From an optimization exercise on the open Yosys and OpenROAD flow, aimed at small area; shortcuts taken in it are not production practice. Where RTL was checked, it was by simulation tests only, not by an equivalence proof against the original. Not every run is shown, and edits may drop behaviour that the tests do not exercise. For run 16, only the layout was checked, not whether the RTL still works. The clock cells of runs 12 to 14 come from the design's own scripts or RTL, not from TritonCTS. No driver is modelled on the clock port, so clock power and skew are understated where the tree is cut down; a real chip needs a root buffer or a tree.

==> flow/design.v <==
module calculator (
  input         clk,
  input         res,
  input  [0:15] keys,
  output [7:0]  data_lcd,
  output        send_lcd
);
reg [3:0] k;
integer j;
always @* begin
  k = 4'd0;
  for (j = 0; j < 16; j = j + 1)
    if (keys[j]) k = j;
end
wire any   = |keys;
wire digit = (k < 4'd10);
reg  [7:0] L;
reg  [6:0] D;
reg  [7:0] H;
reg  [2:0] op;      
reg  [1:0] c;       
reg        prev, e, run;
reg  [4:0] s;
wire op_none = (op == 3'b000);
wire is_addsub = op[2];
wire is_sub = op[2] & op[0];
wire is_mul = op[1] & ~op[0];
wire is_div = op[1] & op[0];
wire is_clr = ~op[2] & ~op[1] & op[0];
wire start = any & ~prev;
wire p0 = run & (s[4:3] == 2'd0);
wire p1 = run & (s[4:3] == 2'd1);
wire p2 = run & (s[4:3] == 2'd2);
wire p3 = run & (s[4:3] == 2'd3);
wire last0 = p0 & (s[2:0] == 3'd7);
wire fin = run & (s == 5'd31);
wire mulm = p0 & is_mul;
wire divm = p0 & is_div;
wire rotadd = p0 & ~op[1];
wire hin = L[7] & ~(mulm | p1);
wire [7:0] Hs = {H[6:0], hin};
wire gD  = (last0 & is_addsub) | (mulm & L[7]) | divm;
wire inv = (last0 & is_sub) | (divm & ~H[7]);
wire c0 = H[3] | (H[2] & (H[1] | H[0]));
wire c1 = H[7] | (H[6] & (H[5] | H[4]));
wire [7:0] Y = ({1'b0, {7{gD}} & D} ^ {8{inv}}) |
               ({8{p2}} & {1'b0, c1, c1, 2'b00, c0, c0, 1'b0});
wire [7:0] S = Hs + Y + {7'd0, inv};
wire lin = p1 ? H[7] : ~S[7];
wire lsh = p0 | (p1 & ~is_div) | p2;
wire [3:0] x = op_none ? L[3:0] : D[3:0];
wire [6:0] nv = (c[0] ? x * 7'd10 : 7'd0) + {3'd0, k};
wire take = start & digit & ~c[1];
wire opkey = start & ~digit & ~(k == 4'd12) & ~(k == 4'd14);
wire clr = ~res | fin;
always @(posedge clk) begin
  prev <= any;
  H <= S;
  if (clr) begin
    L <= 8'd0; D <= 7'd0; op <= 3'd0; c <= 2'd0;
  end else begin
    if (take & op_none) L <= {1'b0, nv};
    else if (lsh) L <= {L[6:0], lin};
    if (take & ~op_none) D <= nv;
    if (take) c <= {c[0], ~c[0]};
    if (opkey) begin
      c <= 2'd0;
      op <= {~k[2], k[2], k[1] & k[0]};   
    end
    if (start & (k == 4'd12)) op <= 3'b001;
  end
  if (~res) begin
    e <= 1'b0; run <= 1'b0; s <= 5'd0;
  end else begin
    e <= take | (start & ~digit);
    if (start & (k[3:2] == 2'b11) & ~k[0]) run <= 1'b1;   
    else if (fin) run <= 1'b0;
    if (run) s <= s + 5'd1;
  end
end
reg [7:0] echo;
always @* begin
  case (k)
    4'd10: echo = 8'h2B;
    4'd11: echo = 8'h2D;
    4'd12: echo = 8'h1B;
    4'd13: echo = 8'h2A;
    4'd14: echo = 8'h3D;
    4'd15: echo = 8'h2F;
    default: echo = {4'h3, k};
  endcase
end
assign send_lcd = e | (p3 & (s[1:0] == 2'd0));
assign data_lcd = e ? echo : is_clr ? (s[2] ? 8'h6A : 8'h5B) : {4'h3, H[7:4]};
endmodule
==> flow/run.sh <==
#!/bin/bash
# synth_recipe.tcl (not shown) runs the flow's synth.tcl, then flattens the netlist and writes it again
# the make line also repeats each setting of config.mk as NAME=value (left out here)
make -C /OpenROAD-flow-scripts/flow DESIGN_CONFIG=/design/flow/config.mk WORK_HOME=/design/flow/orfs CLKGATE_MAP_FILE= SYNTH_SCRIPT=/design/flow/synth_recipe.tcl finish
==> flow/config.mk <==
export PLATFORM = sky130hd
export DESIGN_NAME = calculator
export DESIGN_NICKNAME = calculator
export VERILOG_FILES = /design/flow/design.v
export SDC_FILE = /design/flow/constraint.sdc
export NUM_CORES = 4
export LEC_CHECK = 0
export CAP_MARGIN = 20
export CORE_MARGIN = 2
export CORE_UTILIZATION = 40
export SLEW_MARGIN = 20
==> flow/constraint.sdc <==
create_clock -name core_clock -period 12.0 [get_ports {clk}]
set_input_delay 2.4000 -clock core_clock [delete_from_list [all_inputs] [get_ports {clk}]]
set_output_delay 2.4000 -clock core_clock [all_outputs]
set_load 0.01 [all_outputs]
==> flow_summary.yaml, run 1 <==
global_route:
  met1_usage_pct: 25.6
  overflow: 0
final_layout:
  signal_buffers: 25
  multi_input_cells: 255
  diodes: 0
  design.seq.count: 36
  reg.largest.list: "H: 8 flops, L: 8 flops, D: 7 flops"
  finalInstanceArea_um2: 3030
  register_area_um2: 721
  mostFrequentLayoutCell: "dfxtp_1"
  fillers: 637
  buffer_area_share_pct: 8.26
  seq_share_pct: 23.8
  inverters: 16
worst_setup_path:
  ff2ff_path_depth: 12
  worstPathArrival_ns: 4.94
  startpoint: "keys[12]"
  critPathMaxFanout: 8
  max_stage_delay_ns: 0.61
  critical_path_class: "input port to output port"
  crit_top_cell: "clkdlybuf4s50_1"
  worst-path-stages: 7
  rrSetupSlack_ns: 8.53
min_path:
  holdPathEnd: "D[6]"
synthesis:
  netlist.area_leader.share_pct: 27.0
  synth_area_leaders: "dfxtp_1 27%, ha_1 7.5%, nor2_1 4.8%"
  synth.most_common_cell: "dfxtp_1"
  async_flop_share_pct: 0
  synth_mux_area_share_pct: 8.71
  ys_seq_area_share_pct: 27.0
cts:
  cts-resized-gates: 0
  cts_tree: "built"
  cts_buffers: 5
detailed_routing:
  num_vias: 2241
  drt-initial-drc-count: 114
  maxUsedRoutingLayer: "met4"
placed_design:
  place.gp.congestion: 0.856
sta:
  fin_setup_tns_ns: 0
  slew_headroom_pct: 38.4
  finalHoldViolCount: 0
die:
  fp.dieArea_um2: 7350
  floorplan.initialDensity_pct: 41.6
run_status:
  status: "no timing/DRC/antenna violations"
### Track usage over the die, run 1

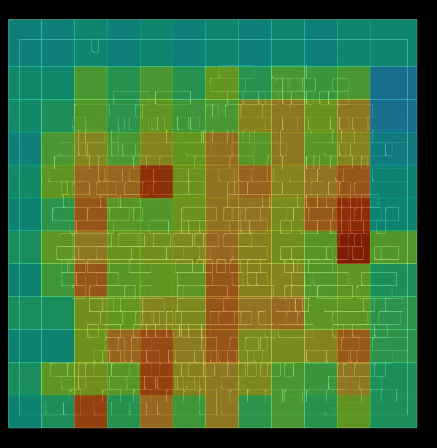
Wirelength per Cell: 14.6 µm
GRT busiest layer: met2
met3 usage: 3.18%
post-layout util: 47.2%
GRT Total Usage: 18.0%

### Routed metal per tile, run 1

The bar under the picture is 20 µm long. 17 x 17 tiles, from dark blue (low) to red (high), scaled to the fullest tile. Values are wire area over tile area, all layers added.
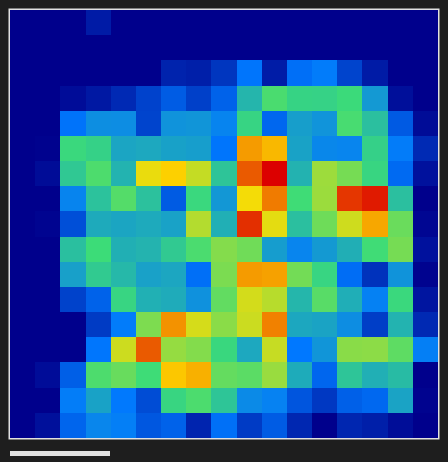
nearly empty tiles = 26%
fullest tile = 0.44
tiles over half the peak = 22%
mean over tiles = 0.13
densest ninth of the die = center
emptiest ninth of the die = upper left

### Clock wires, drivers and flops, run 1

The bar under the picture is 20 µm long.
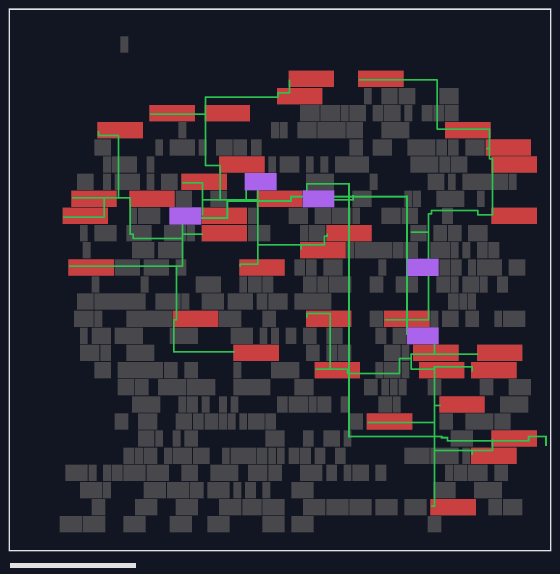
red -> flip-flops  # count 36
purple -> clock-net drivers  # count 5
green -> clock wires  # length 532 µm
routed clock nets = 6
Worst-Skew Late Latency: 0.29 ns
clk_skew: 0.00626 ns

### Placed cells, one color a class, run 1

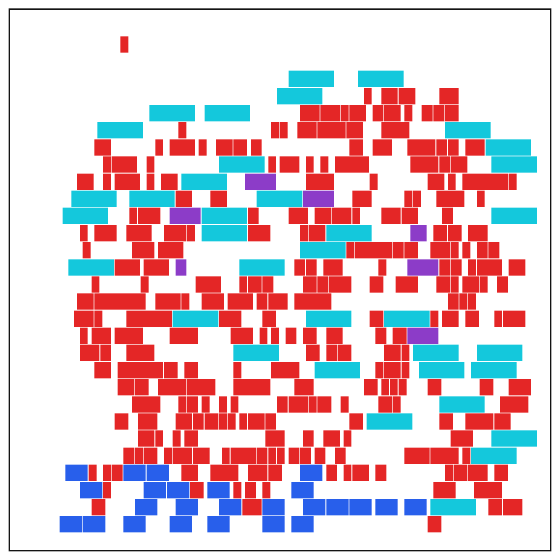
cyan -> registers  # cells 36
blue -> remaining buffers and delay cells  # cells 25
purple -> clock drivers and dummy loads  # cells 7
red -> remaining logic cells  # cells 271

==> inputs of run 2 (changes only) <==
==> flow/design.v (replaced) <==
module calculator (
  input         clk,
  input         res,
  input  [0:15] keys,
  output [7:0]  data_lcd,
  output        send_lcd
);
reg [3:0] k;
integer j;
always @* begin
  k = 4'd0;
  for (j = 0; j < 16; j = j + 1)
    if (keys[j]) k = j;
end
wire any   = |keys;
wire digit = any & (k < 4'd10);
reg  [7:0] L;
reg  [6:0] D;
reg  [7:0] H;
reg  [2:0] op;      
reg  [1:0] c;       
reg        prev, e, run, m;
reg  [4:0] s;
wire op_none = (op == 3'b000);
wire is_addsub = op[2];
wire is_sub = op[2] & op[0];
wire is_mul = op[1] & ~op[0];
wire is_div = op[1] & op[0];
wire is_clr = ~op[2] & ~op[1] & op[0];
wire c11 = c[1] & c[0];
wire start = any & ~prev;
wire opkey = any & ~digit & ~(k[3:2] == 2'b11 & ~k[0]);   
wire eqclr = any & (k[3:2] == 2'b11) & ~k[0];            
wire take  = start & digit & ~c[1];
wire mov   = start & opkey & op_none;
wire eq   = run & m;                  
wire mv   = run & ~m & c11;           
wire dg   = run & ~m & ~c11;          
wire p0 = eq & (s[4:3] == 2'd0);
wire p1 = eq & (s[4:3] == 2'd1);
wire p2 = eq & (s[4:3] == 2'd2);
wire p3 = eq & (s[4:3] == 2'd3);
wire last0 = p0 & (s[2:0] == 3'd7);
wire fin = (eq & (s == 5'd31)) | (mv & (s[2:0] == 3'd7)) | (dg & (s[1:0] == 2'd2));
wire mulm = p0 & is_mul;
wire divm = p0 & is_div;
wire [1:0] di = take ? 2'd3 : ~s[1:0] - 2'd1;
wire dbit = k[di];
wire hin = take | dg ? dbit :
           (p0 & ~op_none & ~is_mul) | p2 ? L[7] : 1'b0;
wire [7:0] Hs = {H[6:0], hin};
wire gD  = (take & c[0]) | (dg & s[1:0] == 2'd1 & c[1]) | mov |
           (last0 & ~op[1]) | (mulm & L[7]) | divm;
wire inv = (last0 & is_sub) | (divm & ~H[7]);
wire c0 = H[3] | (H[2] & (H[1] | H[0]));
wire c1 = H[7] | (H[6] & (H[5] | H[4]));
wire [7:0] Y = ({1'b0, {7{gD}} & D} ^ {8{inv}}) |
               ({8{p2}} & {1'b0, c1, c1, 2'b00, c0, c0, 1'b0});
wire [7:0] S = Hs + Y + {7'd0, inv};
wire lin = (p1 | mv) ? H[7] : ~S[7];
wire lsh = p0 | (p1 & ~is_div) | p2 | mv;
always @(posedge clk) begin
  prev <= any;
  H <= S;
  if (lsh) L <= {L[6:0], lin};
  if (~res) begin
    D <= 7'd0; op <= 3'd0; c <= 2'd0;
    e <= 1'b0; run <= 1'b0; m <= 1'b0; s <= 5'd0;
  end else begin
    e <= start & ~(digit & c[1]);
    if (fin) D <= S[6:0];
    if (take) c <= {c[0], ~c[0]};
    if (start & opkey) begin
      c <= {op_none, op_none};
      op <= {~k[2], k[2], k[1] & k[0]};   
    end
    if (start & eqclr) begin
      m <= 1'b1;
      if (~k[1]) op <= 3'b001;
    end
    if (take | mov | (start & eqclr)) run <= 1'b1;
    if (start) s <= 5'd0;
    else if (run) s <= s + 5'd1;
    if (fin) begin
      run <= 1'b0;
      if (~dg) c <= 2'd0;
      if (eq) begin op <= 3'd0; m <= 1'b0; end
    end
  end
end
reg [7:0] echo;
always @* begin
  case (k)
    4'd10: echo = 8'h2B;
    4'd11: echo = 8'h2D;
    4'd12: echo = 8'h1B;
    4'd13: echo = 8'h2A;
    4'd14: echo = 8'h3D;
    4'd15: echo = 8'h2F;
    default: echo = {4'h3, k};
  endcase
end
assign send_lcd = e | (p3 & (s[1:0] == 2'd0));
assign data_lcd = e ? echo : is_clr ? (s[2] ? 8'h6A : 8'h5B) : {4'h3, H[7:4]};
endmodule
==> flow/flow/run.sh (new file) <==
#!/bin/bash
# Standard layout, but with the smallest buffer on the ports.
set -euo pipefail
export BUFFER_PORTS_ARGS="-buffer_cell sky130_fd_sc_hd__buf_1"
bash standard.sh finish BUFFER_PORTS_ARGS="$BUFFER_PORTS_ARGS" > standard.log 2>&1
==> flow/standard.sh (new file) <==
#!/bin/bash
# synth_recipe.tcl (not shown) runs the flow's synth.tcl, then flattens the netlist and writes it again
# the make line also repeats each setting of config.mk as NAME=value (left out here)
make -C /OpenROAD-flow-scripts/flow DESIGN_CONFIG=/design/flow/config.mk WORK_HOME=/design/flow/orfs CLKGATE_MAP_FILE= SYNTH_SCRIPT=/design/flow/synth_recipe.tcl "${@:-finish}"
--- a/flow/config.mk
+++ b/flow/config.mk
@@ -8,4 +8,5 @@
 export CAP_MARGIN = 20
 export CORE_MARGIN = 2
 export CORE_UTILIZATION = 40
+export CTS_BUF_LIST = sky130_fd_sc_hd__clkbuf_4
 export SLEW_MARGIN = 20
removed: flow/run.sh
### Clock wires, drivers and flops, run 2

The bar under the picture is 20 µm long.
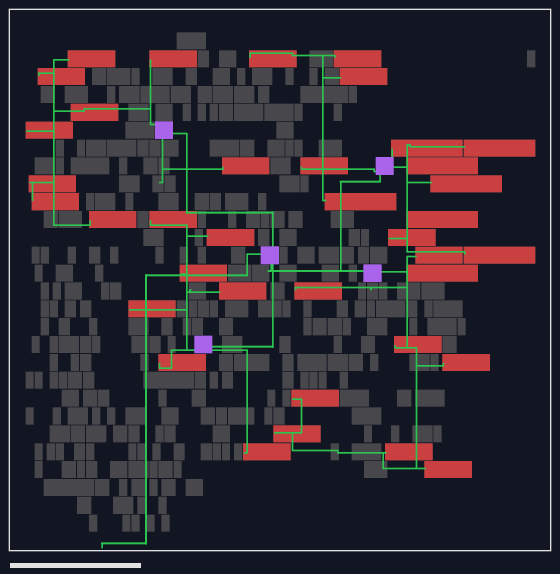
red -> flip-flops  # count 37
green -> clock wires  # length 544 µm
purple -> clock-net drivers  # count 5
routed clock nets = 6
flops lie = widely spread
clk_skew: 0.00654 ns
Worst-Skew Late Latency: 0.36 ns

### Ports around the boundary, run 2

Pins as bars across the die edge, other pins in gray.
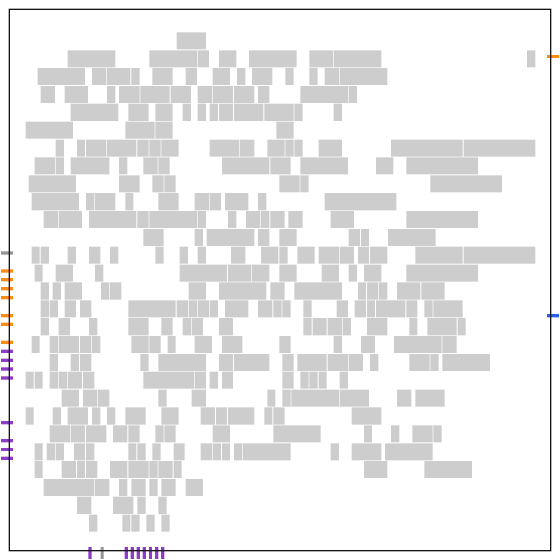
purple -> keys  # pins 16, direction input, edge 8 bottom, 8 left
blue -> send_lcd  # pins 1, direction output, edge right
orange -> data_lcd  # pins 8, direction output, edge 7 left, 1 right
all pins by edge = 16 left, 9 bottom, 2 right
Buffers on Ports: 25
Die Width: 82.2 µm
Chip Height: 82.2 µm

==> run 2 against run 1 <==
Sequential share of layout area grew 7.2 points. Via count shrank 5.3%. Critical path depth grew 3. First-iteration DRC count shrank 52%. Hold slack lost 0.051 ns. Clock skew is essentially flat. Utilization shrank 2.4 points. Global-route usage shrank 0.21 points. Largest cell class unchanged. Synthesized area shrank 8.4%. Setup slack gained 0.93 ns. Highest routed layer unchanged.
==> flow_summary.yaml, run 2 <==
final_layout:
  diodes: 0
  inverters: 18
  finalInstanceArea_um2: 2650
  buffer_area_share_pct: 3.54
  seq_share_pct: 31.0
  multi_input_cells: 231
  register_area_um2: 821
  signal_buffers: 25
  fillers: 617
  reg.largest.list: "H: 8 flops, L: 8 flops, D: 7 flops"
worst_setup_path:
  critical_path_class: "input port to output port"
  critPathMaxFanout: 5
  worst-path-stages: 10
  rrSetupSlack_ns: 8.35
  setup.worst_path.start_class: "input port"
  startpoint: "keys[5]"
  crit_top_cell: "o21ai_0"
  worstPathArrival_ns: 4.01
  ff2ff_path_depth: 15
die:
  floorplan.initialDensity_pct: 41.3
  fp.dieArea_um2: 6760
synthesis:
  netlist.area_leader.share_pct: 23.7
  ys_seq_area_share_pct: 33.5
  async_flop_share_pct: 0
run_status:
  status: "no timing/DRC/antenna violations"
placed_design:
  place.gp.congestion: 0.837
cts:
  cts-resized-gates: 0
  cts.clk_slew.worst_paths_ns: 0.12
  cts_buffers: 5
sta:
  slew_headroom_pct: 40.4
  fin_setup_tns_ns: 0
  finalHoldViolCount: 0
global_route:
  met3_usage_pct: 3.59
  top_usage_layer: "met2"
detailed_routing:
  maxUsedRoutingLayer: "met4"
  num_vias: 2122
min_path:
  holdPathEnd: "L[4]"
### Track usage over the die, run 2

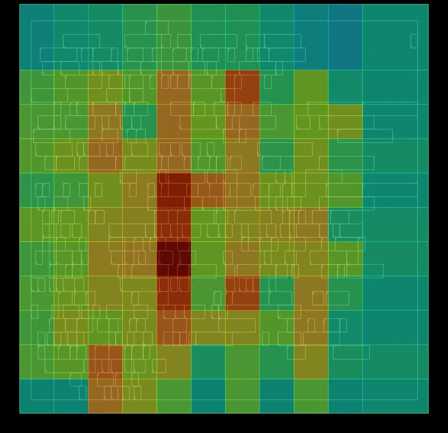
post-layout util: 44.8%
met2 usage: 26.5%
Wirelength per Cell: 14.2 µm
GRT Total Usage: 17.8%
met1 GRT Util: 25.9%

==> inputs of run 3 (changes only) <==
==> flow/run.sh (new file) <==
#!/bin/bash
# synth_recipe.tcl (not shown) runs the flow's synth.tcl, then flattens the netlist and writes it again
# the make line also repeats each setting of config.mk as NAME=value (left out here)
make -C /OpenROAD-flow-scripts/flow DESIGN_CONFIG=/design/flow/config.mk WORK_HOME=/design/flow/orfs CLKGATE_MAP_FILE= SYNTH_SCRIPT=/design/flow/synth_recipe.tcl finish
--- a/flow/config.mk
+++ b/flow/config.mk
@@ -8,5 +8,4 @@
 export CAP_MARGIN = 20
 export CORE_MARGIN = 2
 export CORE_UTILIZATION = 40
-export CTS_BUF_LIST = sky130_fd_sc_hd__clkbuf_4
 export SLEW_MARGIN = 20
removed: flow/flow/run.sh
removed: flow/standard.sh
### Track usage over the die, run 3

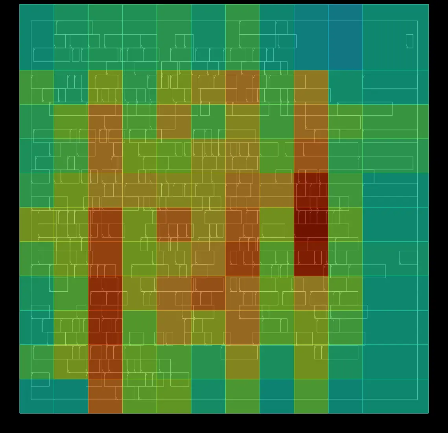
Wirelength per Cell: 14.6 µm
met2 usage: 29.4%
post-layout util: 48.3%
met1 GRT Util: 25.4%
GRT Total Usage: 18.5%

### Ports around the boundary, run 3

Pins as bars across the die edge, other pins in gray.
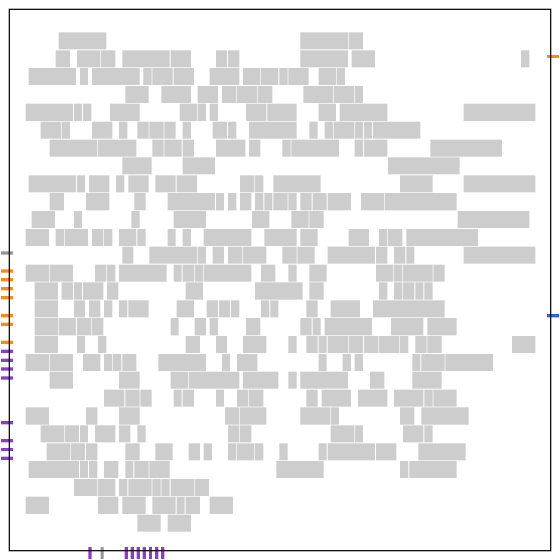
blue -> send_lcd  # pins 1, direction output, edge right
orange -> data_lcd  # pins 8, direction output, edge 7 left, 1 right
purple -> keys  # pins 16, direction input, edge 8 bottom, 8 left
all pins by edge = 16 left, 9 bottom, 2 right

==> run 3 against run 2 <==
Critical path type unchanged. Die area stayed put. Via count decreased by 0.24%. Hold slack worse by 0.0059 ns. Count of clock-buffer cells in the layout unchanged. Synthesized cell count did not move. Sequential cell count stayed put. Final cell count stayed put. Clock skew up 0.00077 ns.
==> flow_summary.yaml, run 3 <==
run_status:
  status: "no timing/DRC/antenna violations"
min_path:
  holdPathEnd: "L[7]"
synthesis:
  ys_seq_area_share_pct: 33.5
  synth_area_leaders: "dfxtp_1 24%, edfxtp_1 9.8%, ha_1 6.6%"
  async_flop_share_pct: 0
  synth_mux_area_share_pct: 3.68
  netlist.area_leader.share_pct: 23.7
cts:
  cts_tree: "built"
  cts.clk_slew.worst_paths_ns: 0.08
  cts_buffers: 5
final_layout:
  seq_share_pct: 28.7
  multi_input_cells: 231
  finalInstanceArea_um2: 2860
  signal_buffers: 25
  buffer_area_share_pct: 8.75
  inverters: 18
  reg.largest.list: "H: 8 flops, L: 8 flops, D: 7 flops"
  register_area_um2: 821
  diodes: 0
worst_setup_path:
  rrSetupSlack_ns: 8.32
  max_stage_delay_ns: 0.56
  ff2ff_path_depth: 15
  critPathMaxFanout: 5
  setup.worst_path.start_class: "input port"
  worstPathArrival_ns: 4.84
  crit_top_cell: "o21ai_0"
  critical_path_class: "input port to output port"
  startpoint: "keys[5]"
  worst-path-stages: 10
global_route:
  met3_usage_pct: 2.83
  overflow: 0
  top_usage_layer: "met2"
placed_design:
  port_buffers: 25
  place.gp.congestion: 0.838
sta:
  fin_setup_tns_ns: 0
  skew_ns: 0.00731
detailed_routing:
  drt-initial-drc-count: 100
  num_vias: 2117
  maxUsedRoutingLayer: "met4"
die:
  fp.dieW_um: 82.2
  die_h_um: 82.2
### Placed cells, one color a class, run 3

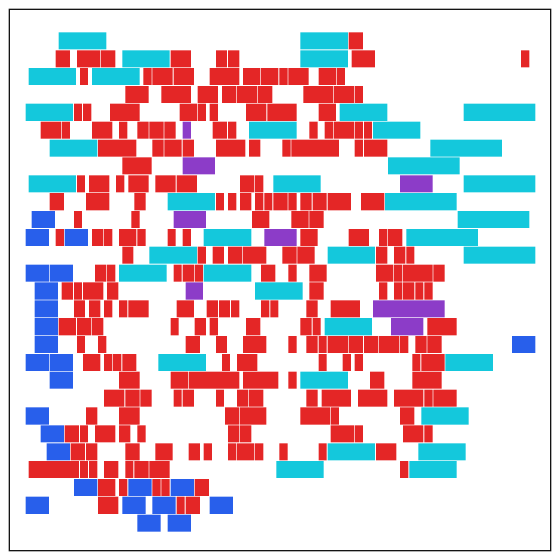
red -> remaining logic cells  # cells 249
cyan -> registers  # cells 37
blue -> remaining buffers and delay cells  # cells 25
purple -> clock drivers and dummy loads  # cells 8

==> inputs of run 4 (changes only) <==
==> flow/flow/run.sh (new file) <==
#!/bin/bash
# Standard layout with two changes: an area-oriented ABC script for the
# standard synthesis (registers are untouched, only the mapping of the
# combinational logic differs), and the smallest buffer (buf_1) on the ports.
set -euo pipefail
rm -rf scripts_area
cp -r "$FLOW_HOME/scripts" scripts_area
cp flow/abc_area.script scripts_area/abc_area.script
bash standard.sh synth SCRIPTS_DIR="$PWD/scripts_area" ABC_AREA=1 > synth.log 2>&1
bash standard.sh finish BUFFER_PORTS_ARGS="-buffer_cell sky130_fd_sc_hd__buf_1" > layout.log 2>&1
==> flow/flow/abc_area.script (new file) <==
&get -n
&st
&syn2
&dch -f
&nf -a -R 1000
&put
topo
dnsize -c
==> flow/standard.sh (new file) <==
#!/bin/bash
# synth_recipe.tcl (not shown) runs the flow's synth.tcl, then flattens the netlist and writes it again
# the make line also repeats each setting of config.mk as NAME=value (left out here)
make -C /OpenROAD-flow-scripts/flow DESIGN_CONFIG=/design/flow/config.mk WORK_HOME=/design/flow/orfs CLKGATE_MAP_FILE= SYNTH_SCRIPT=/design/flow/synth_recipe.tcl "${@:-finish}"
--- a/flow/config.mk
+++ b/flow/config.mk
@@ -5,7 +5,9 @@
 export SDC_FILE = /design/flow/constraint.sdc
 export NUM_CORES = 4
 export LEC_CHECK = 0
+export ABC_AREA = 1
 export CAP_MARGIN = 20
 export CORE_MARGIN = 2
-export CORE_UTILIZATION = 40
+export CORE_UTILIZATION = 65
+export CTS_BUF_LIST = sky130_fd_sc_hd__clkbuf_4
 export SLEW_MARGIN = 20
removed: flow/run.sh
### Routed metal per tile, run 4

The bar under the picture is 20 µm long. 12 x 12 tiles, from dark blue (low) to red (high), scaled to the fullest tile. Values are wire area over tile area, all layers added.
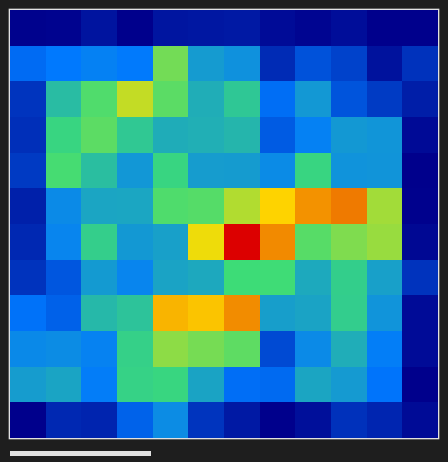
mean over tiles = 0.20
densest ninth of the die = center
tiles over half the peak = 19%
emptiest ninth of the die = upper right
fullest tile = 0.63
nearly empty tiles = 8.3%
final wirelength: 4490 µm
GRT Total Usage: 25.8%
detailed-route via count: 1890

### Placed cells, one color a class, run 4

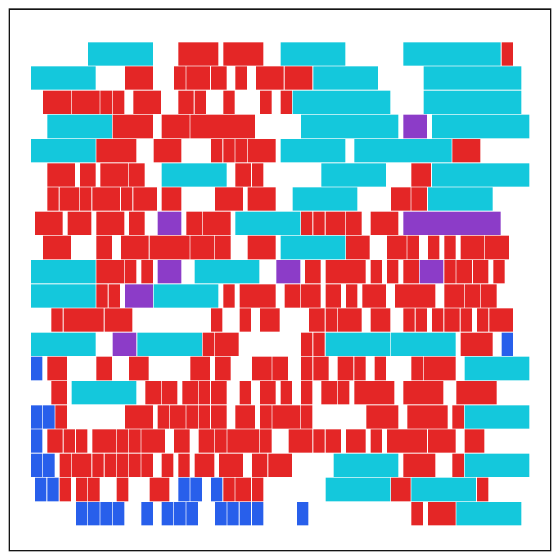
red -> remaining logic cells  # cells 210
purple -> clock drivers and dummy loads  # cells 8
cyan -> registers  # cells 37
blue -> remaining buffers and delay cells  # cells 25
Seq area share: 35.5%
row count: 20
post-layout instance area: 2310 µm²
core footprint: 3050 µm²

==> run 4 against run 3 <==
Final cell count shrank 18%. Largest cell class unchanged. Highest routed layer unchanged. Utilization is 27 points higher. Sequential share of layout area is 6.8 points higher. Still clean. Clock skew grew 0.0056 ns. Global-route usage grew 7.3 points.
==> flow_summary.yaml, run 4 <==
run_status:
  status: "no timing/DRC/antenna violations"
global_route:
  top_usage_layer: "met2"
  met3_usage_pct: 6.40
  met1_usage_pct: 34.5
  overflow: 0
cts:
  cts.clk_slew.worst_paths_ns: 0.11
  cts-resized-gates: 0
  cts_tree: "built"
  clock_latency_ns: 0.34
  cts_buffers: 5
final_layout:
  diodes: 0
  signal_buffers: 25
  design.seq.count: 37
  inverters: 14
  register_area_um2: 821
  multi_input_cells: 196
  fillers: 241
die:
  fp.dieArea_um2: 3680
  fp.dieW_um: 60.7
synthesis:
  netlist.area_leader.share_pct: 27.8
  ys_seq_area_share_pct: 39.3
  synth_area_leaders: "dfxtp_1 28%, edfxtp_1 11%, ha_1 7.8%"
  synth.most_common_cell: "nor2_1"
worst_setup_path:
  crit_top_cell: "nor2_1"
  startpoint: "keys[2]"
  ff2ff_path_depth: 14
  critPathMaxFanout: 5
  critical_path_class: "input port to output port"
  worst-path-stages: 18
sta:
  skew_ns: 0.0129
  slew_headroom_pct: 43.3
placed_design:
  port_buffers: 25
detailed_routing:
  maxUsedRoutingLayer: "met4"
  drt-initial-drc-count: 106
### Track usage over the die, run 4

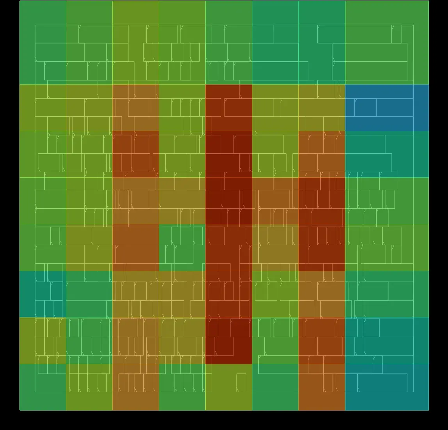
post-layout util: 75.8%
Wirelength per Cell: 13.9 µm

==> inputs of run 5 (changes only) <==
--- a/flow/flow/run.sh
+++ b/flow/flow/run.sh
@@ -7,4 +7,4 @@
 cp -r "$FLOW_HOME/scripts" scripts_area
 cp flow/abc_area.script scripts_area/abc_area.script
 bash standard.sh synth SCRIPTS_DIR="$PWD/scripts_area" ABC_AREA=1 > synth.log 2>&1
-bash standard.sh finish BUFFER_PORTS_ARGS="-buffer_cell sky130_fd_sc_hd__buf_1" > layout.log 2>&1
+bash standard.sh finish BUFFER_PORTS_ARGS="-buffer_cell sky130_fd_sc_hd__buf_1" CTS_ARGS="-sink_clustering_enable -repair_clock_nets -buf_list sky130_fd_sc_hd__clkbuf_4 -dont_use_dummy_load" > layout.log 2>&1
### Clock wires, drivers and flops, run 5

The bar under the picture is 20 µm long.
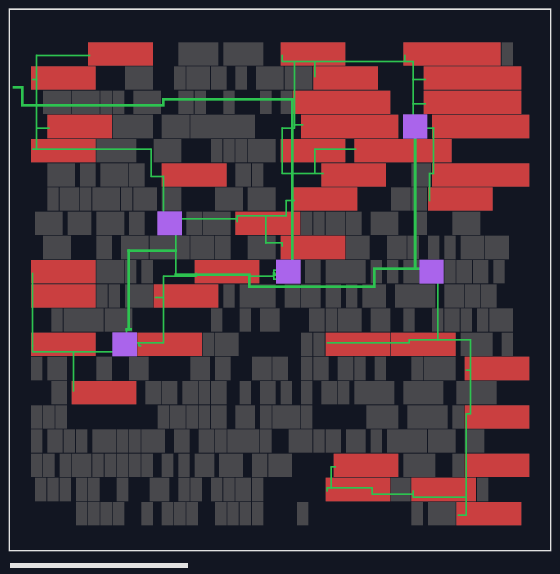
purple -> clock-net drivers  # count 5
green -> clock wires  # length 364 µm
red -> flip-flops  # count 37
flops lie = widely spread
Worst-Skew Late Latency: 0.34 ns
clk_skew: 0.0313 ns

### Routed metal per tile, run 5

The bar under the picture is 20 µm long. 12 x 12 tiles, from dark blue (low) to red (high), scaled to the fullest tile. Values are wire area over tile area, all layers added.
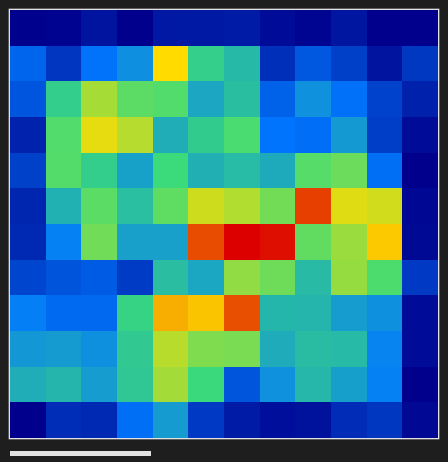
Wirelength per Cell: 13.5 µm
GRT Total Usage: 25.1%
final wirelength: 4340 µm

==> run 5 against run 4 <==
Global-route usage shrank 0.75 points. First-iteration DRC count shrank 20%. Final cell count shrank 0.93%. Maximum frequency is essentially flat. Sequential cell count is the same. Non-clock buffer count is the same. Hold slack is essentially flat. Utilization shrank 1.5 points. Register-to-register slack gained 0.06 ns.
==> flow_summary.yaml, run 5 <==
final_layout:
  reg.largest.list: "H: 8 flops, L: 8 flops, D: 7 flops"
  multi_input_cells: 196
  signal_buffers: 25
  buffer_area_share_pct: 4.14
  fillers: 246
detailed_routing:
  maxUsedRoutingLayer: "met4"
  num_vias: 1874
worst_setup_path:
  worst-path-stages: 18
  crit_top_cell: "nor2_1"
  critical_path_class: "input port to output port"
  max_stage_delay_ns: 0.35
  rrSetupSlack_ns: 8.37
  worstPathArrival_ns: 4.33
die:
  rows: 20
  fp.dieW_um: 60.7
  die_h_um: 60.7
  core_um2: 3050
  floorplan.initialDensity_pct: 68.4
run_status:
  status: "no timing/DRC/antenna violations"
placed_design:
  port_buffers: 25
sta:
  slew_headroom_pct: 44.1
  finalHoldViolCount: 0
  fin_setup_tns_ns: 0
cts:
  cts_buffers: 5
  cts_tree: "built"
global_route:
  top_usage_layer: "met2"
  grt_use_met2_pct: 39.6
synthesis:
  synth_area_leaders: "dfxtp_1 28%, edfxtp_1 11%, ha_1 7.8%"
  synth.most_common_cell: "nor2_1"
### Placed cells, one color a class, run 5

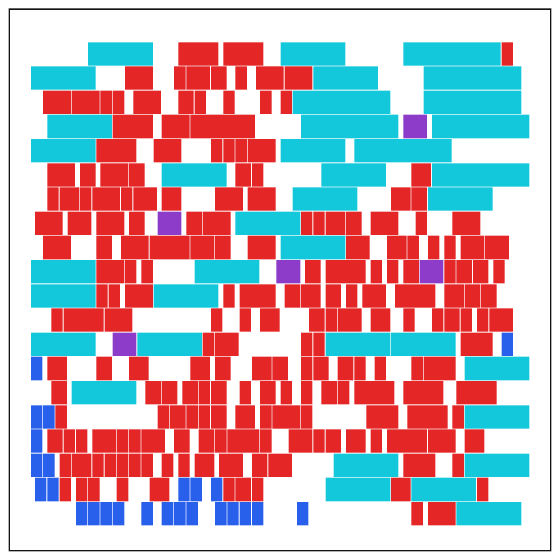
cyan -> registers  # cells 37
blue -> remaining buffers and delay cells  # cells 25
purple -> clock-net drivers  # cells 5
red -> remaining logic cells  # cells 210
Seq area share: 36.2%
post-layout instance area: 2270 µm²
post-layout util: 74.3%

==> inputs of run 6 (changes only) <==
==> flow/flow/abc_area.script (replaced) <==
&get -n
&st
&deepsyn -T 20
&dch -f
&nf -a -R 1000
&put
mfs3 -a
topo
dnsize -c
### Placed cells, one color a class, run 6

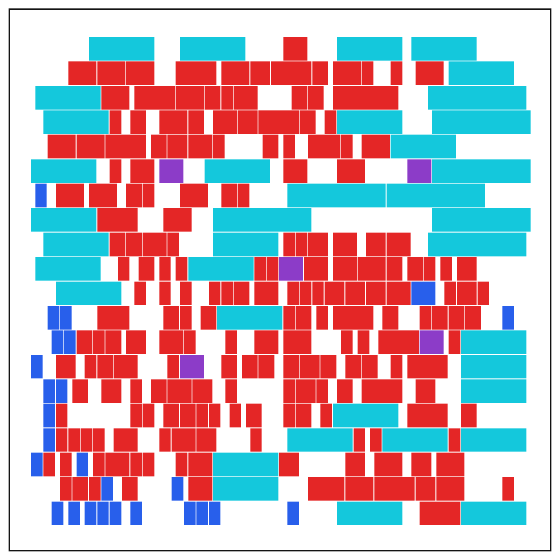
red -> remaining logic cells  # cells 202
blue -> remaining buffers and delay cells  # cells 26
purple -> clock-net drivers  # cells 5
cyan -> registers  # cells 37

### Track usage over the die, run 6

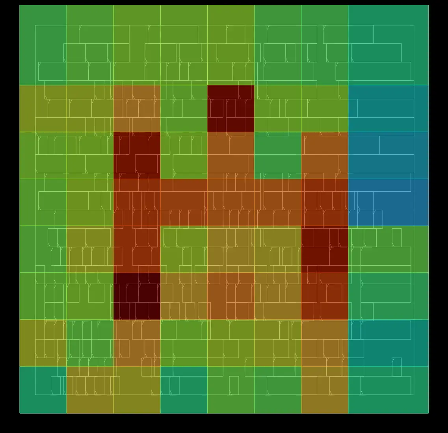
GRT Total Usage: 25.7%
met3 usage: 5.84%
GRT busiest layer: met1

==> run 6 against run 5 <==
Still clean on timing, DRC and antenna. Sequential share of layout area rose by 0.61 points. Clock skew is 0.015 ns lower. Critical path depth grew 7. Die area fell by 2.0%. Maximum frequency decreased by 0.47%. Sequential cell count unchanged. Critical endpoint is now L[0].
==> flow_summary.yaml, run 6 <==
detailed_routing:
  drt-initial-drc-count: 152
  maxUsedRoutingLayer: "met4"
cts:
  cts_buffers: 5
  cts_tree: "built"
  clock_latency_ns: 0.33
  cts-resized-gates: 0
final_layout:
  multi_input_cells: 187
  fillers: 243
  design.seq.count: 37
  diodes: 0
  reg.largest.list: "H: 8 flops, L: 8 flops, D: 7 flops"
  seq_share_pct: 36.8
  fin_util_pct: 73.7
  register_area_um2: 821
  signal_buffers: 26
  finalInstanceArea_um2: 2230
  mostFrequentLayoutCell: "nor2_1"
  inverters: 15
sta:
  slew_headroom_pct: 53.0
  finalHoldViolCount: 0
  fin_setup_tns_ns: 0
  skew_ns: 0.0163
die:
  floorplan.initialDensity_pct: 67.5
  fp.dieArea_um2: 3610
  core_um2: 3030
  die_h_um: 60.1
worst_setup_path:
  ff2ff_path_depth: 18
  startpoint: "keys[15]"
  max_stage_delay_ns: 0.41
  critPathMaxFanout: 7
  setup.worst_path.start_class: "input port"
  worst-path-stages: 25
  critical_path_class: "input port to flop"
synthesis:
  synth_mux_area_share_pct: 1.04
  ys_seq_area_share_pct: 40.1
  synth.most_common_cell: "nor2_1"
  netlist.area_leader.share_pct: 28.4
global_route:
  met1_usage_pct: 38.3
  overflow: 0
min_path:
  holdPathEnd: "L[2]"
run_status:
  status: "no timing/DRC/antenna violations"
placed_design:
  place.gp.congestion: 0.925
### Routed metal per tile, run 6

The bar under the picture is 20 µm long. 12 x 12 tiles, from dark blue (low) to red (high), scaled to the fullest tile. Values are wire area over tile area, all layers added.
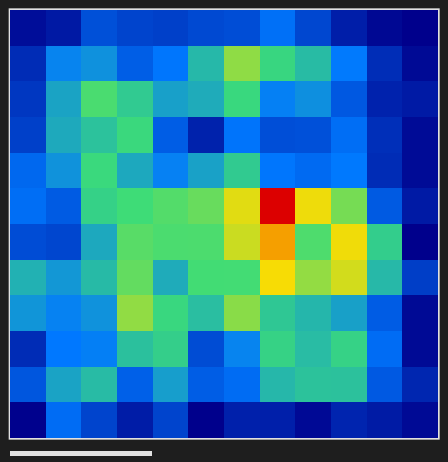
emptiest ninth of the die = upper right
tiles over half the peak = 17%
fullest tile = 0.62
final wirelength: 4140 µm
detailed-route via count: 1789
Wirelength per Cell: 13.2 µm

--- run 7 (changed files replaced; the others as in run 6) ---
removed: flow/flow/abc_area.script
==> flow/design.v <==
module calculator (
  input         clk,
  input         res,
  input  [0:15] keys,
  output [7:0]  data_lcd,
  output        send_lcd
);
reg [3:0] k;
integer j;
always @* begin
  k = 4'd0;
  for (j = 0; j < 16; j = j + 1)
    if (keys[j]) k = j;
end
wire any   = |keys;
wire digit = any & (k < 4'd10);
reg  [7:0] L;
reg  [6:0] D;
reg  [7:0] H;
reg  [2:0] op;      
reg  [1:0] c;       
reg        prev, run;
reg  [4:0] s;
wire op_none = (op == 3'b000);
wire is_addsub = op[2];
wire is_sub = op[2] & op[0];
wire is_mul = op[1] & ~op[0];
wire is_div = op[1] & op[0];
wire c11 = c[1] & c[0];
wire start = any & ~prev;
wire opkey = any & ~digit & ~(k[3:2] == 2'b11 & ~k[0]);   
wire eqkey = any & (k == 4'd14);
wire clrkey = any & (k == 4'd12);
wire take  = start & digit & ~c[1];
wire mov   = start & opkey & op_none;
wire eq   = run & ~c11 & (eqkey | s[4] | s[3] | s[2] | (s[1] & s[0]));
wire mv   = run & c11;                
wire dg   = run & ~c11 & ~eq;         
wire p0 = eq & (s[4:3] == 2'd0);
wire p1 = eq & (s[4:3] == 2'd1);
wire p2 = eq & (s[4:3] == 2'd2);
wire p3 = eq & (s[4:3] == 2'd3);
wire last0 = p0 & (s[2:0] == 3'd7);
wire fin = (eq & (s == 5'd31)) | (mv & (s[2:0] == 3'd7)) | (dg & (s[1:0] == 2'd2));
wire mulm = p0 & is_mul;
wire divm = p0 & is_div;
wire hin = ((p0 & ~op_none & ~is_mul) | p2) & L[7];
wire [7:0] Hs = {H[6:0], hin};
wire gD  = (take & c[0]) | (dg & s[1:0] == 2'd1 & c[1]) | mov |
           (last0 & ~op[1]) | (mulm & L[7]) | divm;
wire inv = (last0 & is_sub) | (divm & ~H[7]);
wire c0 = H[3] | (H[2] & (H[1] | H[0]));
wire c1 = H[7] | (H[6] & (H[5] | H[4]));
wire [7:0] Y = ({1'b0, {7{gD}} & D} ^ {8{inv}}) |
               ({8{p2}} & {1'b0, c1, c1, 2'b00, c0, c0, 1'b0}) |
               ({8{dg & s[1] & digit}} & {4'd0, k});
wire [8:0] cy;
wire [7:0] S;
assign cy[0] = inv;
genvar gi;
generate
  for (gi = 0; gi < 8; gi = gi + 1) begin : g_add
    assign S[gi] = Hs[gi] ^ Y[gi] ^ cy[gi];
    assign cy[gi+1] = (Hs[gi] & Y[gi]) | (cy[gi] & (Hs[gi] ^ Y[gi]));
  end
endgenerate
wire lin = (p1 | mv) ? H[7] : ~S[7];
wire lsh = p0 | (p1 & ~is_div) | p2 | mv;
always @(posedge clk) begin
  prev <= any;
  H <= S;
  if (lsh) L <= {L[6:0], lin};
  if (start) s <= 5'd0;
  else s <= s + 5'd1;
  if (~res) begin
    D <= 7'd0; op <= 3'd0; c <= 2'd0;
    run <= 1'b0;
  end else begin
    if (fin & ~(dg & opkey)) D <= S[6:0];
    if (take) c <= {c[0], ~c[0]};
    if (start & opkey) begin
      c <= {op_none, op_none};
      op <= {~k[2], k[2], k[1] & k[0]};   
    end
    if (start & clrkey) begin
      op <= 3'd0; c <= 2'd0;
    end
    if (start & ~(digit & c[1])) run <= 1'b1;
    if (fin) begin
      run <= 1'b0;
      if (~dg) c <= 2'd0;
      if (eq) op <= 3'd0;
    end
  end
end
reg [7:0] echo;
always @* begin
  case (k)
    4'd10: echo = 8'h2B;
    4'd11: echo = 8'h2D;
    4'd12: echo = s[1] ? 8'h6A : s[0] ? 8'h5B : 8'h1B;
    4'd13: echo = 8'h2A;
    4'd14: echo = 8'h3D;
    4'd15: echo = 8'h2F;
    default: echo = {4'h3, k};
  endcase
end
assign send_lcd = (run & (s == 5'd0)) | (dg & clrkey) | (p3 & (s[1:0] == 2'd0));
assign data_lcd = eq & s[4] ? {4'h3, H[7:4]} : echo;
endmodule
==> flow/flow/run.sh <==
#!/bin/bash
# The standard layout with three changes:
#  - synthesis: the standard synthesis, but with an area-oriented ABC
#    script and without the adder-cell extraction, so ABC maps all of the
#    combinational logic (the registers are the same as the standard
#    synthesis makes them); if ABC fails, the next script, then the plain
#    standard synthesis, is used;
#  - ports: buffered with the smallest buffer, buf_1;
#  - clock tree: built from CTS_CELL without dummy load cells.
set -uo pipefail
CTS_CELL=sky130_fd_sc_hd__clkbuf_4
CTS_EXTRA=""
rm -rf scripts_area
cp -r "$FLOW_HOME/scripts" scripts_area
ok=0
for a in abc1 abc2; do
  cp "flow/$a.script" scripts_area/abc_area.script
  if bash standard.sh synth SCRIPTS_DIR="$PWD/scripts_area" ABC_AREA=1 ADDER_MAP_FILE= > "synth_$a.log" 2>&1; then
    ok=1
    break
  fi
  rm -rf orfs
done
set -e
if [[ $ok == 0 ]]; then
  bash standard.sh synth > synth_standard.log 2>&1
fi
bash standard.sh finish BUFFER_PORTS_ARGS="-buffer_cell sky130_fd_sc_hd__buf_1" \
  CTS_ARGS="-sink_clustering_enable -repair_clock_nets -buf_list $CTS_CELL -dont_use_dummy_load $CTS_EXTRA" > layout.log 2>&1
==> flow/flow/abc1.script <==
&get -n
&st
&deepsyn -T 120
&dch -f
&nf -a -R 1000
&put
topo
dnsize -c
==> flow/flow/abc2.script <==
&get -n
&st
&syn2
&dch -f
&nf -a -R 1000
&put
topo
dnsize -c
==> flow/config.mk <==
export PLATFORM = sky130hd
export DESIGN_NAME = calculator
export DESIGN_NICKNAME = calculator
export VERILOG_FILES = /design/flow/design.v
export SDC_FILE = /design/flow/constraint.sdc
export NUM_CORES = 4
export LEC_CHECK = 0
export ABC_AREA = 1
export CAP_MARGIN = 20
export CORE_AREA = 2.3 2.72 61.64 61.2
export DIE_AREA = 0 0 64 64
export SLEW_MARGIN = 20
### Routed metal per tile, run 7

The bar under the picture is 20 µm long. 13 x 13 tiles, from dark blue (low) to red (high), scaled to the fullest tile. Values are wire area over tile area, all layers added.
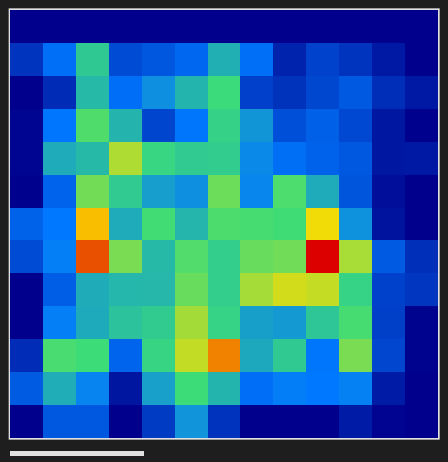
tiles over half the peak = 17%
fullest tile = 0.61
mean over tiles = 0.17
densest ninth of the die = center
nearly empty tiles = 20%
emptiest ninth of the die = upper right

### Ports around the boundary, run 7

Pins as bars across the die edge, other pins in gray.
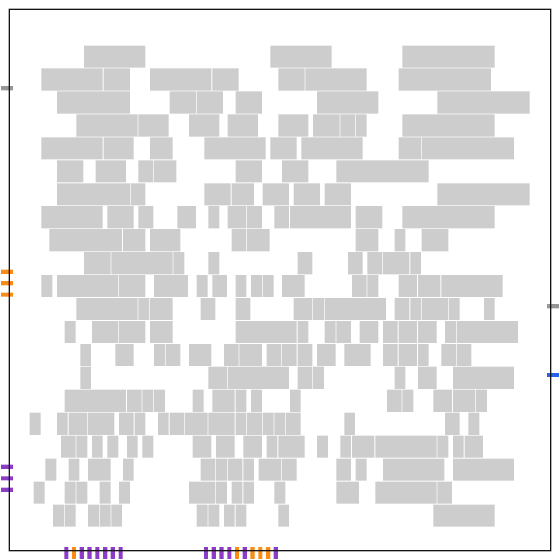
purple -> keys  # pins 16, direction input, edge 13 bottom, 3 left
orange -> data_lcd  # pins 8, direction output, edge 5 bottom, 3 left
blue -> send_lcd  # pins 1, direction output, edge right
Chip Height: 64 µm
Die Width: 64 µm

==> run 7 against run 6 <==
Still clean on timing, DRC and antenna. Critical path depth decreased by 6. Hold slack better by 0.0056 ns. First-iteration DRC count down 33%. Die area up 13%. Non-clock buffer count is 1 lower. Synthesized area shrank 11%.
==> flow_summary.yaml, run 7 <==
run_status:
  status: "no timing/DRC/antenna violations"
detailed_routing:
  drt-initial-drc-count: 102
  maxUsedRoutingLayer: "met4"
  avgRoutedWirePerCell_um: 15.4
  num_vias: 1634
  drt_wl_total_um: 4280
final_layout:
  finalInstanceArea_um2: 2000
  mostFrequentLayoutCell: "nor2_1"
  design.seq.count: 35
  seq_share_pct: 39.0
  signal_buffers: 25
  fillers: 331
cts:
  cts-resized-gates: 0
  clock_latency_ns: 0.33
  cts_tree: "built"
  cts_buffers: 5
worst_setup_path:
  critical_path_class: "input port to flop"
  ff2ff_path_depth: 14
  crit_top_cell: "maj3_1"
  startpoint: "keys[12]"
  worst-path-stages: 19
global_route:
  overflow: 0
  met3_usage_pct: 5.46
  track_usage_pct: 22.7
  top_usage_layer: "met2"
  met1_usage_pct: 29.6
sta:
  slew_headroom_pct: 44.9
  fin_setup_tns_ns: 0
  finalHoldViolCount: 0
synthesis:
  async_flop_share_pct: 0
  synth_mux_area_share_pct: 1.17
die:
  fp.dieArea_um2: 4100
### Placed cells, one color a class, run 7

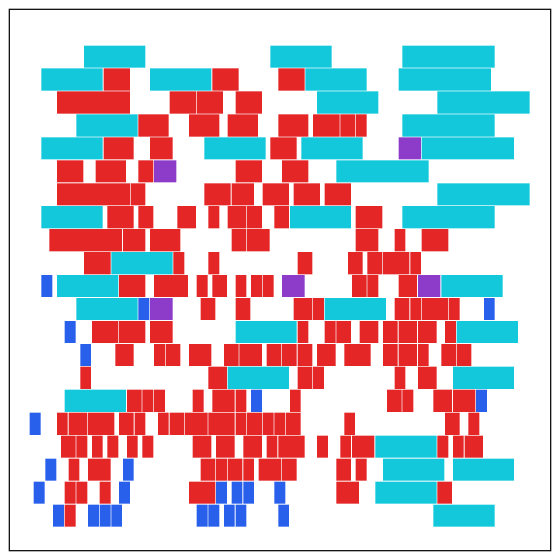
cyan -> registers  # cells 35
blue -> remaining buffers and delay cells  # cells 25
red -> remaining logic cells  # cells 166
purple -> clock-net drivers  # cells 5

==> inputs of run 8 (changes only) <==
--- a/flow/design.v
+++ b/flow/design.v
@@ -37,16 +37,16 @@
 wire mv   = run & c11;                
 wire dg   = run & ~c11 & ~eq;         
 wire p0 = eq & (s[4:3] == 2'd0);
-wire p1 = eq & (s[4:3] == 2'd1);
-wire p2 = eq & (s[4:3] == 2'd2);
-wire p3 = eq & (s[4:3] == 2'd3);
+wire p1 = run & (s[4:3] == 2'd1);
+wire p2 = run & (s[4:3] == 2'd2);
+wire p3 = run & (s[4:3] == 2'd3);
 wire last0 = p0 & (s[2:0] == 3'd7);
-wire fin = (eq & (s == 5'd31)) | (mv & (s[2:0] == 3'd7)) | (dg & (s[1:0] == 2'd2));
+wire fin = (run & (s == 5'd31)) | (mv & (s[2:0] == 3'd7)) | (dg & s[1]);
 wire mulm = p0 & is_mul;
 wire divm = p0 & is_div;
 wire hin = ((p0 & ~op_none & ~is_mul) | p2) & L[7];
 wire [7:0] Hs = {H[6:0], hin};
-wire gD  = (take & c[0]) | (dg & s[1:0] == 2'd1 & c[1]) | mov |
+wire gD  = (take & c[0]) | (dg & s[0] & c[1]) | mov |
            (last0 & ~op[1]) | (mulm & L[7]) | divm;
 wire inv = (last0 & is_sub) | (divm & ~H[7]);
 wire c0 = H[3] | (H[2] & (H[1] | H[0]));
@@ -89,7 +89,7 @@
     if (fin) begin
       run <= 1'b0;
       if (~dg) c <= 2'd0;
-      if (eq) op <= 3'd0;
+      if (s[4]) op <= 3'd0;
     end
   end
 end
@@ -105,6 +105,6 @@
     default: echo = {4'h3, k};
   endcase
 end
-assign send_lcd = (run & (s == 5'd0)) | (dg & clrkey) | (p3 & (s[1:0] == 2'd0));
-assign data_lcd = eq & s[4] ? {4'h3, H[7:4]} : echo;
+assign send_lcd = (run & (s == 5'd0)) | (run & clrkey) | (p3 & (s[1:0] == 2'd0));
+assign data_lcd = s[4] ? {4'h3, H[7:4]} : echo;    
 endmodule
==> flow/flow/run.sh (replaced) <==
#!/bin/bash
# The standard layout with three changes:
#  - synthesis: the standard synthesis (standard.sh synth), but with an
#    area-oriented ABC script (flow/abc_area.script) and without the adder-cell
#    extraction, so that ABC maps all of the combinational logic. The registers
#    are the ones the standard synthesis makes. ABC's deepsyn is randomized, so
#    eight syntheses with different seeds run, four at a time (each in
#    try<seed>/, with its own log), and the smallest netlist is laid out. If all
#    fail, a plain area script, then the unchanged standard synthesis, is used.
#  - ports: buffered with the smallest buffer, buf_1.
#  - clock tree: clkbuf_4 buffers, without dummy load cells.
set -uo pipefail
here=$PWD
best=""
bestarea=""
for sd in 1 2 3 4 5 6 7 8; do
  rm -rf "try$sd"; mkdir -p "try$sd"
  cp -r "$FLOW_HOME/scripts" "try$sd/scripts"
  sed "s/@SEED@/$sd/" flow/abc_area.script > "try$sd/scripts/abc_area.script"
  sed "s#WORK_HOME=[^ ]*#WORK_HOME=$here/try$sd/orfs#" standard.sh > "try$sd/standard.sh"
  ( bash "try$sd/standard.sh" synth SCRIPTS_DIR="$here/try$sd/scripts" ADDER_MAP_FILE= > "try$sd/synth.log" 2>&1; echo $? > "try$sd/rc" ) &
  if [[ $sd == 4 ]]; then wait; fi
done
wait
for sd in 1 2 3 4 5 6 7 8; do
  stat="try$sd/orfs/reports/$FLOW_PLATFORM/calculator/base/synth_stat.txt"
  if [[ "$(cat try$sd/rc)" == 0 && -f "$stat" ]]; then
    a=$(grep "Chip area for module" "$stat" | tail -1 | awk '{print $NF}')
    echo "seed $sd: area $a" >> synth_choice.log
    if [[ -z "$best" ]] || awk -v a="$a" -v b="$bestarea" 'BEGIN{exit !(a < b)}'; then best=$sd; bestarea=$a; fi
  else
    echo "seed $sd: failed" >> synth_choice.log
  fi
done
rm -rf orfs
if [[ -n "$best" ]]; then
  echo "chosen: seed $best ($bestarea)" >> synth_choice.log
  mv "try$best/orfs" orfs
else
  rm -rf scripts_area; cp -r "$FLOW_HOME/scripts" scripts_area
  cp flow/abc_fallback.script scripts_area/abc_area.script
  if ! bash standard.sh synth SCRIPTS_DIR="$here/scripts_area" ADDER_MAP_FILE= > synth_fallback.log 2>&1; then
    rm -rf orfs
    bash standard.sh synth > synth_standard.log 2>&1
  fi
fi
set -e
bash standard.sh finish BUFFER_PORTS_ARGS="-buffer_cell sky130_fd_sc_hd__buf_1" \
  CTS_ARGS="-sink_clustering_enable -repair_clock_nets -buf_list sky130_fd_sc_hd__clkbuf_4 -dont_use_dummy_load" > layout.log 2>&1
==> flow/flow/abc_area.script (new file) <==
&get -n
&st
&deepsyn -T 30 -S @SEED@
&dch -f
&nf -a -R 1000
&put
topo
dnsize -c
==> flow/flow/abc_fallback.script (new file) <==
&get -n
&st
&syn2
&dch -f
&nf -a -R 1000
&put
topo
dnsize -c
removed: flow/flow/abc1.script
removed: flow/flow/abc2.script
### Placed cells, one color a class, run 8

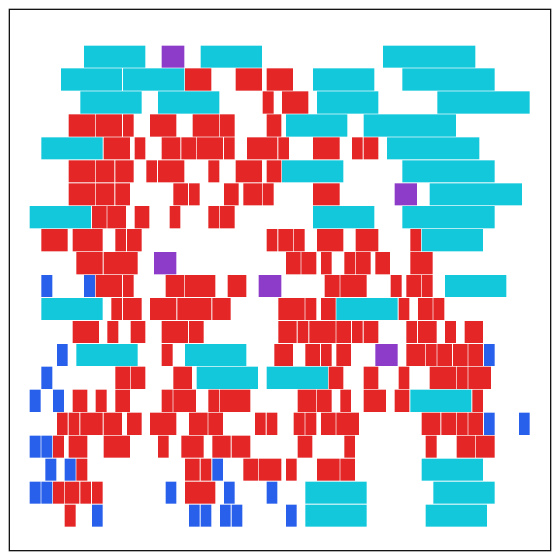
red -> remaining logic cells  # cells 177
purple -> clock-net drivers  # cells 5
blue -> remaining buffers and delay cells  # cells 25
cyan -> registers  # cells 35

### Ports around the boundary, run 8

Pins as bars across the die edge, other pins in gray.
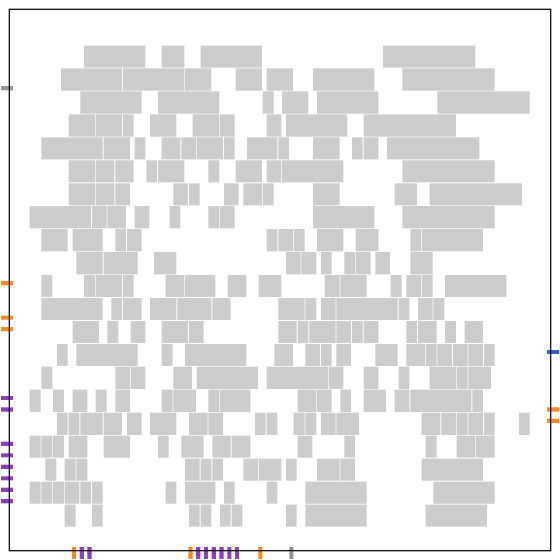

==> run 8 against run 7 <==
Die area did not move. Setup slack improved by 0.68 ns. Maximum frequency rose by 9.5%. Clock skew rose by 0.0022 ns. Sequential cell count did not move. Non-clock buffer count did not move. Hold slack got worse by 0.0048 ns. Synthesized area fell by 0.76%. Largest cell class unchanged.
==> flow_summary.yaml, run 8 <==
final_layout:
  finalInstanceArea_um2: 1990
  reg.largest.list: "H: 8 flops, L: 8 flops, D: 7 flops"
  diodes: 0
  mostFrequentLayoutCell: "nor2_1"
  multi_input_cells: 167
  buffer_area_share_pct: 4.73
  fillers: 335
  inverters: 10
  signal_buffers: 25
  seq_share_pct: 39.3
synthesis:
  netlist.area_leader.share_pct: 30.0
  synth_mux_area_share_pct: 1.73
  synth_area_leaders: "dfxtp_1 30%, edfxtp_1 13%, nor2_1 6.7%"
  async_flop_share_pct: 0
  ys_seq_area_share_pct: 43.3
cts:
  cts-resized-gates: 0
  cts_tree: "built"
  cts_buffers: 5
  cts.clk_slew.worst_paths_ns: 0.11
  clock_latency_ns: 0.34
die:
  fp.dieArea_um2: 4100
  core_um2: 3390
  fp.dieW_um: 64
  floorplan.initialDensity_pct: 53.2
placed_design:
  place.gp.congestion: 0.824
  port_buffers: 25
worst_setup_path:
  startpoint: "keys[13]"
  worst-path-stages: 22
  critical_path_class: "input port to flop"
  critPathMaxFanout: 8
  crit_top_cell: "a21oi_1"
  setup.worst_path.start_class: "input port"
  worstPathArrival_ns: 7.29
  crit_end: "L[0]"
  max_stage_delay_ns: 0.68
  rrSetupSlack_ns: 7.07
global_route:
  grt_use_met2_pct: 34.8
  top_usage_layer: "met2"
  met3_usage_pct: 4.40
run_status:
  status: "no timing/DRC/antenna violations"
sta:
  fin_setup_tns_ns: 0
  finalHoldViolCount: 0
  slew_headroom_pct: 32.9
  skew_ns: 0.0249
min_path:
  holdPathEnd: "L[4]"
detailed_routing:
  avgRoutedWirePerCell_um: 14.0
  drt-initial-drc-count: 114
  maxUsedRoutingLayer: "met4"
### Routed metal per tile, run 8

The bar under the picture is 20 µm long. 13 x 13 tiles, from dark blue (low) to red (high), scaled to the fullest tile. Values are wire area over tile area, all layers added.
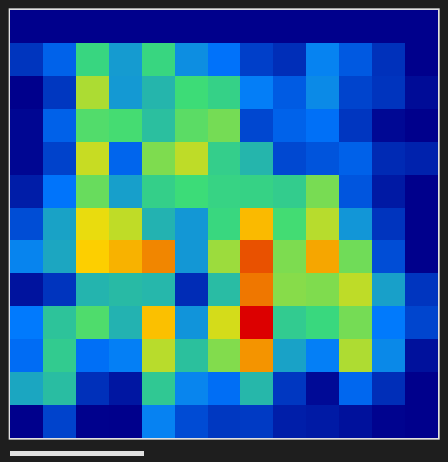
nearly empty tiles = 17%
emptiest ninth of the die = upper right
tiles over half the peak = 22%
GRT Total Usage: 21.8%
detailed-route via count: 1639
final wirelength: 4050 µm

==> inputs of run 9 (changes only) <==
--- a/flow/flow/run.sh
+++ b/flow/flow/run.sh
@@ -4,25 +4,24 @@
 #    area-oriented ABC script (flow/abc_area.script) and without the adder-cell
 #    extraction, so that ABC maps all of the combinational logic. The registers
 #    are the ones the standard synthesis makes. ABC's deepsyn is randomized, so
-#    eight syntheses with different seeds run, four at a time (each in
-#    try<seed>/, with its own log), and the smallest netlist is laid out. If all
-#    fail, a plain area script, then the unchanged standard synthesis, is used.
+#    four syntheses with different seeds run side by side (each in try<seed>/,
+#    with its own log) and the smallest netlist is laid out. If all fail, a
+#    plain area script, then the unchanged standard synthesis, is used.
 #  - ports: buffered with the smallest buffer, buf_1.
 #  - clock tree: clkbuf_4 buffers, without dummy load cells.
 set -uo pipefail
 here=$PWD
 best=""
 bestarea=""
-for sd in 1 2 3 4 5 6 7 8; do
+for sd in 1 2 3 4; do
   rm -rf "try$sd"; mkdir -p "try$sd"
   cp -r "$FLOW_HOME/scripts" "try$sd/scripts"
   sed "s/@SEED@/$sd/" flow/abc_area.script > "try$sd/scripts/abc_area.script"
   sed "s#WORK_HOME=[^ ]*#WORK_HOME=$here/try$sd/orfs#" standard.sh > "try$sd/standard.sh"
   ( bash "try$sd/standard.sh" synth SCRIPTS_DIR="$here/try$sd/scripts" ADDER_MAP_FILE= > "try$sd/synth.log" 2>&1; echo $? > "try$sd/rc" ) &
-  if [[ $sd == 4 ]]; then wait; fi
 done
 wait
-for sd in 1 2 3 4 5 6 7 8; do
+for sd in 1 2 3 4; do
   stat="try$sd/orfs/reports/$FLOW_PLATFORM/calculator/base/synth_stat.txt"
   if [[ "$(cat try$sd/rc)" == 0 && -f "$stat" ]]; then
     a=$(grep "Chip area for module" "$stat" | tail -1 | awk '{print $NF}')
==> flow/flow/abc_area.script (replaced) <==
&get -n
&st
&deepsyn -T 100 -S @SEED@
&dch -f
&nf -a -R 1000
&put
topo
dnsize -c
### Placed cells, one color a class, run 9

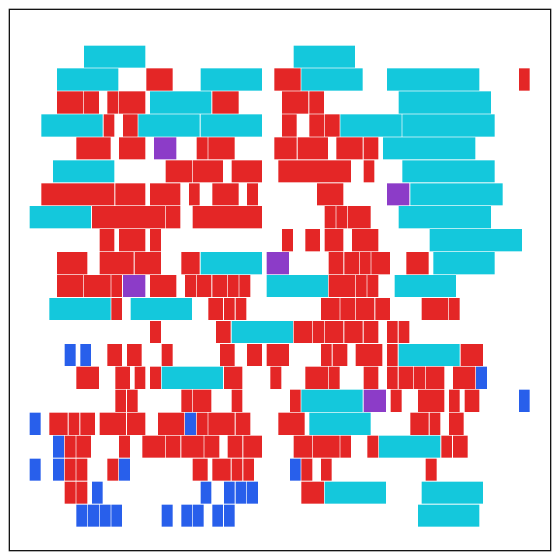
blue -> remaining buffers and delay cells  # cells 25
cyan -> registers  # cells 35
red -> remaining logic cells  # cells 164
purple -> clock-net drivers  # cells 5

### Clock wires, drivers and flops, run 9

The bar under the picture is 20 µm long.
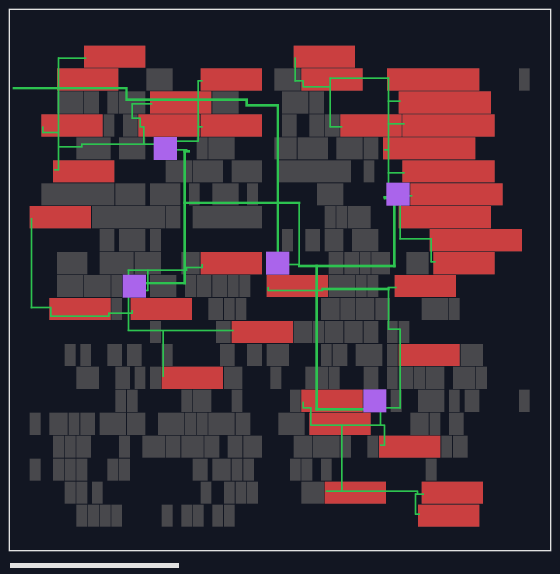
green -> clock wires  # length 391 µm
purple -> clock-net drivers  # count 5
red -> flip-flops  # count 35
flops lie = widely spread
routed clock nets = 6

==> run 9 against run 8 <==
Count of clock-buffer cells in the layout unchanged. Still clean on timing, DRC and antenna. Clock skew fell by 0.0075 ns.
==> flow_summary.yaml, run 9 <==
run_status:
  status: "no timing/DRC/antenna violations"
worst_setup_path:
  crit_end: "L[0]"
  setup.worst_path.start_class: "input port"
  max_stage_delay_ns: 0.47
  startpoint: "keys[12]"
  worst-path-stages: 18
final_layout:
  inverters: 7
  multi_input_cells: 157
  signal_buffers: 25
  design.seq.count: 35
  seq_share_pct: 39.4
  fillers: 315
global_route:
  overflow: 0
die:
  die_h_um: 64
synthesis:
  ys_seq_area_share_pct: 43.4
  synth_mux_area_share_pct: 0.625
cts:
  cts.clk_slew.worst_paths_ns: 0.10
sta:
  slew_headroom_pct: 50.5
placed_design:
  port_buffers: 25
### Routed metal per tile, run 9

The bar under the picture is 20 µm long. 13 x 13 tiles, from dark blue (low) to red (high), scaled to the fullest tile. Values are wire area over tile area, all layers added.
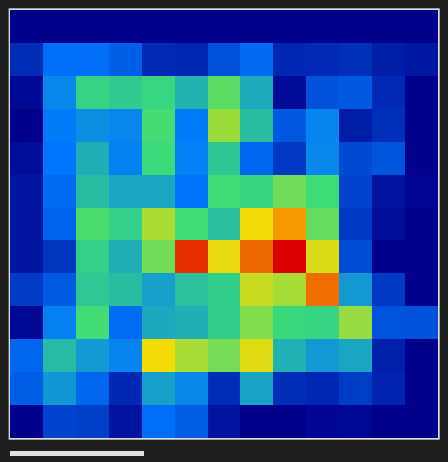
mean over tiles = 0.16
tiles over half the peak = 17%
densest ninth of the die = center
emptiest ninth of the die = upper right
nearly empty tiles = 20%
fullest tile = 0.62

==> inputs of run 10 (changes only) <==
--- a/flow/flow/run.sh
+++ b/flow/flow/run.sh
@@ -4,24 +4,28 @@
 #    area-oriented ABC script (flow/abc_area.script) and without the adder-cell
 #    extraction, so that ABC maps all of the combinational logic. The registers
 #    are the ones the standard synthesis makes. ABC's deepsyn is randomized, so
-#    four syntheses with different seeds run side by side (each in try<seed>/,
-#    with its own log) and the smallest netlist is laid out. If all fail, a
+#    the synthesis runs with twelve seeds, four at a time (each in try<seed>/,
+#    with its own log), and the smallest netlist is laid out. If all fail, a
 #    plain area script, then the unchanged standard synthesis, is used.
 #  - ports: buffered with the smallest buffer, buf_1.
 #  - clock tree: clkbuf_4 buffers, without dummy load cells.
 set -uo pipefail
 here=$PWD
+SEEDS="1 2 3 4 5 6 7 8 9 10 11 12"
 best=""
 bestarea=""
-for sd in 1 2 3 4; do
+n=0
+for sd in $SEEDS; do
   rm -rf "try$sd"; mkdir -p "try$sd"
   cp -r "$FLOW_HOME/scripts" "try$sd/scripts"
   sed "s/@SEED@/$sd/" flow/abc_area.script > "try$sd/scripts/abc_area.script"
   sed "s#WORK_HOME=[^ ]*#WORK_HOME=$here/try$sd/orfs#" standard.sh > "try$sd/standard.sh"
   ( bash "try$sd/standard.sh" synth SCRIPTS_DIR="$here/try$sd/scripts" ADDER_MAP_FILE= > "try$sd/synth.log" 2>&1; echo $? > "try$sd/rc" ) &
+  n=$((n + 1))
+  if (( n % 4 == 0 )); then wait; fi
 done
 wait
-for sd in 1 2 3 4; do
+for sd in $SEEDS; do
   stat="try$sd/orfs/reports/$FLOW_PLATFORM/calculator/base/synth_stat.txt"
   if [[ "$(cat try$sd/rc)" == 0 && -f "$stat" ]]; then
     a=$(grep "Chip area for module" "$stat" | tail -1 | awk '{print $NF}')
==> flow/flow/abc_area.script (replaced) <==
&get -n
&st
&deepsyn -J 500 -T 300 -S @SEED@
&dch -f
&nf -a -R 1000
&put
topo
dnsize -c
### Ports around the boundary, run 10

Pins as bars across the die edge, other pins in gray.
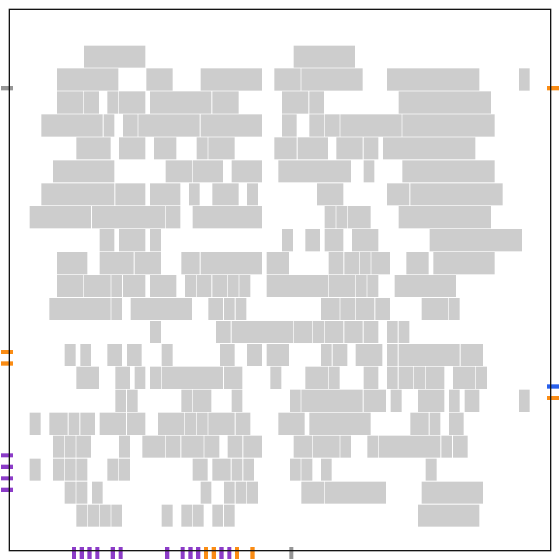
purple -> keys  # pins 16, direction input, edge 12 bottom, 4 left
orange -> data_lcd  # pins 8, direction output, edge 4 bottom, 2 left, 2 right
blue -> send_lcd  # pins 1, direction output, edge right
all pins by edge = 17 bottom, 7 left, 3 right

==> run 10 against run 9 <==
Still clean on timing, DRC and antenna. Synthesized area unchanged. Setup slack unchanged. Final cell count unchanged. Die area unchanged. Critical path type unchanged. Critical endpoint unchanged. Highest routed layer unchanged.
==> flow_summary.yaml, run 10 <==
die:
  core_um2: 3390
  fp.dieArea_um2: 4100
  fp.dieW_um: 64
  floorplan.initialDensity_pct: 53.1
worst_setup_path:
  crit_end: "L[0]"
  crit_top_cell: "maj3_1"
run_status:
  status: "no timing/DRC/antenna violations"
min_path:
  holdPathEnd: "L[1]"
placed_design:
  place.gp.congestion: 0.881
final_layout:
  register_area_um2: 781
  signal_buffers: 25
  seq_share_pct: 39.4
  design.seq.count: 35
cts:
  cts.clk_slew.worst_paths_ns: 0.10
synthesis:
  synth_area_leaders: "dfxtp_1 30%, edfxtp_1 13%, nor2_1 5.6%"
  ys_seq_area_share_pct: 43.4
sta:
  slew_headroom_pct: 50.5
  finalHoldViolCount: 0
detailed_routing:
  drt_wl_total_um: 4150
  maxUsedRoutingLayer: "met4"
==> inputs of run 11 (changes only) <==
--- a/flow/design.v
+++ b/flow/design.v
@@ -21,7 +21,8 @@
 reg  [1:0] c;       
 reg        prev, run;
 reg  [4:0] s;
-wire op_none = (op == 3'b000);
+wire op_none = (op[2:1] == 2'b00);
+wire fresh = op_none & op[0];
 wire is_addsub = op[2];
 wire is_sub = op[2] & op[0];
 wire is_mul = op[1] & ~op[0];
@@ -46,8 +47,8 @@
 wire divm = p0 & is_div;
 wire hin = ((p0 & ~op_none & ~is_mul) | p2) & L[7];
 wire [7:0] Hs = {H[6:0], hin};
-wire gD  = (take & c[0]) | (dg & s[0] & c[1]) | mov |
-           (last0 & ~op[1]) | (mulm & L[7]) | divm;
+wire gD  = (take & c[0]) | (dg & s[0] & c[1]) | (mov & ~fresh) |
+           (last0 & ~op[1] & ~fresh) | (mulm & L[7]) | divm;
 wire inv = (last0 & is_sub) | (divm & ~H[7]);
 wire c0 = H[3] | (H[2] & (H[1] | H[0]));
 wire c1 = H[7] | (H[6] & (H[5] | H[4]));
@@ -73,10 +74,11 @@
   if (start) s <= 5'd0;
   else s <= s + 5'd1;
   if (~res) begin
-    D <= 7'd0; op <= 3'd0; c <= 2'd0;
+    op <= 3'b001; c <= 2'd0;
     run <= 1'b0;
   end else begin
     if (fin & ~(dg & opkey)) D <= S[6:0];
+    if (take & fresh) op <= 3'd0;
     if (take) c <= {c[0], ~c[0]};
     if (start & opkey) begin
       c <= {op_none, op_none};
### Routed metal per tile, run 11

The bar under the picture is 20 µm long. 13 x 13 tiles, from dark blue (low) to red (high), scaled to the fullest tile. Values are wire area over tile area, all layers added.
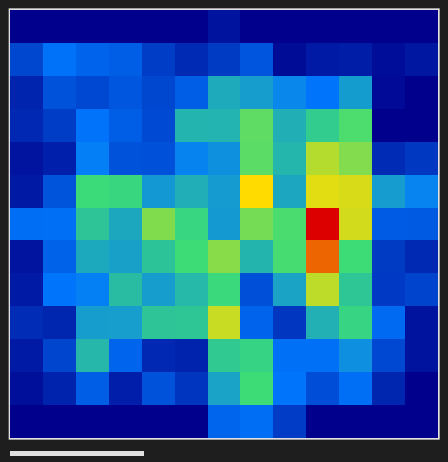
mean over tiles = 0.17
nearly empty tiles = 15%
tiles over half the peak = 12%
fullest tile = 0.68
final wirelength: 4170 µm
detailed-route via count: 1582
GRT Total Usage: 22.9%
Wirelength per Cell: 15.1 µm

### Ports around the boundary, run 11

Pins as bars across the die edge, other pins in gray.
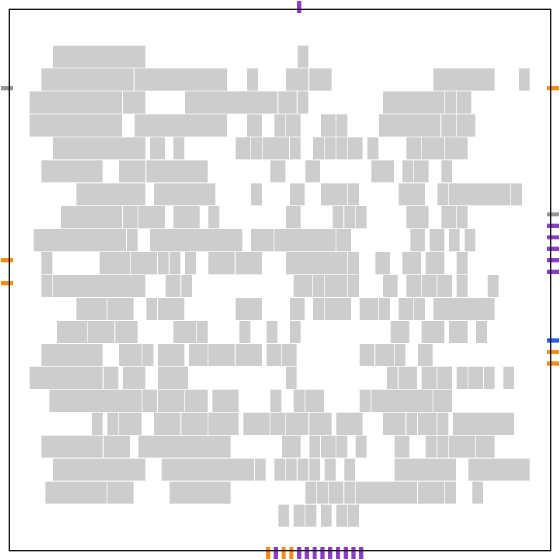
blue -> send_lcd  # pins 1, direction output, edge right
purple -> keys  # pins 16, direction input, edge 10 bottom, 5 right, 1 top
orange -> data_lcd  # pins 8, direction output, edge 3 bottom, 3 right, 2 left
all pins by edge = 13 bottom, 10 right, 3 left, 1 top

==> run 11 against run 10 <==
Wire length is 0.53% higher. Non-clock buffer count unchanged. Via count is 4.8% lower. Maximum frequency up 4.7%. Critical path type unchanged. Highest routed layer unchanged. Register-to-register slack better by 1.0 ns. Setup slack better by 0.33 ns. Sequential share of layout area up 3.0 points. Sequential cell count unchanged.
==> flow_summary.yaml, run 11 <==
run_status:
  status: "no timing/DRC/antenna violations"
synthesis:
  ys_seq_area_share_pct: 46.6
  synth_mux_area_share_pct: 0.548
  netlist.area_leader.share_pct: 24.7
sta:
  skew_ns: 0.0253
  finalHoldViolCount: 0
  slew_headroom_pct: 38.7
detailed_routing:
  maxUsedRoutingLayer: "met4"
worst_setup_path:
  setup.worst_path.start_class: "input port"
  crit_top_cell: "maj3_1"
  critical_path_class: "input port to flop"
  crit_end: "L[0]"
  critPathMaxFanout: 7
final_layout:
  inverters: 9
  fillers: 306
  register_area_um2: 851
  buffer_area_share_pct: 4.68
  reg.largest.list: "H: 8 flops, L: 8 flops, D: 7 flops"
  diodes: 0
cts:
  cts_buffers: 5
  clock_latency_ns: 0.35
placed_design:
  place.gp.congestion: 0.882
die:
  rows: 21
  core_um2: 3390
  floorplan.initialDensity_pct: 53.9
global_route:
  met3_usage_pct: 7.39
  grt_use_met2_pct: 36.5
  met1_usage_pct: 27.1
min_path:
  holdPathEnd: "L[1]"
### Placed cells, one color a class, run 11

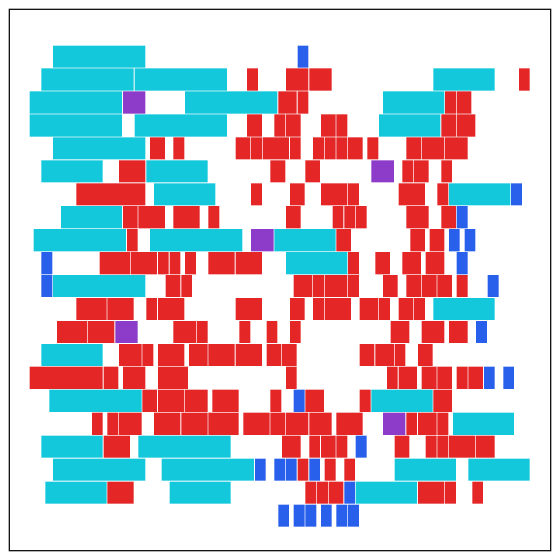
purple -> clock-net drivers  # cells 5
blue -> remaining buffers and delay cells  # cells 25
cyan -> registers  # cells 35
red -> remaining logic cells  # cells 165

==> inputs of run 12 (changes only) <==
--- a/flow/design.v
+++ b/flow/design.v
@@ -21,8 +21,7 @@
 reg  [1:0] c;       
 reg        prev, run;
 reg  [4:0] s;
-wire op_none = (op[2:1] == 2'b00);
-wire fresh = op_none & op[0];
+wire op_none = (op == 3'b000);
 wire is_addsub = op[2];
 wire is_sub = op[2] & op[0];
 wire is_mul = op[1] & ~op[0];
@@ -47,8 +46,8 @@
 wire divm = p0 & is_div;
 wire hin = ((p0 & ~op_none & ~is_mul) | p2) & L[7];
 wire [7:0] Hs = {H[6:0], hin};
-wire gD  = (take & c[0]) | (dg & s[0] & c[1]) | (mov & ~fresh) |
-           (last0 & ~op[1] & ~fresh) | (mulm & L[7]) | divm;
+wire gD  = (take & c[0]) | (dg & s[0] & c[1]) | mov |
+           (last0 & ~op[1]) | (mulm & L[7]) | divm;
 wire inv = (last0 & is_sub) | (divm & ~H[7]);
 wire c0 = H[3] | (H[2] & (H[1] | H[0]));
 wire c1 = H[7] | (H[6] & (H[5] | H[4]));
@@ -74,11 +73,10 @@
   if (start) s <= 5'd0;
   else s <= s + 5'd1;
   if (~res) begin
-    op <= 3'b001; c <= 2'd0;
+    D <= 7'd0; op <= 3'd0; c <= 2'd0;
     run <= 1'b0;
   end else begin
     if (fin & ~(dg & opkey)) D <= S[6:0];
-    if (take & fresh) op <= 3'd0;
     if (take) c <= {c[0], ~c[0]};
     if (start & opkey) begin
       c <= {op_none, op_none};
--- a/flow/flow/run.sh
+++ b/flow/flow/run.sh
@@ -11,7 +11,7 @@
 #  - clock tree: clkbuf_4 buffers, without dummy load cells.
 set -uo pipefail
 here=$PWD
-SEEDS="1 2 3 4 5 6 7 8 9 10 11 12"
+SEEDS="2"
 best=""
 bestarea=""
 n=0
@@ -49,4 +49,5 @@
 fi
 set -e
 bash standard.sh finish BUFFER_PORTS_ARGS="-buffer_cell sky130_fd_sc_hd__buf_1" \
-  CTS_ARGS="-sink_clustering_enable -repair_clock_nets -buf_list sky130_fd_sc_hd__clkbuf_4 -dont_use_dummy_load" > layout.log 2>&1
+  CTS_ARGS="-sink_clustering_enable -repair_clock_nets -buf_list sky130_fd_sc_hd__clkbuf_4 -dont_use_dummy_load" \
+  POST_CTS_TCL="$here/flow/onebuf.tcl" ONEBUF_CELL=sky130_fd_sc_hd__clkbuf_16 > layout.log 2>&1
==> flow/flow/onebuf.tcl (new file) <==
# Collapse the clock tree CTS built into its root buffer alone: every sink of the
# leaf buffers moves to the root buffer's output, and the leaf buffers go.
set db [ord::get_db]
set block [ord::get_db_block]
set clkport_net [$block findNet clk]
set root ""
foreach it [$clkport_net getITerms] { if {[$it isInputSignal]} { set root [$it getInst] } }
set rootout [[$root findITerm X] getNet]
set leaves {}
foreach it [$rootout getITerms] {
  if {[$it isInputSignal] && [string match "*clkbuf*" [[[$it getInst] getMaster] getName]]} { lappend leaves [$it getInst] }
}
foreach leaf $leaves {
  set lnet [[$leaf findITerm X] getNet]
  set sinks {}
  foreach it [$lnet getITerms] { if {[$it isInputSignal]} { lappend sinks $it } }
  foreach it $sinks { $it disconnect; $it connect $rootout }
  [$leaf findITerm A] disconnect
  [$leaf findITerm X] disconnect
  odb::dbInst_destroy $leaf
  odb::dbNet_destroy $lnet
}
$root swapMaster [$db findMaster $::env(ONEBUF_CELL)]
puts "ONEBUF: removed [llength $leaves] leaf buffers, root [$root getName] is $::env(ONEBUF_CELL)"
# put the buffer at the centre of its sinks; detailed placement legalizes it
set sx 0; set sy 0; set n 0
foreach it [$rootout getITerms] {
  if {[$it isInputSignal]} { set b [[$it getInst] getBBox]; set sx [expr {$sx + ([$b xMin]+[$b xMax])/2}]; set sy [expr {$sy + ([$b yMin]+[$b yMax])/2}]; incr n }
}
$root setLocation [expr {$sx / $n}] [expr {$sy / $n}]
$root setPlacementStatus PLACED
detailed_placement
### Clock wires, drivers and flops, run 12

The bar under the picture is 20 µm long.
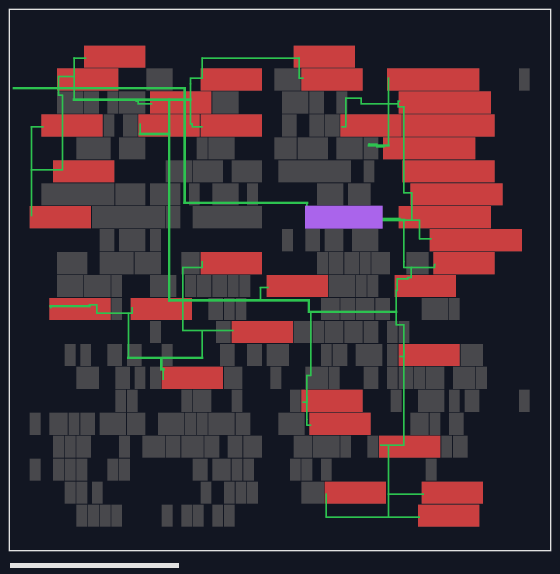
purple -> clock-net drivers  # count 1
red -> flip-flops  # count 35
green -> clock wires  # length 364 µm
flops lie = widely spread
Worst-Skew Late Latency: 0.18 ns

### Routed metal per tile, run 12

The bar under the picture is 20 µm long. 13 x 13 tiles, from dark blue (low) to red (high), scaled to the fullest tile. Values are wire area over tile area, all layers added.
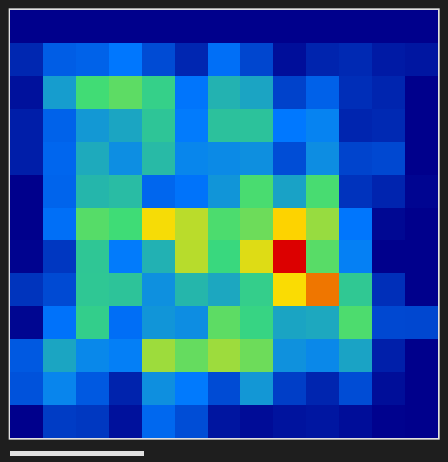
nearly empty tiles = 18%
fullest tile = 0.71
densest ninth of the die = center
emptiest ninth of the die = upper right

==> run 12 against run 11 <==
Still clean on timing, DRC and antenna. Non-clock buffer count stayed put. Wire length is 2.5% higher. First-iteration DRC count is 32% higher. Critical path depth is 2 lower. Register-to-register slack worse by 1.1 ns. Maximum frequency is 7.0% lower. Highest routed layer unchanged.
==> flow_summary.yaml, run 12 <==
die:
  core_um2: 3390
  die_h_um: 64
  rows: 21
  floorplan.initialDensity_pct: 53.1
  fp.dieW_um: 64
worst_setup_path:
  crit_top_cell: "maj3_1"
  critical_path_class: "input port to flop"
  crit_end: "L[0]"
  setup.worst_path.start_class: "input port"
  max_stage_delay_ns: 0.48
  rrSetupSlack_ns: 6.22
  critPathMaxFanout: 5
  worst-path-stages: 18
  worstPathArrival_ns: 7.40
  ff2ff_path_depth: 15
synthesis:
  synth_area_leaders: "dfxtp_1 30%, edfxtp_1 13%, nor2_1 5.6%"
  async_flop_share_pct: 0
  synth_mux_area_share_pct: 0.625
  netlist.area_leader.share_pct: 30.0
  ys_seq_area_share_pct: 43.4
final_layout:
  register_area_um2: 781
  diodes: 0
  multi_input_cells: 157
  buffer_area_share_pct: 4.76
  design.seq.count: 35
  fin_util_pct: 58.1
  finalInstanceArea_um2: 1970
  fillers: 317
  reg.largest.list: "H: 8 flops, L: 8 flops, D: 7 flops"
min_path:
  holdPathEnd: "L[1]"
global_route:
  track_usage_pct: 24.3
  top_usage_layer: "met2"
  overflow: 0
  met1_usage_pct: 33.7
detailed_routing:
  maxUsedRoutingLayer: "met4"
  num_vias: 1674
  drt_wl_total_um: 4280
  avgRoutedWirePerCell_um: 15.8
  drt-initial-drc-count: 201
sta:
  fin_setup_tns_ns: 0
  finalHoldViolCount: 0
  slew_headroom_pct: 51.7
cts:
  cts.clk_slew.worst_paths_ns: 0.12
run_status:
  status: "no timing/DRC/antenna violations"
placed_design:
  place.gp.congestion: 0.881
### Ports around the boundary, run 12

Pins as bars across the die edge, other pins in gray.
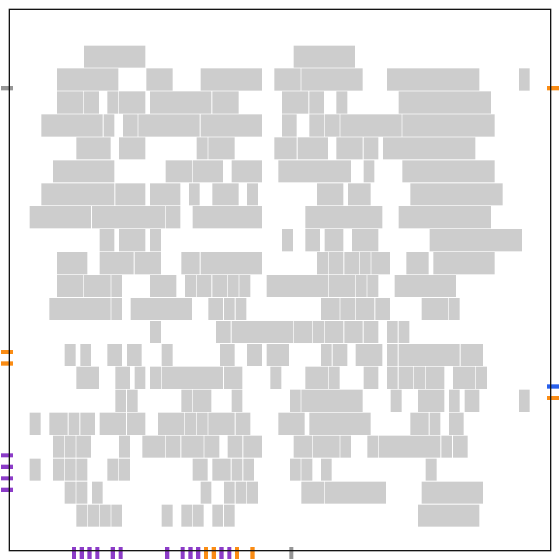
blue -> send_lcd  # pins 1, direction output, edge right
purple -> keys  # pins 16, direction input, edge 12 bottom, 4 left
orange -> data_lcd  # pins 8, direction output, edge 4 bottom, 2 left, 2 right
all pins by edge = 17 bottom, 7 left, 3 right

==> inputs of run 13 (changes only) <==
--- a/flow/flow/run.sh
+++ b/flow/flow/run.sh
@@ -8,10 +8,13 @@
 #    with its own log), and the smallest netlist is laid out. If all fail, a
 #    plain area script, then the unchanged standard synthesis, is used.
 #  - ports: buffered with the smallest buffer, buf_1.
-#  - clock tree: clkbuf_4 buffers, without dummy load cells.
+#  - clock tree: CTS builds it from clkbuf_4 buffers without dummy load cells;
+#    then flow/onebuf.tcl (POST_CTS_TCL) collapses it into its root buffer,
+#    sized to clkbuf_16 and moved to the centre of the flip-flops, which drives
+#    every flip-flop's clock pin (the clock port feeds only that buffer).
 set -uo pipefail
 here=$PWD
-SEEDS="2"
+SEEDS="1 2 3 4 5 6 7 8 9 10 11 12"
 best=""
 bestarea=""
 n=0
### Placed cells, one color a class, run 13

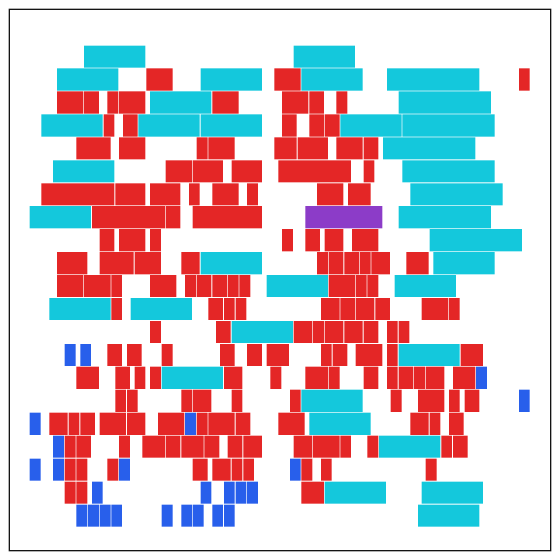
blue -> remaining buffers and delay cells  # cells 25
purple -> clock-net drivers  # cells 1
red -> remaining logic cells  # cells 164
cyan -> registers  # cells 35
core footprint: 3390 µm²
row count: 21
Seq area share: 39.6%
post-layout util: 58.1%
post-layout instance area: 1970 µm²

==> run 13 against run 12 <==
Still clean. Maximum frequency is the same. First-iteration DRC count stayed put. Non-clock buffer count did not move. Global-route usage did not move. Wire length is the same. Synthesized area unchanged.
==> flow_summary.yaml, run 13 <==
worst_setup_path:
  critical_path_class: "input port to flop"
  startpoint: "keys[12]"
  setup.worst_path.start_class: "input port"
  ff2ff_path_depth: 15
  critPathMaxFanout: 5
  crit_top_cell: "maj3_1"
  max_stage_delay_ns: 0.48
  worst-path-stages: 18
  worstPathArrival_ns: 7.40
  rrSetupSlack_ns: 6.22
  crit_end: "L[0]"
global_route:
  grt_pass1_vias: 1498
  track_usage_pct: 24.3
  top_usage_layer: "met2"
  grt_use_met2_pct: 40.9
  overflow: 0
  met3_usage_pct: 4.40
  met1_usage_pct: 33.7
die:
  fp.dieArea_um2: 4100
  floorplan.initialDensity_pct: 53.1
  fp.dieW_um: 64
  die_h_um: 64
detailed_routing:
  first_pass_iters: 7
  maxUsedRoutingLayer: "met4"
  avgRoutedWirePerCell_um: 15.8
  num_vias: 1674
  drt-initial-drc-count: 201
sta:
  slew_headroom_pct: 51.7
  finalHoldViolCount: 0
  setup_viol: 0
  skew_ns: 0.00494
  slew_violations: 0
  fin_setup_tns_ns: 0
synthesis:
  ys_seq_area_share_pct: 43.4
  yosys.area_share.adder_pct: 3.34
  netlist.area_leader.share_pct: 30.0
min_path:
  holdPathEnd: "L[1]"
cts:
  cts.clk_slew.worst_paths_ns: 0.12
final_layout:
  register_area_um2: 781
  buffer_area_share_pct: 4.76
  diodes: 0
  inverters: 7
  design.seq.count: 35
  fillers: 317
placed_design:
  port_buffers: 25
  place.gp.congestion: 0.881
run_status:
  status: "no timing/DRC/antenna violations"
==> inputs of run 14 (changes only) <==
==> flow/flow/run.sh (replaced) <==
#!/bin/bash
# The standard layout with three changes:
#  - synthesis: the standard synthesis (standard.sh synth), but with an
#    area-oriented ABC script and without the adder-cell extraction, so that
#    ABC maps all of the combinational logic. The registers are the ones the
#    standard synthesis makes. ABC's deepsyn is randomized, so the synthesis
#    runs for each of two scripts (flow/abc_a.script, flow/abc_b.script) with
#    eight seeds, four runs at a time (each in try_<script>_<seed>/, with its
#    own log), and the smallest netlist is laid out. If all fail, a plain area
#    script, then the unchanged standard synthesis, is used.
#  - ports: buffered with the smallest buffer, buf_1.
#  - clock tree: CTS builds it from clkbuf_4 buffers without dummy load cells;
#    then flow/onebuf.tcl (POST_CTS_TCL) collapses it into its root buffer,
#    sized to clkbuf_16 and moved to the centre of the flip-flops, which drives
#    every flip-flop's clock pin (the clock port feeds only that buffer).
set -uo pipefail
here=$PWD
RUNS=""
for sd in 1 2 3 4 5 6 7 8; do RUNS="$RUNS a_$sd b_$sd"; done
best=""
bestarea=""
n=0
for r in $RUNS; do
  scr=${r%_*}; sd=${r#*_}; t="try_$r"
  rm -rf "$t"; mkdir -p "$t"
  cp -r "$FLOW_HOME/scripts" "$t/scripts"
  sed "s/@SEED@/$sd/" "flow/abc_$scr.script" > "$t/scripts/abc_area.script"
  sed "s#WORK_HOME=[^ ]*#WORK_HOME=$here/$t/orfs#" standard.sh > "$t/standard.sh"
  ( bash "$t/standard.sh" synth SCRIPTS_DIR="$here/$t/scripts" ADDER_MAP_FILE= > "$t/synth.log" 2>&1; echo $? > "$t/rc" ) &
  n=$((n + 1))
  if (( n % 4 == 0 )); then wait; fi
done
wait
for r in $RUNS; do
  t="try_$r"
  stat="$t/orfs/reports/$FLOW_PLATFORM/calculator/base/synth_stat.txt"
  if [[ "$(cat $t/rc)" == 0 && -f "$stat" ]]; then
    a=$(grep "Chip area for module" "$stat" | tail -1 | awk '{print $NF}')
    echo "$r: area $a" >> synth_choice.log
    if [[ -z "$best" ]] || awk -v a="$a" -v b="$bestarea" 'BEGIN{exit !(a < b)}'; then best=$r; bestarea=$a; fi
  else
    echo "$r: failed" >> synth_choice.log
  fi
done
rm -rf orfs
if [[ -n "$best" ]]; then
  echo "chosen: $best ($bestarea)" >> synth_choice.log
  mv "try_$best/orfs" orfs
else
  rm -rf scripts_area; cp -r "$FLOW_HOME/scripts" scripts_area
  cp flow/abc_fallback.script scripts_area/abc_area.script
  if ! bash standard.sh synth SCRIPTS_DIR="$here/scripts_area" ADDER_MAP_FILE= > synth_fallback.log 2>&1; then
    rm -rf orfs
    bash standard.sh synth > synth_standard.log 2>&1
  fi
fi
set -e
bash standard.sh finish BUFFER_PORTS_ARGS="-buffer_cell sky130_fd_sc_hd__buf_1" \
  CTS_ARGS="-sink_clustering_enable -repair_clock_nets -buf_list sky130_fd_sc_hd__clkbuf_4 -dont_use_dummy_load" \
  POST_CTS_TCL="$here/flow/onebuf.tcl" ONEBUF_CELL=sky130_fd_sc_hd__clkbuf_16 > layout.log 2>&1
==> flow/flow/abc_a.script (new file) <==
&get -n
&st
&deepsyn -J 500 -T 300 -S @SEED@
&dch -f
&nf -a -R 1000
&put
topo
dnsize -c
==> flow/flow/abc_b.script (new file) <==
&get -n
&st
&deepsyn -J 500 -T 300 -S @SEED@
&dch -f
&nf -a -R 1000
&st
&dch -f
&nf -a -R 1000
&put
topo
dnsize -c
removed: flow/flow/abc_area.script
### Ports around the boundary, run 14

Pins as bars across the die edge, other pins in gray.
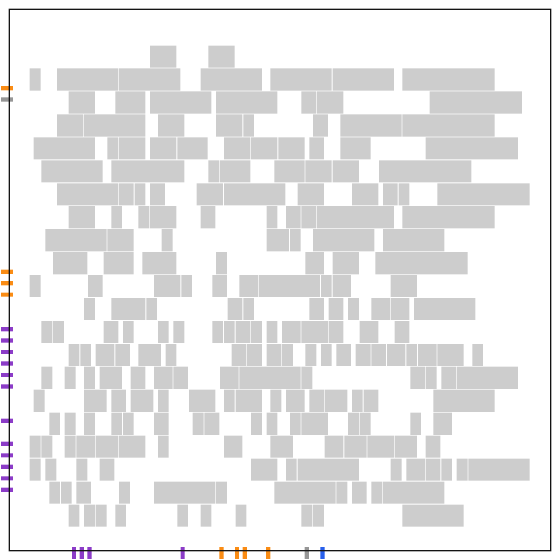

### Placed cells, one color a class, run 14

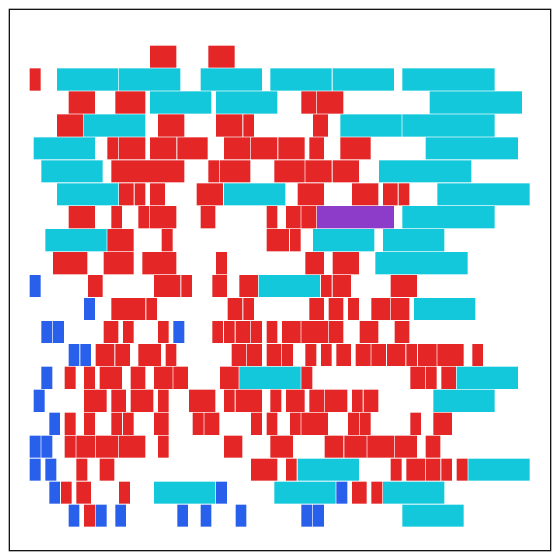
cyan -> registers  # cells 35
purple -> clock-net drivers  # cells 1
blue -> remaining buffers and delay cells  # cells 25
red -> remaining logic cells  # cells 167

==> run 14 against run 13 <==
Still clean. Via count is 2.0% lower. Final area is 0.95% lower. Non-clock buffer count stayed put.
==> flow_summary.yaml, run 14 <==
min_path:
  holdPathEnd: "L[1]"
die:
  fp.dieArea_um2: 4100
  rows: 21
  floorplan.initialDensity_pct: 52.6
  fp.dieW_um: 64
cts:
  clock_latency_ns: 0.18
global_route:
  overflow: 0
  grt_use_met2_pct: 36.6
  met1_usage_pct: 31.9
final_layout:
  reg.largest.list: "H: 8 flops, L: 8 flops, D: 7 flops"
  mostFrequentLayoutCell: "dfxtp_1"
  signal_buffers: 25
  design.seq.count: 35
  register_area_um2: 781
placed_design:
  port_buffers: 25
  place.gp.congestion: 0.916
synthesis:
  synth_mux_area_share_pct: 1.83
worst_setup_path:
  crit_top_cell: "maj3_1"
  startpoint: "keys[12]"
  critical_path_class: "input port to flop"
  rrSetupSlack_ns: 6.28
  ff2ff_path_depth: 18
  worstPathArrival_ns: 7.75
  max_stage_delay_ns: 0.65
detailed_routing:
  drt-initial-drc-count: 218
  drt_wl_total_um: 4120
  first_pass_iters: 8
  maxUsedRoutingLayer: "met4"
sta:
  fin_setup_tns_ns: 0
  setup_viol: 0
  slew_violations: 0
run_status:
  status: "no timing/DRC/antenna violations"
### Clock wires, drivers and flops, run 14

The bar under the picture is 20 µm long.
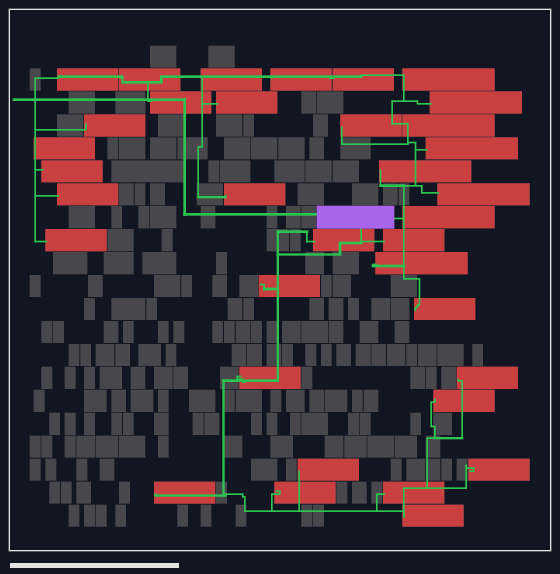
red -> flip-flops  # count 35
green -> clock wires  # length 368 µm
purple -> clock-net drivers  # count 1
routed clock nets = 2
clk_skew: 0.00359 ns

==> inputs of run 15 (changes only) <==
--- a/flow/flow/run.sh
+++ b/flow/flow/run.sh
@@ -9,10 +9,7 @@
 #    own log), and the smallest netlist is laid out. If all fail, a plain area
 #    script, then the unchanged standard synthesis, is used.
 #  - ports: buffered with the smallest buffer, buf_1.
-#  - clock tree: CTS builds it from clkbuf_4 buffers without dummy load cells;
-#    then flow/onebuf.tcl (POST_CTS_TCL) collapses it into its root buffer,
-#    sized to clkbuf_16 and moved to the centre of the flip-flops, which drives
-#    every flip-flop's clock pin (the clock port feeds only that buffer).
+#  - clock tree: clkbuf_4 buffers, without dummy load cells.
 set -uo pipefail
 here=$PWD
 RUNS=""
@@ -56,5 +53,4 @@
 fi
 set -e
 bash standard.sh finish BUFFER_PORTS_ARGS="-buffer_cell sky130_fd_sc_hd__buf_1" \
-  CTS_ARGS="-sink_clustering_enable -repair_clock_nets -buf_list sky130_fd_sc_hd__clkbuf_4 -dont_use_dummy_load" \
-  POST_CTS_TCL="$here/flow/onebuf.tcl" ONEBUF_CELL=sky130_fd_sc_hd__clkbuf_16 > layout.log 2>&1
+  CTS_ARGS="-sink_clustering_enable -repair_clock_nets -buf_list sky130_fd_sc_hd__clkbuf_4 -dont_use_dummy_load" > layout.log 2>&1
removed: flow/flow/onebuf.tcl
### Track usage over the die, run 15

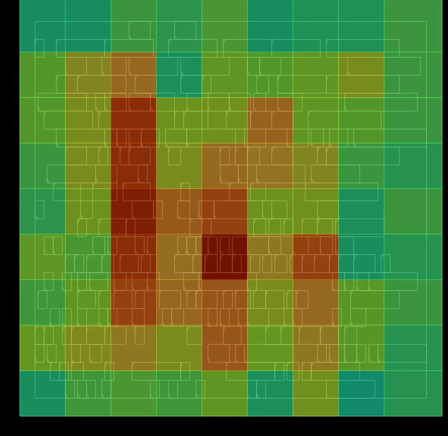
met3 usage: 6.69%
post-layout util: 57.9%
met1 GRT Util: 28.2%
Wirelength per Cell: 14.9 µm

### Routed metal per tile, run 15

The bar under the picture is 20 µm long. 13 x 13 tiles, from dark blue (low) to red (high), scaled to the fullest tile. Values are wire area over tile area, all layers added.
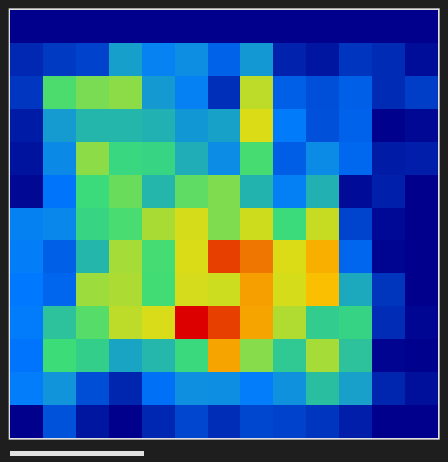
tiles over half the peak = 25%
fullest tile = 0.51
nearly empty tiles = 17%
mean over tiles = 0.16
emptiest ninth of the die = upper right
densest ninth of the die = center

==> run 15 against run 14 <==
Still clean on timing, DRC and antenna. Sequential cell count did not move. Hold slack got worse by 0.0034 ns. Utilization rose by 0.37 points.
==> flow_summary.yaml, run 15 <==
global_route:
  top_usage_layer: "met2"
  overflow: 0
  grt_use_met2_pct: 33.6
worst_setup_path:
  critPathMaxFanout: 6
  startpoint: "keys[12]"
  critical_path_class: "input port to flop"
  ff2ff_path_depth: 18
  worstPathArrival_ns: 7.72
  setup.worst_path.start_class: "input port"
  rrSetupSlack_ns: 6.35
synthesis:
  synth_mux_area_share_pct: 1.83
  ys_seq_area_share_pct: 43.8
  synth_area_leaders: "dfxtp_1 30%, edfxtp_1 13%, xnor2_1 6.4%"
  async_flop_share_pct: 0
die:
  fp.dieW_um: 64
  fp.dieArea_um2: 4100
  core_um2: 3390
  die_h_um: 64
final_layout:
  fillers: 337
  register_area_um2: 781
  reg.largest.list: "H: 8 flops, L: 8 flops, D: 7 flops"
  buffer_area_share_pct: 4.78
cts:
  clock_latency_ns: 0.33
  cts_tree: "built"
  cts-resized-gates: 0
  cts.clk_slew.worst_paths_ns: 0.11
placed_design:
  place.gp.congestion: 0.916
  port_buffers: 25
sta:
  slew_headroom_pct: 46.1
  skew_ns: 0.0150
  setup_viol: 0
  finalHoldViolCount: 0
detailed_routing:
  maxUsedRoutingLayer: "met4"
  num_vias: 1604
  drt-initial-drc-count: 117
  drt_wl_total_um: 4150
run_status:
  status: "no timing/DRC/antenna violations"
### Ports around the boundary, run 15

Pins as bars across the die edge, other pins in gray.
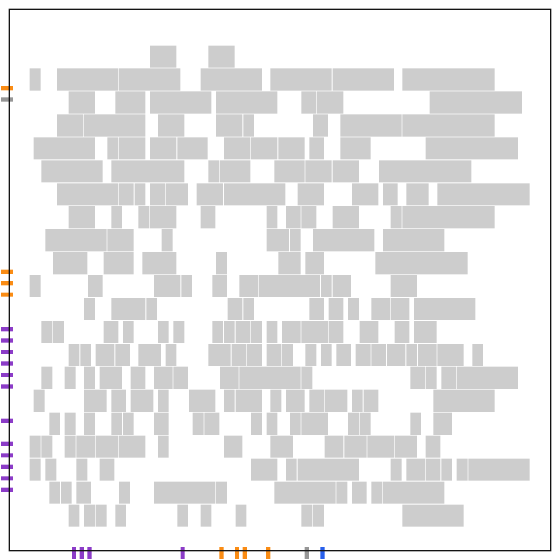
blue -> send_lcd  # pins 1, direction output, edge bottom
purple -> keys  # pins 16, direction input, edge 12 left, 4 bottom
orange -> data_lcd  # pins 8, direction output, edge 4 bottom, 4 left

==> run 16: a larger rewrite; changed files in full <==
removed: flow/flow/run.sh
removed: flow/flow/abc_a.script
removed: flow/flow/abc_b.script
removed: flow/flow/abc_fallback.script
removed: flow/standard.sh
==> flow/design.v <==
module bin2bcd #(parameter NO_BITS_IN=14,
                           NO_BCD_DIGITS=4,
			     BIT_CNT_WIDTH=4)
                 (input clk,rst_n,start,
                  output done,
                  input [NO_BITS_IN-1:0] data_in,
                  output reg [4*NO_BCD_DIGITS-1:0] data_bcd);
reg [4*NO_BCD_DIGITS-1:0] temp_bcd;
reg [BIT_CNT_WIDTH-1:0] bit_cnt;
 reg busy;     
function [4*NO_BCD_DIGITS-1:0] BCD     
                               (input [4*NO_BCD_DIGITS-1:0] din,
				  input modin);     
integer i;
reg modout;
reg [3:0] digit,digit2;
begin
 modout=modin;
 for (i=0;i<NO_BCD_DIGITS;i=i+1)
 begin 
  digit2[0]=din[4*i];
  digit2[1]=din[4*i+1];
  digit2[2]=din[4*i+2];
  digit2[3]=din[4*i+3];
  case(digit2) 
    4'd5: digit={3'b000,modout};
    4'd6: digit={3'b001,modout};
    4'd7: digit={3'b010,modout};
    4'd8: digit={3'b011,modout};
    4'd9: digit={3'b100,modout}; 
    default: digit={digit2[2:0],modout};
  endcase
  modout=(digit2>4'd4)?1'b1:1'b0;
  BCD[4*i]=digit[0];
  BCD[4*i+1]=digit[1];
  BCD[4*i+2]=digit[2];
  BCD[4*i+3]=digit[3];
 end
end
endfunction
always @(posedge clk)
if(~rst_n) busy<=1'b0;
else
begin
   if(start&~busy) 
   begin
	 busy<=1'b1; bit_cnt<=NO_BITS_IN-1; temp_bcd=0;
   end 
   if(busy)
   begin
	    temp_bcd=BCD(temp_bcd,data_in[bit_cnt]);
    if(bit_cnt!=0) bit_cnt<=bit_cnt-1;
    else 
	  begin 
	    data_bcd<=temp_bcd;           
		  busy<=1'b0;  
	  end
   end
end
assign done=~busy;
endmodule
`timescale 1ns / 1ps
module kalkulator(
input clk,
input [0:15] keys,
output reg [7:0] data_lcd,
output reg send_lcd,
output reg [7:0] data_to_bcd,
output reg start_bcd,
input bcd_done,
input [11:0]  data_bcd,
input res
    );
 reg [7:0] set;  
 reg [7:0] number; 
 reg [7:0] data1;
 reg [7:0] data2;
 reg [3:0] i;
 reg [2:0] value;
 reg [2:0] add;
 reg [2:0] sub;
 reg [2:0] multi;
 reg [2:0] div;
 reg [7:0] data1_;
 reg [7:0] data2_;
 reg [2:0] funct;    
always @(posedge clk) 
begin
if (!res)
begin
 number [7:0] <= 8'b00000000; 
 data1 [7:0] <= 8'b00000000;
 data2 [7:0] <= 8'b00000000;
 i [3:0] <= 4'b0000;
 value [2:0] <= 3'b000;
 add [2:0] <= 3'b000;
 sub [2:0] <= 3'b000;
 multi [2:0] <= 3'b000;
 div [2:0] <= 3'b000;
 data1_ [7:0] <= 8'b00000000;
 data2_ [7:0] <= 8'b00000000;
 funct [2:0] <= 3'b000;
 data_lcd [7:0] <=  8'b00000000;
 send_lcd <= 0;
 data_to_bcd [7:0] <= 8'b00000000;
 start_bcd <= 0;
 set <=0;
end
else
begin
begin
case (set)
0:
begin
set<=5;
end
5:              
begin
if (keys[0]==1)      
begin
number <= 'd48;
set <= 10;
end
if (keys[1]==1)      
begin
number <= 'd49;
set <= 10;
end
if (keys[2]==1)      
begin
number <= 'd50;
set <= 10;
end
if (keys[3]==1)      
begin
number <= 'd51;
set <= 10;
end
if (keys[4]==1)      
begin
number <= 'd52;
set <= 10;
end
if (keys[5]==1)      
begin
number <= 'd53;
set <= 10;
end
if (keys[6]==1)      
begin
number <= 'd54;
set <= 10;
end
if (keys[7]==1)      
begin
number <= 'd55;
set <= 10;
end
if (keys[8]==1)      
begin
number <= 'd56;
set <= 10;
end
if (keys[9]==1)      
begin
number <= 'd57;
set <= 10;
end
if (keys[10]==1)      
begin
number <= 'd43;
set <= 20;
end
if (keys[11]==1)      
begin 
number <= 'd45;
set <= 21;
end
if (keys[12]==1)      
begin
set <= 60;
end
if (keys[13]==1)     
begin
number <= 'd42;
set <= 22;
end
if (keys[14]==1)      
begin
number <= 'd61;
set <= 26;
end
if (keys[15]==1)     
begin
number <= 'd47;
set <= 23;
end
end
10:
begin
if (keys == 0)
begin
if ((add == 0) && (sub == 0) && (multi == 0) && (div == 0))               
begin
if (value == 0)
begin
set <=50;
data1 [3:0] <= number [3:0];
data1_ [3:0] <= number [3:0];
data1 [7:4] <= 4'b0000;
data1_ [7:4] <= 4'b0000;
value <= value + 1;
end
if (value == 1)
begin
set <=50;
data1 [7:0] <= (data1_ * 4'b1010) + {4'b0000, number [3:0]};
value <= 3;
end
if (value == 3)
set <=0;
end
if ((add == 1) || (sub == 1) || (multi == 1) || (div == 1))                
begin
if (value == 0)
begin
set <=50;
data2 [3:0] <= number [3:0];
data2_ [3:0] <= number [3:0];
data2 [7:4] <= 4'b0000;
data2_ [7:4] <= 4'b0000;
value <= value + 1;
end
if (value == 1)
begin
set <=50;
data2 [7:0] <= (data2_ * 4'b1010) + {4'b0000, number [3:0]};
value <= 3;
end
if (value == 3)
set <=0;
end
end
end
20:
begin
if (keys == 0)
begin
value <= 0;
add <= 1;
sub <= 0;
multi <= 0;
div <= 0;
set <= 50;
funct <= 0;
end
end
21:
begin
if (keys == 0)
begin
value <= 0;
add <= 0;
sub <= 1;
multi <= 0;
div <= 0;
set <= 50;
funct <= 0;
end
end
22:
begin
if (keys == 0)
begin
value <= 0;
sub <= 0;
add <= 0;
multi <= 1;
div <= 0;
set <= 50;
funct <= 0;
end
end
23:
begin
if (keys == 0)
begin
value <= 0;
sub <= 0;
add <= 0;
multi <= 0;
div <= 1;
set <= 50;
funct <= 0;
end
end
26:
begin
if (keys == 0)
begin
data_lcd [7:0] <= 'd61;
set <= 28;
end
end
28:
begin
send_lcd <= 1;
set <= 30;
end
30:
begin
send_lcd <= 0;
set <=32;
end
32:
begin
if (add == 1)
begin
data_to_bcd [7:0] <= data1 [7:0] + data2 [7:0];
set <= 34;
end
else if (sub == 1)
begin
data_to_bcd [7:0] <= data1 [7:0] + (~data2 [7:0] + 1);
set <= 34;
end 
else if (multi == 1)
begin
data_to_bcd [7:0] <= data1 [7:0] * data2 [7:0];
set <= 34;
end
else if (div == 1)
begin
if (data2 == 0)
data_to_bcd [7:0] <= 8'hff;
else
data_to_bcd [7:0] <= data1 [7:0] / data2 [7:0];
set <= 34;
end
else
begin
data_to_bcd [7:0] <= data1 [7:0];
set <= 34;
end
end
34:
begin
start_bcd <= 1;
set <= 35;
end
35:
begin
start_bcd <= 0;
set <= 36;
end
36:
begin
if (bcd_done)
begin
data2 [3:0] <= data_bcd [3:0];
data1 [3:0] <= data_bcd [7:4];
data1 [7:4] <= 4'b0011;
data2 [7:4] <= 4'b0011;
set <= 37;
end
end
37:
begin
data_lcd [7:0] <= data1 [7:0];
set <= 38;
end
38:
begin
send_lcd <= 1;
set <= 39;
end
39:
begin
send_lcd <= 0;
set <=40;
end
40:
begin
data_lcd [7:0] <= data2 [7:0];
set <= 41;
end
41:
begin
send_lcd <= 1;
set <= 42;
end
42:
begin
send_lcd <= 0;
set <=43;
end
43: 
begin
 number [7:0] <= 8'b00000000; 
 data1 [7:0] <= 8'b00000000;
 data2 [7:0] <= 8'b00000000;
 i [3:0] <= 4'b0000;
 value [2:0] <= 3'b000;
 add [2:0] <= 3'b000;
 sub [2:0] <= 3'b000;
 multi [2:0] <= 3'b000;
 div [2:0] <= 3'b000;
 data1_ [7:0] <= 8'b00000000;
 data2_ [7:0] <= 8'b00000000;
 funct [2:0] <= 3'b000;
 data_lcd [7:0] <=  8'b00000000;
 send_lcd <= 0;
 data_to_bcd [7:0] <= 8'b00000000;
 start_bcd <= 0;
 set <=0;
end
50:
begin
data_lcd [7:0] <= number [7:0];
set <= 52;
end
52:
begin
send_lcd <= 1;
set <= 54;
end
54:
begin
send_lcd <= 0;
set <=0;
end
60:
begin
if (keys == 0)
begin
if (i==0)
data_lcd [7:0] <= 'h1b;
if(i==1)
data_lcd [7:0] <= 'h5b;
if(i==2)
data_lcd [7:0] <= 'h6a;
set <= 62;
end
end
62:
begin
send_lcd <= 1;
set <= 64;
end
64:
begin
send_lcd <= 0;
if (i ==2)
begin 
 number [7:0] <= 8'b00000000; 
 data1 [7:0] <= 8'b00000000;
 data2 [7:0] <= 8'b00000000;
 i [3:0] <= 4'b0000;
 value [2:0] <= 3'b000;
 add [2:0] <= 3'b000;
 sub [2:0] <= 3'b000;
 multi [2:0] <= 3'b000;
 div [2:0] <= 3'b000;
 data1_ [7:0] <= 8'b00000000;
 data2_ [7:0] <= 8'b00000000;
 funct [2:0] <= 3'b000;
 data_lcd [7:0] <=  8'b00000000;
 send_lcd <= 0;
 data_to_bcd [7:0] <= 8'b00000000;
 start_bcd <= 0;
 set <=0;
end
else
begin
i<=i+1;
set <= 60;
end
end
endcase
end
end 
end
endmodule
`timescale 1ns / 1ps
module calculator (
  input         clk,
  input         res,
  input  [0:15] keys,
  output [7:0]  data_lcd,
  output        send_lcd
);
wire [7:0]  data_to_bcd;
wire        start_bcd;
wire        bcd_done;
wire [11:0] data_bcd;
kalkulator u_calc (
  .clk(clk),
  .keys(keys),
  .data_lcd(data_lcd),
  .send_lcd(send_lcd),
  .data_to_bcd(data_to_bcd),
  .start_bcd(start_bcd),
  .bcd_done(bcd_done),
  .data_bcd(data_bcd),
  .res(res)
);
bin2bcd #(.NO_BITS_IN(8), .NO_BCD_DIGITS(3), .BIT_CNT_WIDTH(4)) u_bcd (
  .clk(clk),
  .rst_n(res),
  .start(start_bcd),
  .done(bcd_done),
  .data_in(data_to_bcd),
  .data_bcd(data_bcd)
);
endmodule
==> flow/run.sh <==
#!/bin/bash
# synth_recipe.tcl (not shown) runs the flow's synth.tcl, then flattens the netlist and writes it again
# the make line also repeats each setting of config.mk as NAME=value (left out here)
make -C /OpenROAD-flow-scripts/flow DESIGN_CONFIG=/design/flow/config.mk WORK_HOME=/design/flow/orfs CLKGATE_MAP_FILE= SYNTH_SCRIPT=/design/flow/synth_recipe.tcl finish
==> flow/config.mk <==
export PLATFORM = sky130hd
export DESIGN_NAME = calculator
export DESIGN_NICKNAME = calculator
export VERILOG_FILES = /design/flow/design.v
export SDC_FILE = /design/flow/constraint.sdc
export NUM_CORES = 4
export LEC_CHECK = 0
export CAP_MARGIN = 20
export CORE_MARGIN = 2
export CORE_UTILIZATION = 40
export SLEW_MARGIN = 20
### Routed metal per tile, run 16

The bar under the picture is 50 µm long. 31 x 31 tiles, from dark blue (low) to red (high), scaled to the fullest tile. Values are wire area over tile area, all layers added.
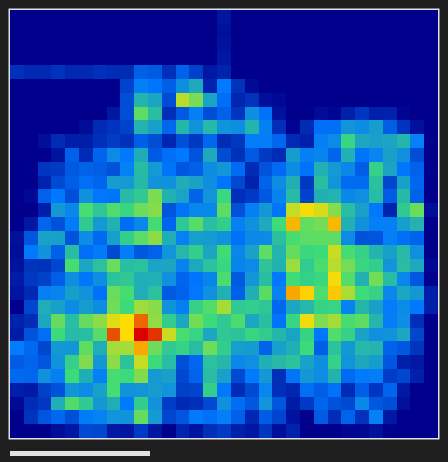
tiles over half the peak = 9.6%
mean over tiles = 0.16
fullest tile = 0.72
nearly empty tiles = 26%

### Clock wires, drivers and flops, run 16

The bar under the picture is 50 µm long.
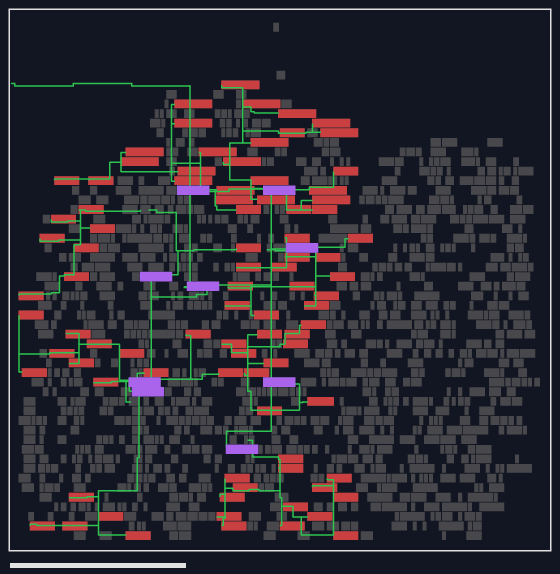
purple -> clock-net drivers  # count 9
red -> flip-flops  # count 88
green -> clock wires  # length 1250 µm
routed clock nets = 10
Worst-Skew Late Latency: 0.35 ns
clk_skew: 0.00942 ns

==> run 16 against run 15 <==
Still clean. Wire length rose to 5.9 times the previous value. Via count rose to 5.0 times the previous value. Synthesized cell count rose to 5.5 times the previous value. Highest routed layer unchanged.
==> flow_summary.yaml, run 16 <==
synthesis:
  synth.most_common_cell: "nand2_1"
  netlist.area_leader.share_pct: 15.3
  synth_area_leaders: "dfxtp_1 15%, ha_1 12%, edfxtp_1 6.8%"
  ys_seq_area_share_pct: 22.1
  synth_seq_cells: 88
  yosys.area_share.adder_pct: 16.4
  async_flop_share_pct: 0
die:
  fp.dieW_um: 153
  core_um2: 21800
  floorplan.initialDensity_pct: 40.8
  die_h_um: 153
final_layout:
  signal_buffers: 37
  register_area_um2: 1960
  design.seq.count: 88
  inverters: 71
  mostFrequentLayoutCell: "nand2_1"
  buffer_area_share_pct: 3.52
  diodes: 0
  multi_input_cells: 890
  fillers: 2242
worst_setup_path:
  critical_path_class: "flop to flop"
  ff2ff_path_depth: 42
  max_stage_delay_ns: 0.63
  crit_end: "u_calc.data_to_bcd[0]"
  setup.worst_path.start_class: "flop"
  critPathMaxFanout: 11
  worst-path-stages: 42
detailed_routing:
  first_pass_iters: 5
  maxUsedRoutingLayer: "met4"
  drt-initial-drc-count: 752
  num_vias: 8011
  drt_wl_total_um: 24400
global_route:
  met1_usage_pct: 28.8
  met3_usage_pct: 2.72
  top_usage_layer: "met2"
  overflow: 0
  track_usage_pct: 21.1
  grt_use_met2_pct: 35.4
  grt_pass1_vias: 7868
cts:
  cts-resized-gates: 0
  cts.clk_slew.worst_paths_ns: 0.07
  cts_buffers: 9
sta:
  slew_headroom_pct: 37.4
  finalHoldViolCount: 0
  setup_viol: 0
  slew_violations: 0
run_status:
  status: "no timing/DRC/antenna violations"
placed_design:
  place.gp.congestion: 0.903
  port_buffers: 26
min_path:
  holdPathEnd: "u_calc.data_to_bcd[4]"
### Placed cells, one color a class, run 16

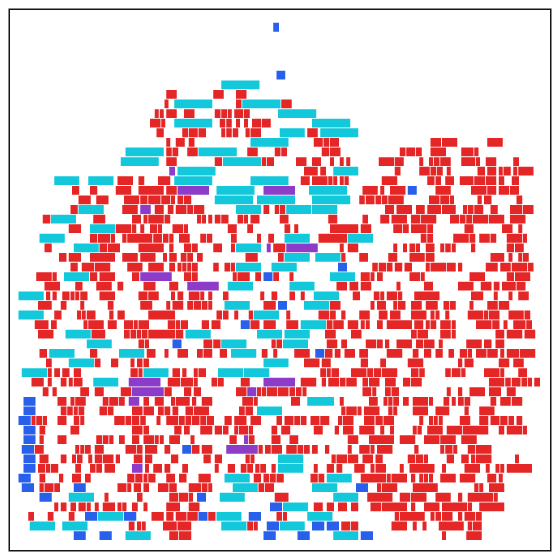
row count: 54
post-layout instance area: 9590 µm²
post-layout util: 44.0%

static timing again, ports no longer ideal:
No port has a modelled driver above. Below, the same layouts with a new extraction and two added sets of constraints.
Step 1, drivers: a clkbuf_16 drives clk and a buf_2 each remaining input, both assumed.
Step 2 times the ports against the registers' clock, not the clock port: input delays grow and output delays shrink by t, the midpoint of the rising clock arrivals with the driver on.
Three values: ideal ports, drivers, drivers and shift; two values: the first two.
run	t, ns	slack for setup (ns)	worst register clock-pin slew, ns	worst data-port slew with drivers (ns)
run 1	0.316	4.660 / 4.637 / 4.637	0.08 / 0.08	0.04
run 2	0.383	5.590 / 5.567 / 5.567	0.12 / 0.12	0.03
run 3	0.316	4.765 / 4.743 / 4.743	0.08 / 0.08	0.03
run 4	0.363	5.259 / 5.240 / 5.010	0.12 / 0.12	0.03
run 5	0.350	5.265 / 5.246 / 4.998	0.11 / 0.11	0.03
run 6	0.347	5.233 / 5.234 / 4.887	0.10 / 0.10	0.03
run 7	0.342	4.128 / 4.133 / 3.792	0.10 / 0.10	0.04
run 8	0.350	4.810 / 4.811 / 4.461	0.11 / 0.11	0.03
run 9	0.357	4.734 / 4.737 / 4.380	0.10 / 0.10	0.03
run 10	0.357	4.734 / 4.737 / 4.380	0.10 / 0.10	0.03
run 11	0.357	5.060 / 5.056 / 4.698	0.11 / 0.11	0.04
run 12	0.208	4.537 / 4.546 / 4.338	0.12 / 0.12	0.03
run 13	0.208	4.537 / 4.546 / 4.338	0.12 / 0.12	0.03
run 14	0.209	4.186 / 4.195 / 3.986	0.12 / 0.12	0.03
run 15	0.345	4.370 / 4.371 / 4.027	0.11 / 0.11	0.03
run 16	0.381	1.142 / 1.142 / 1.142	0.07 / 0.07	0.04
After both steps setup and hold are still met in every run listed. The setup slack of run 11, which loses most, moves by -0.004 ns with the drivers and by -0.362 ns with both steps.
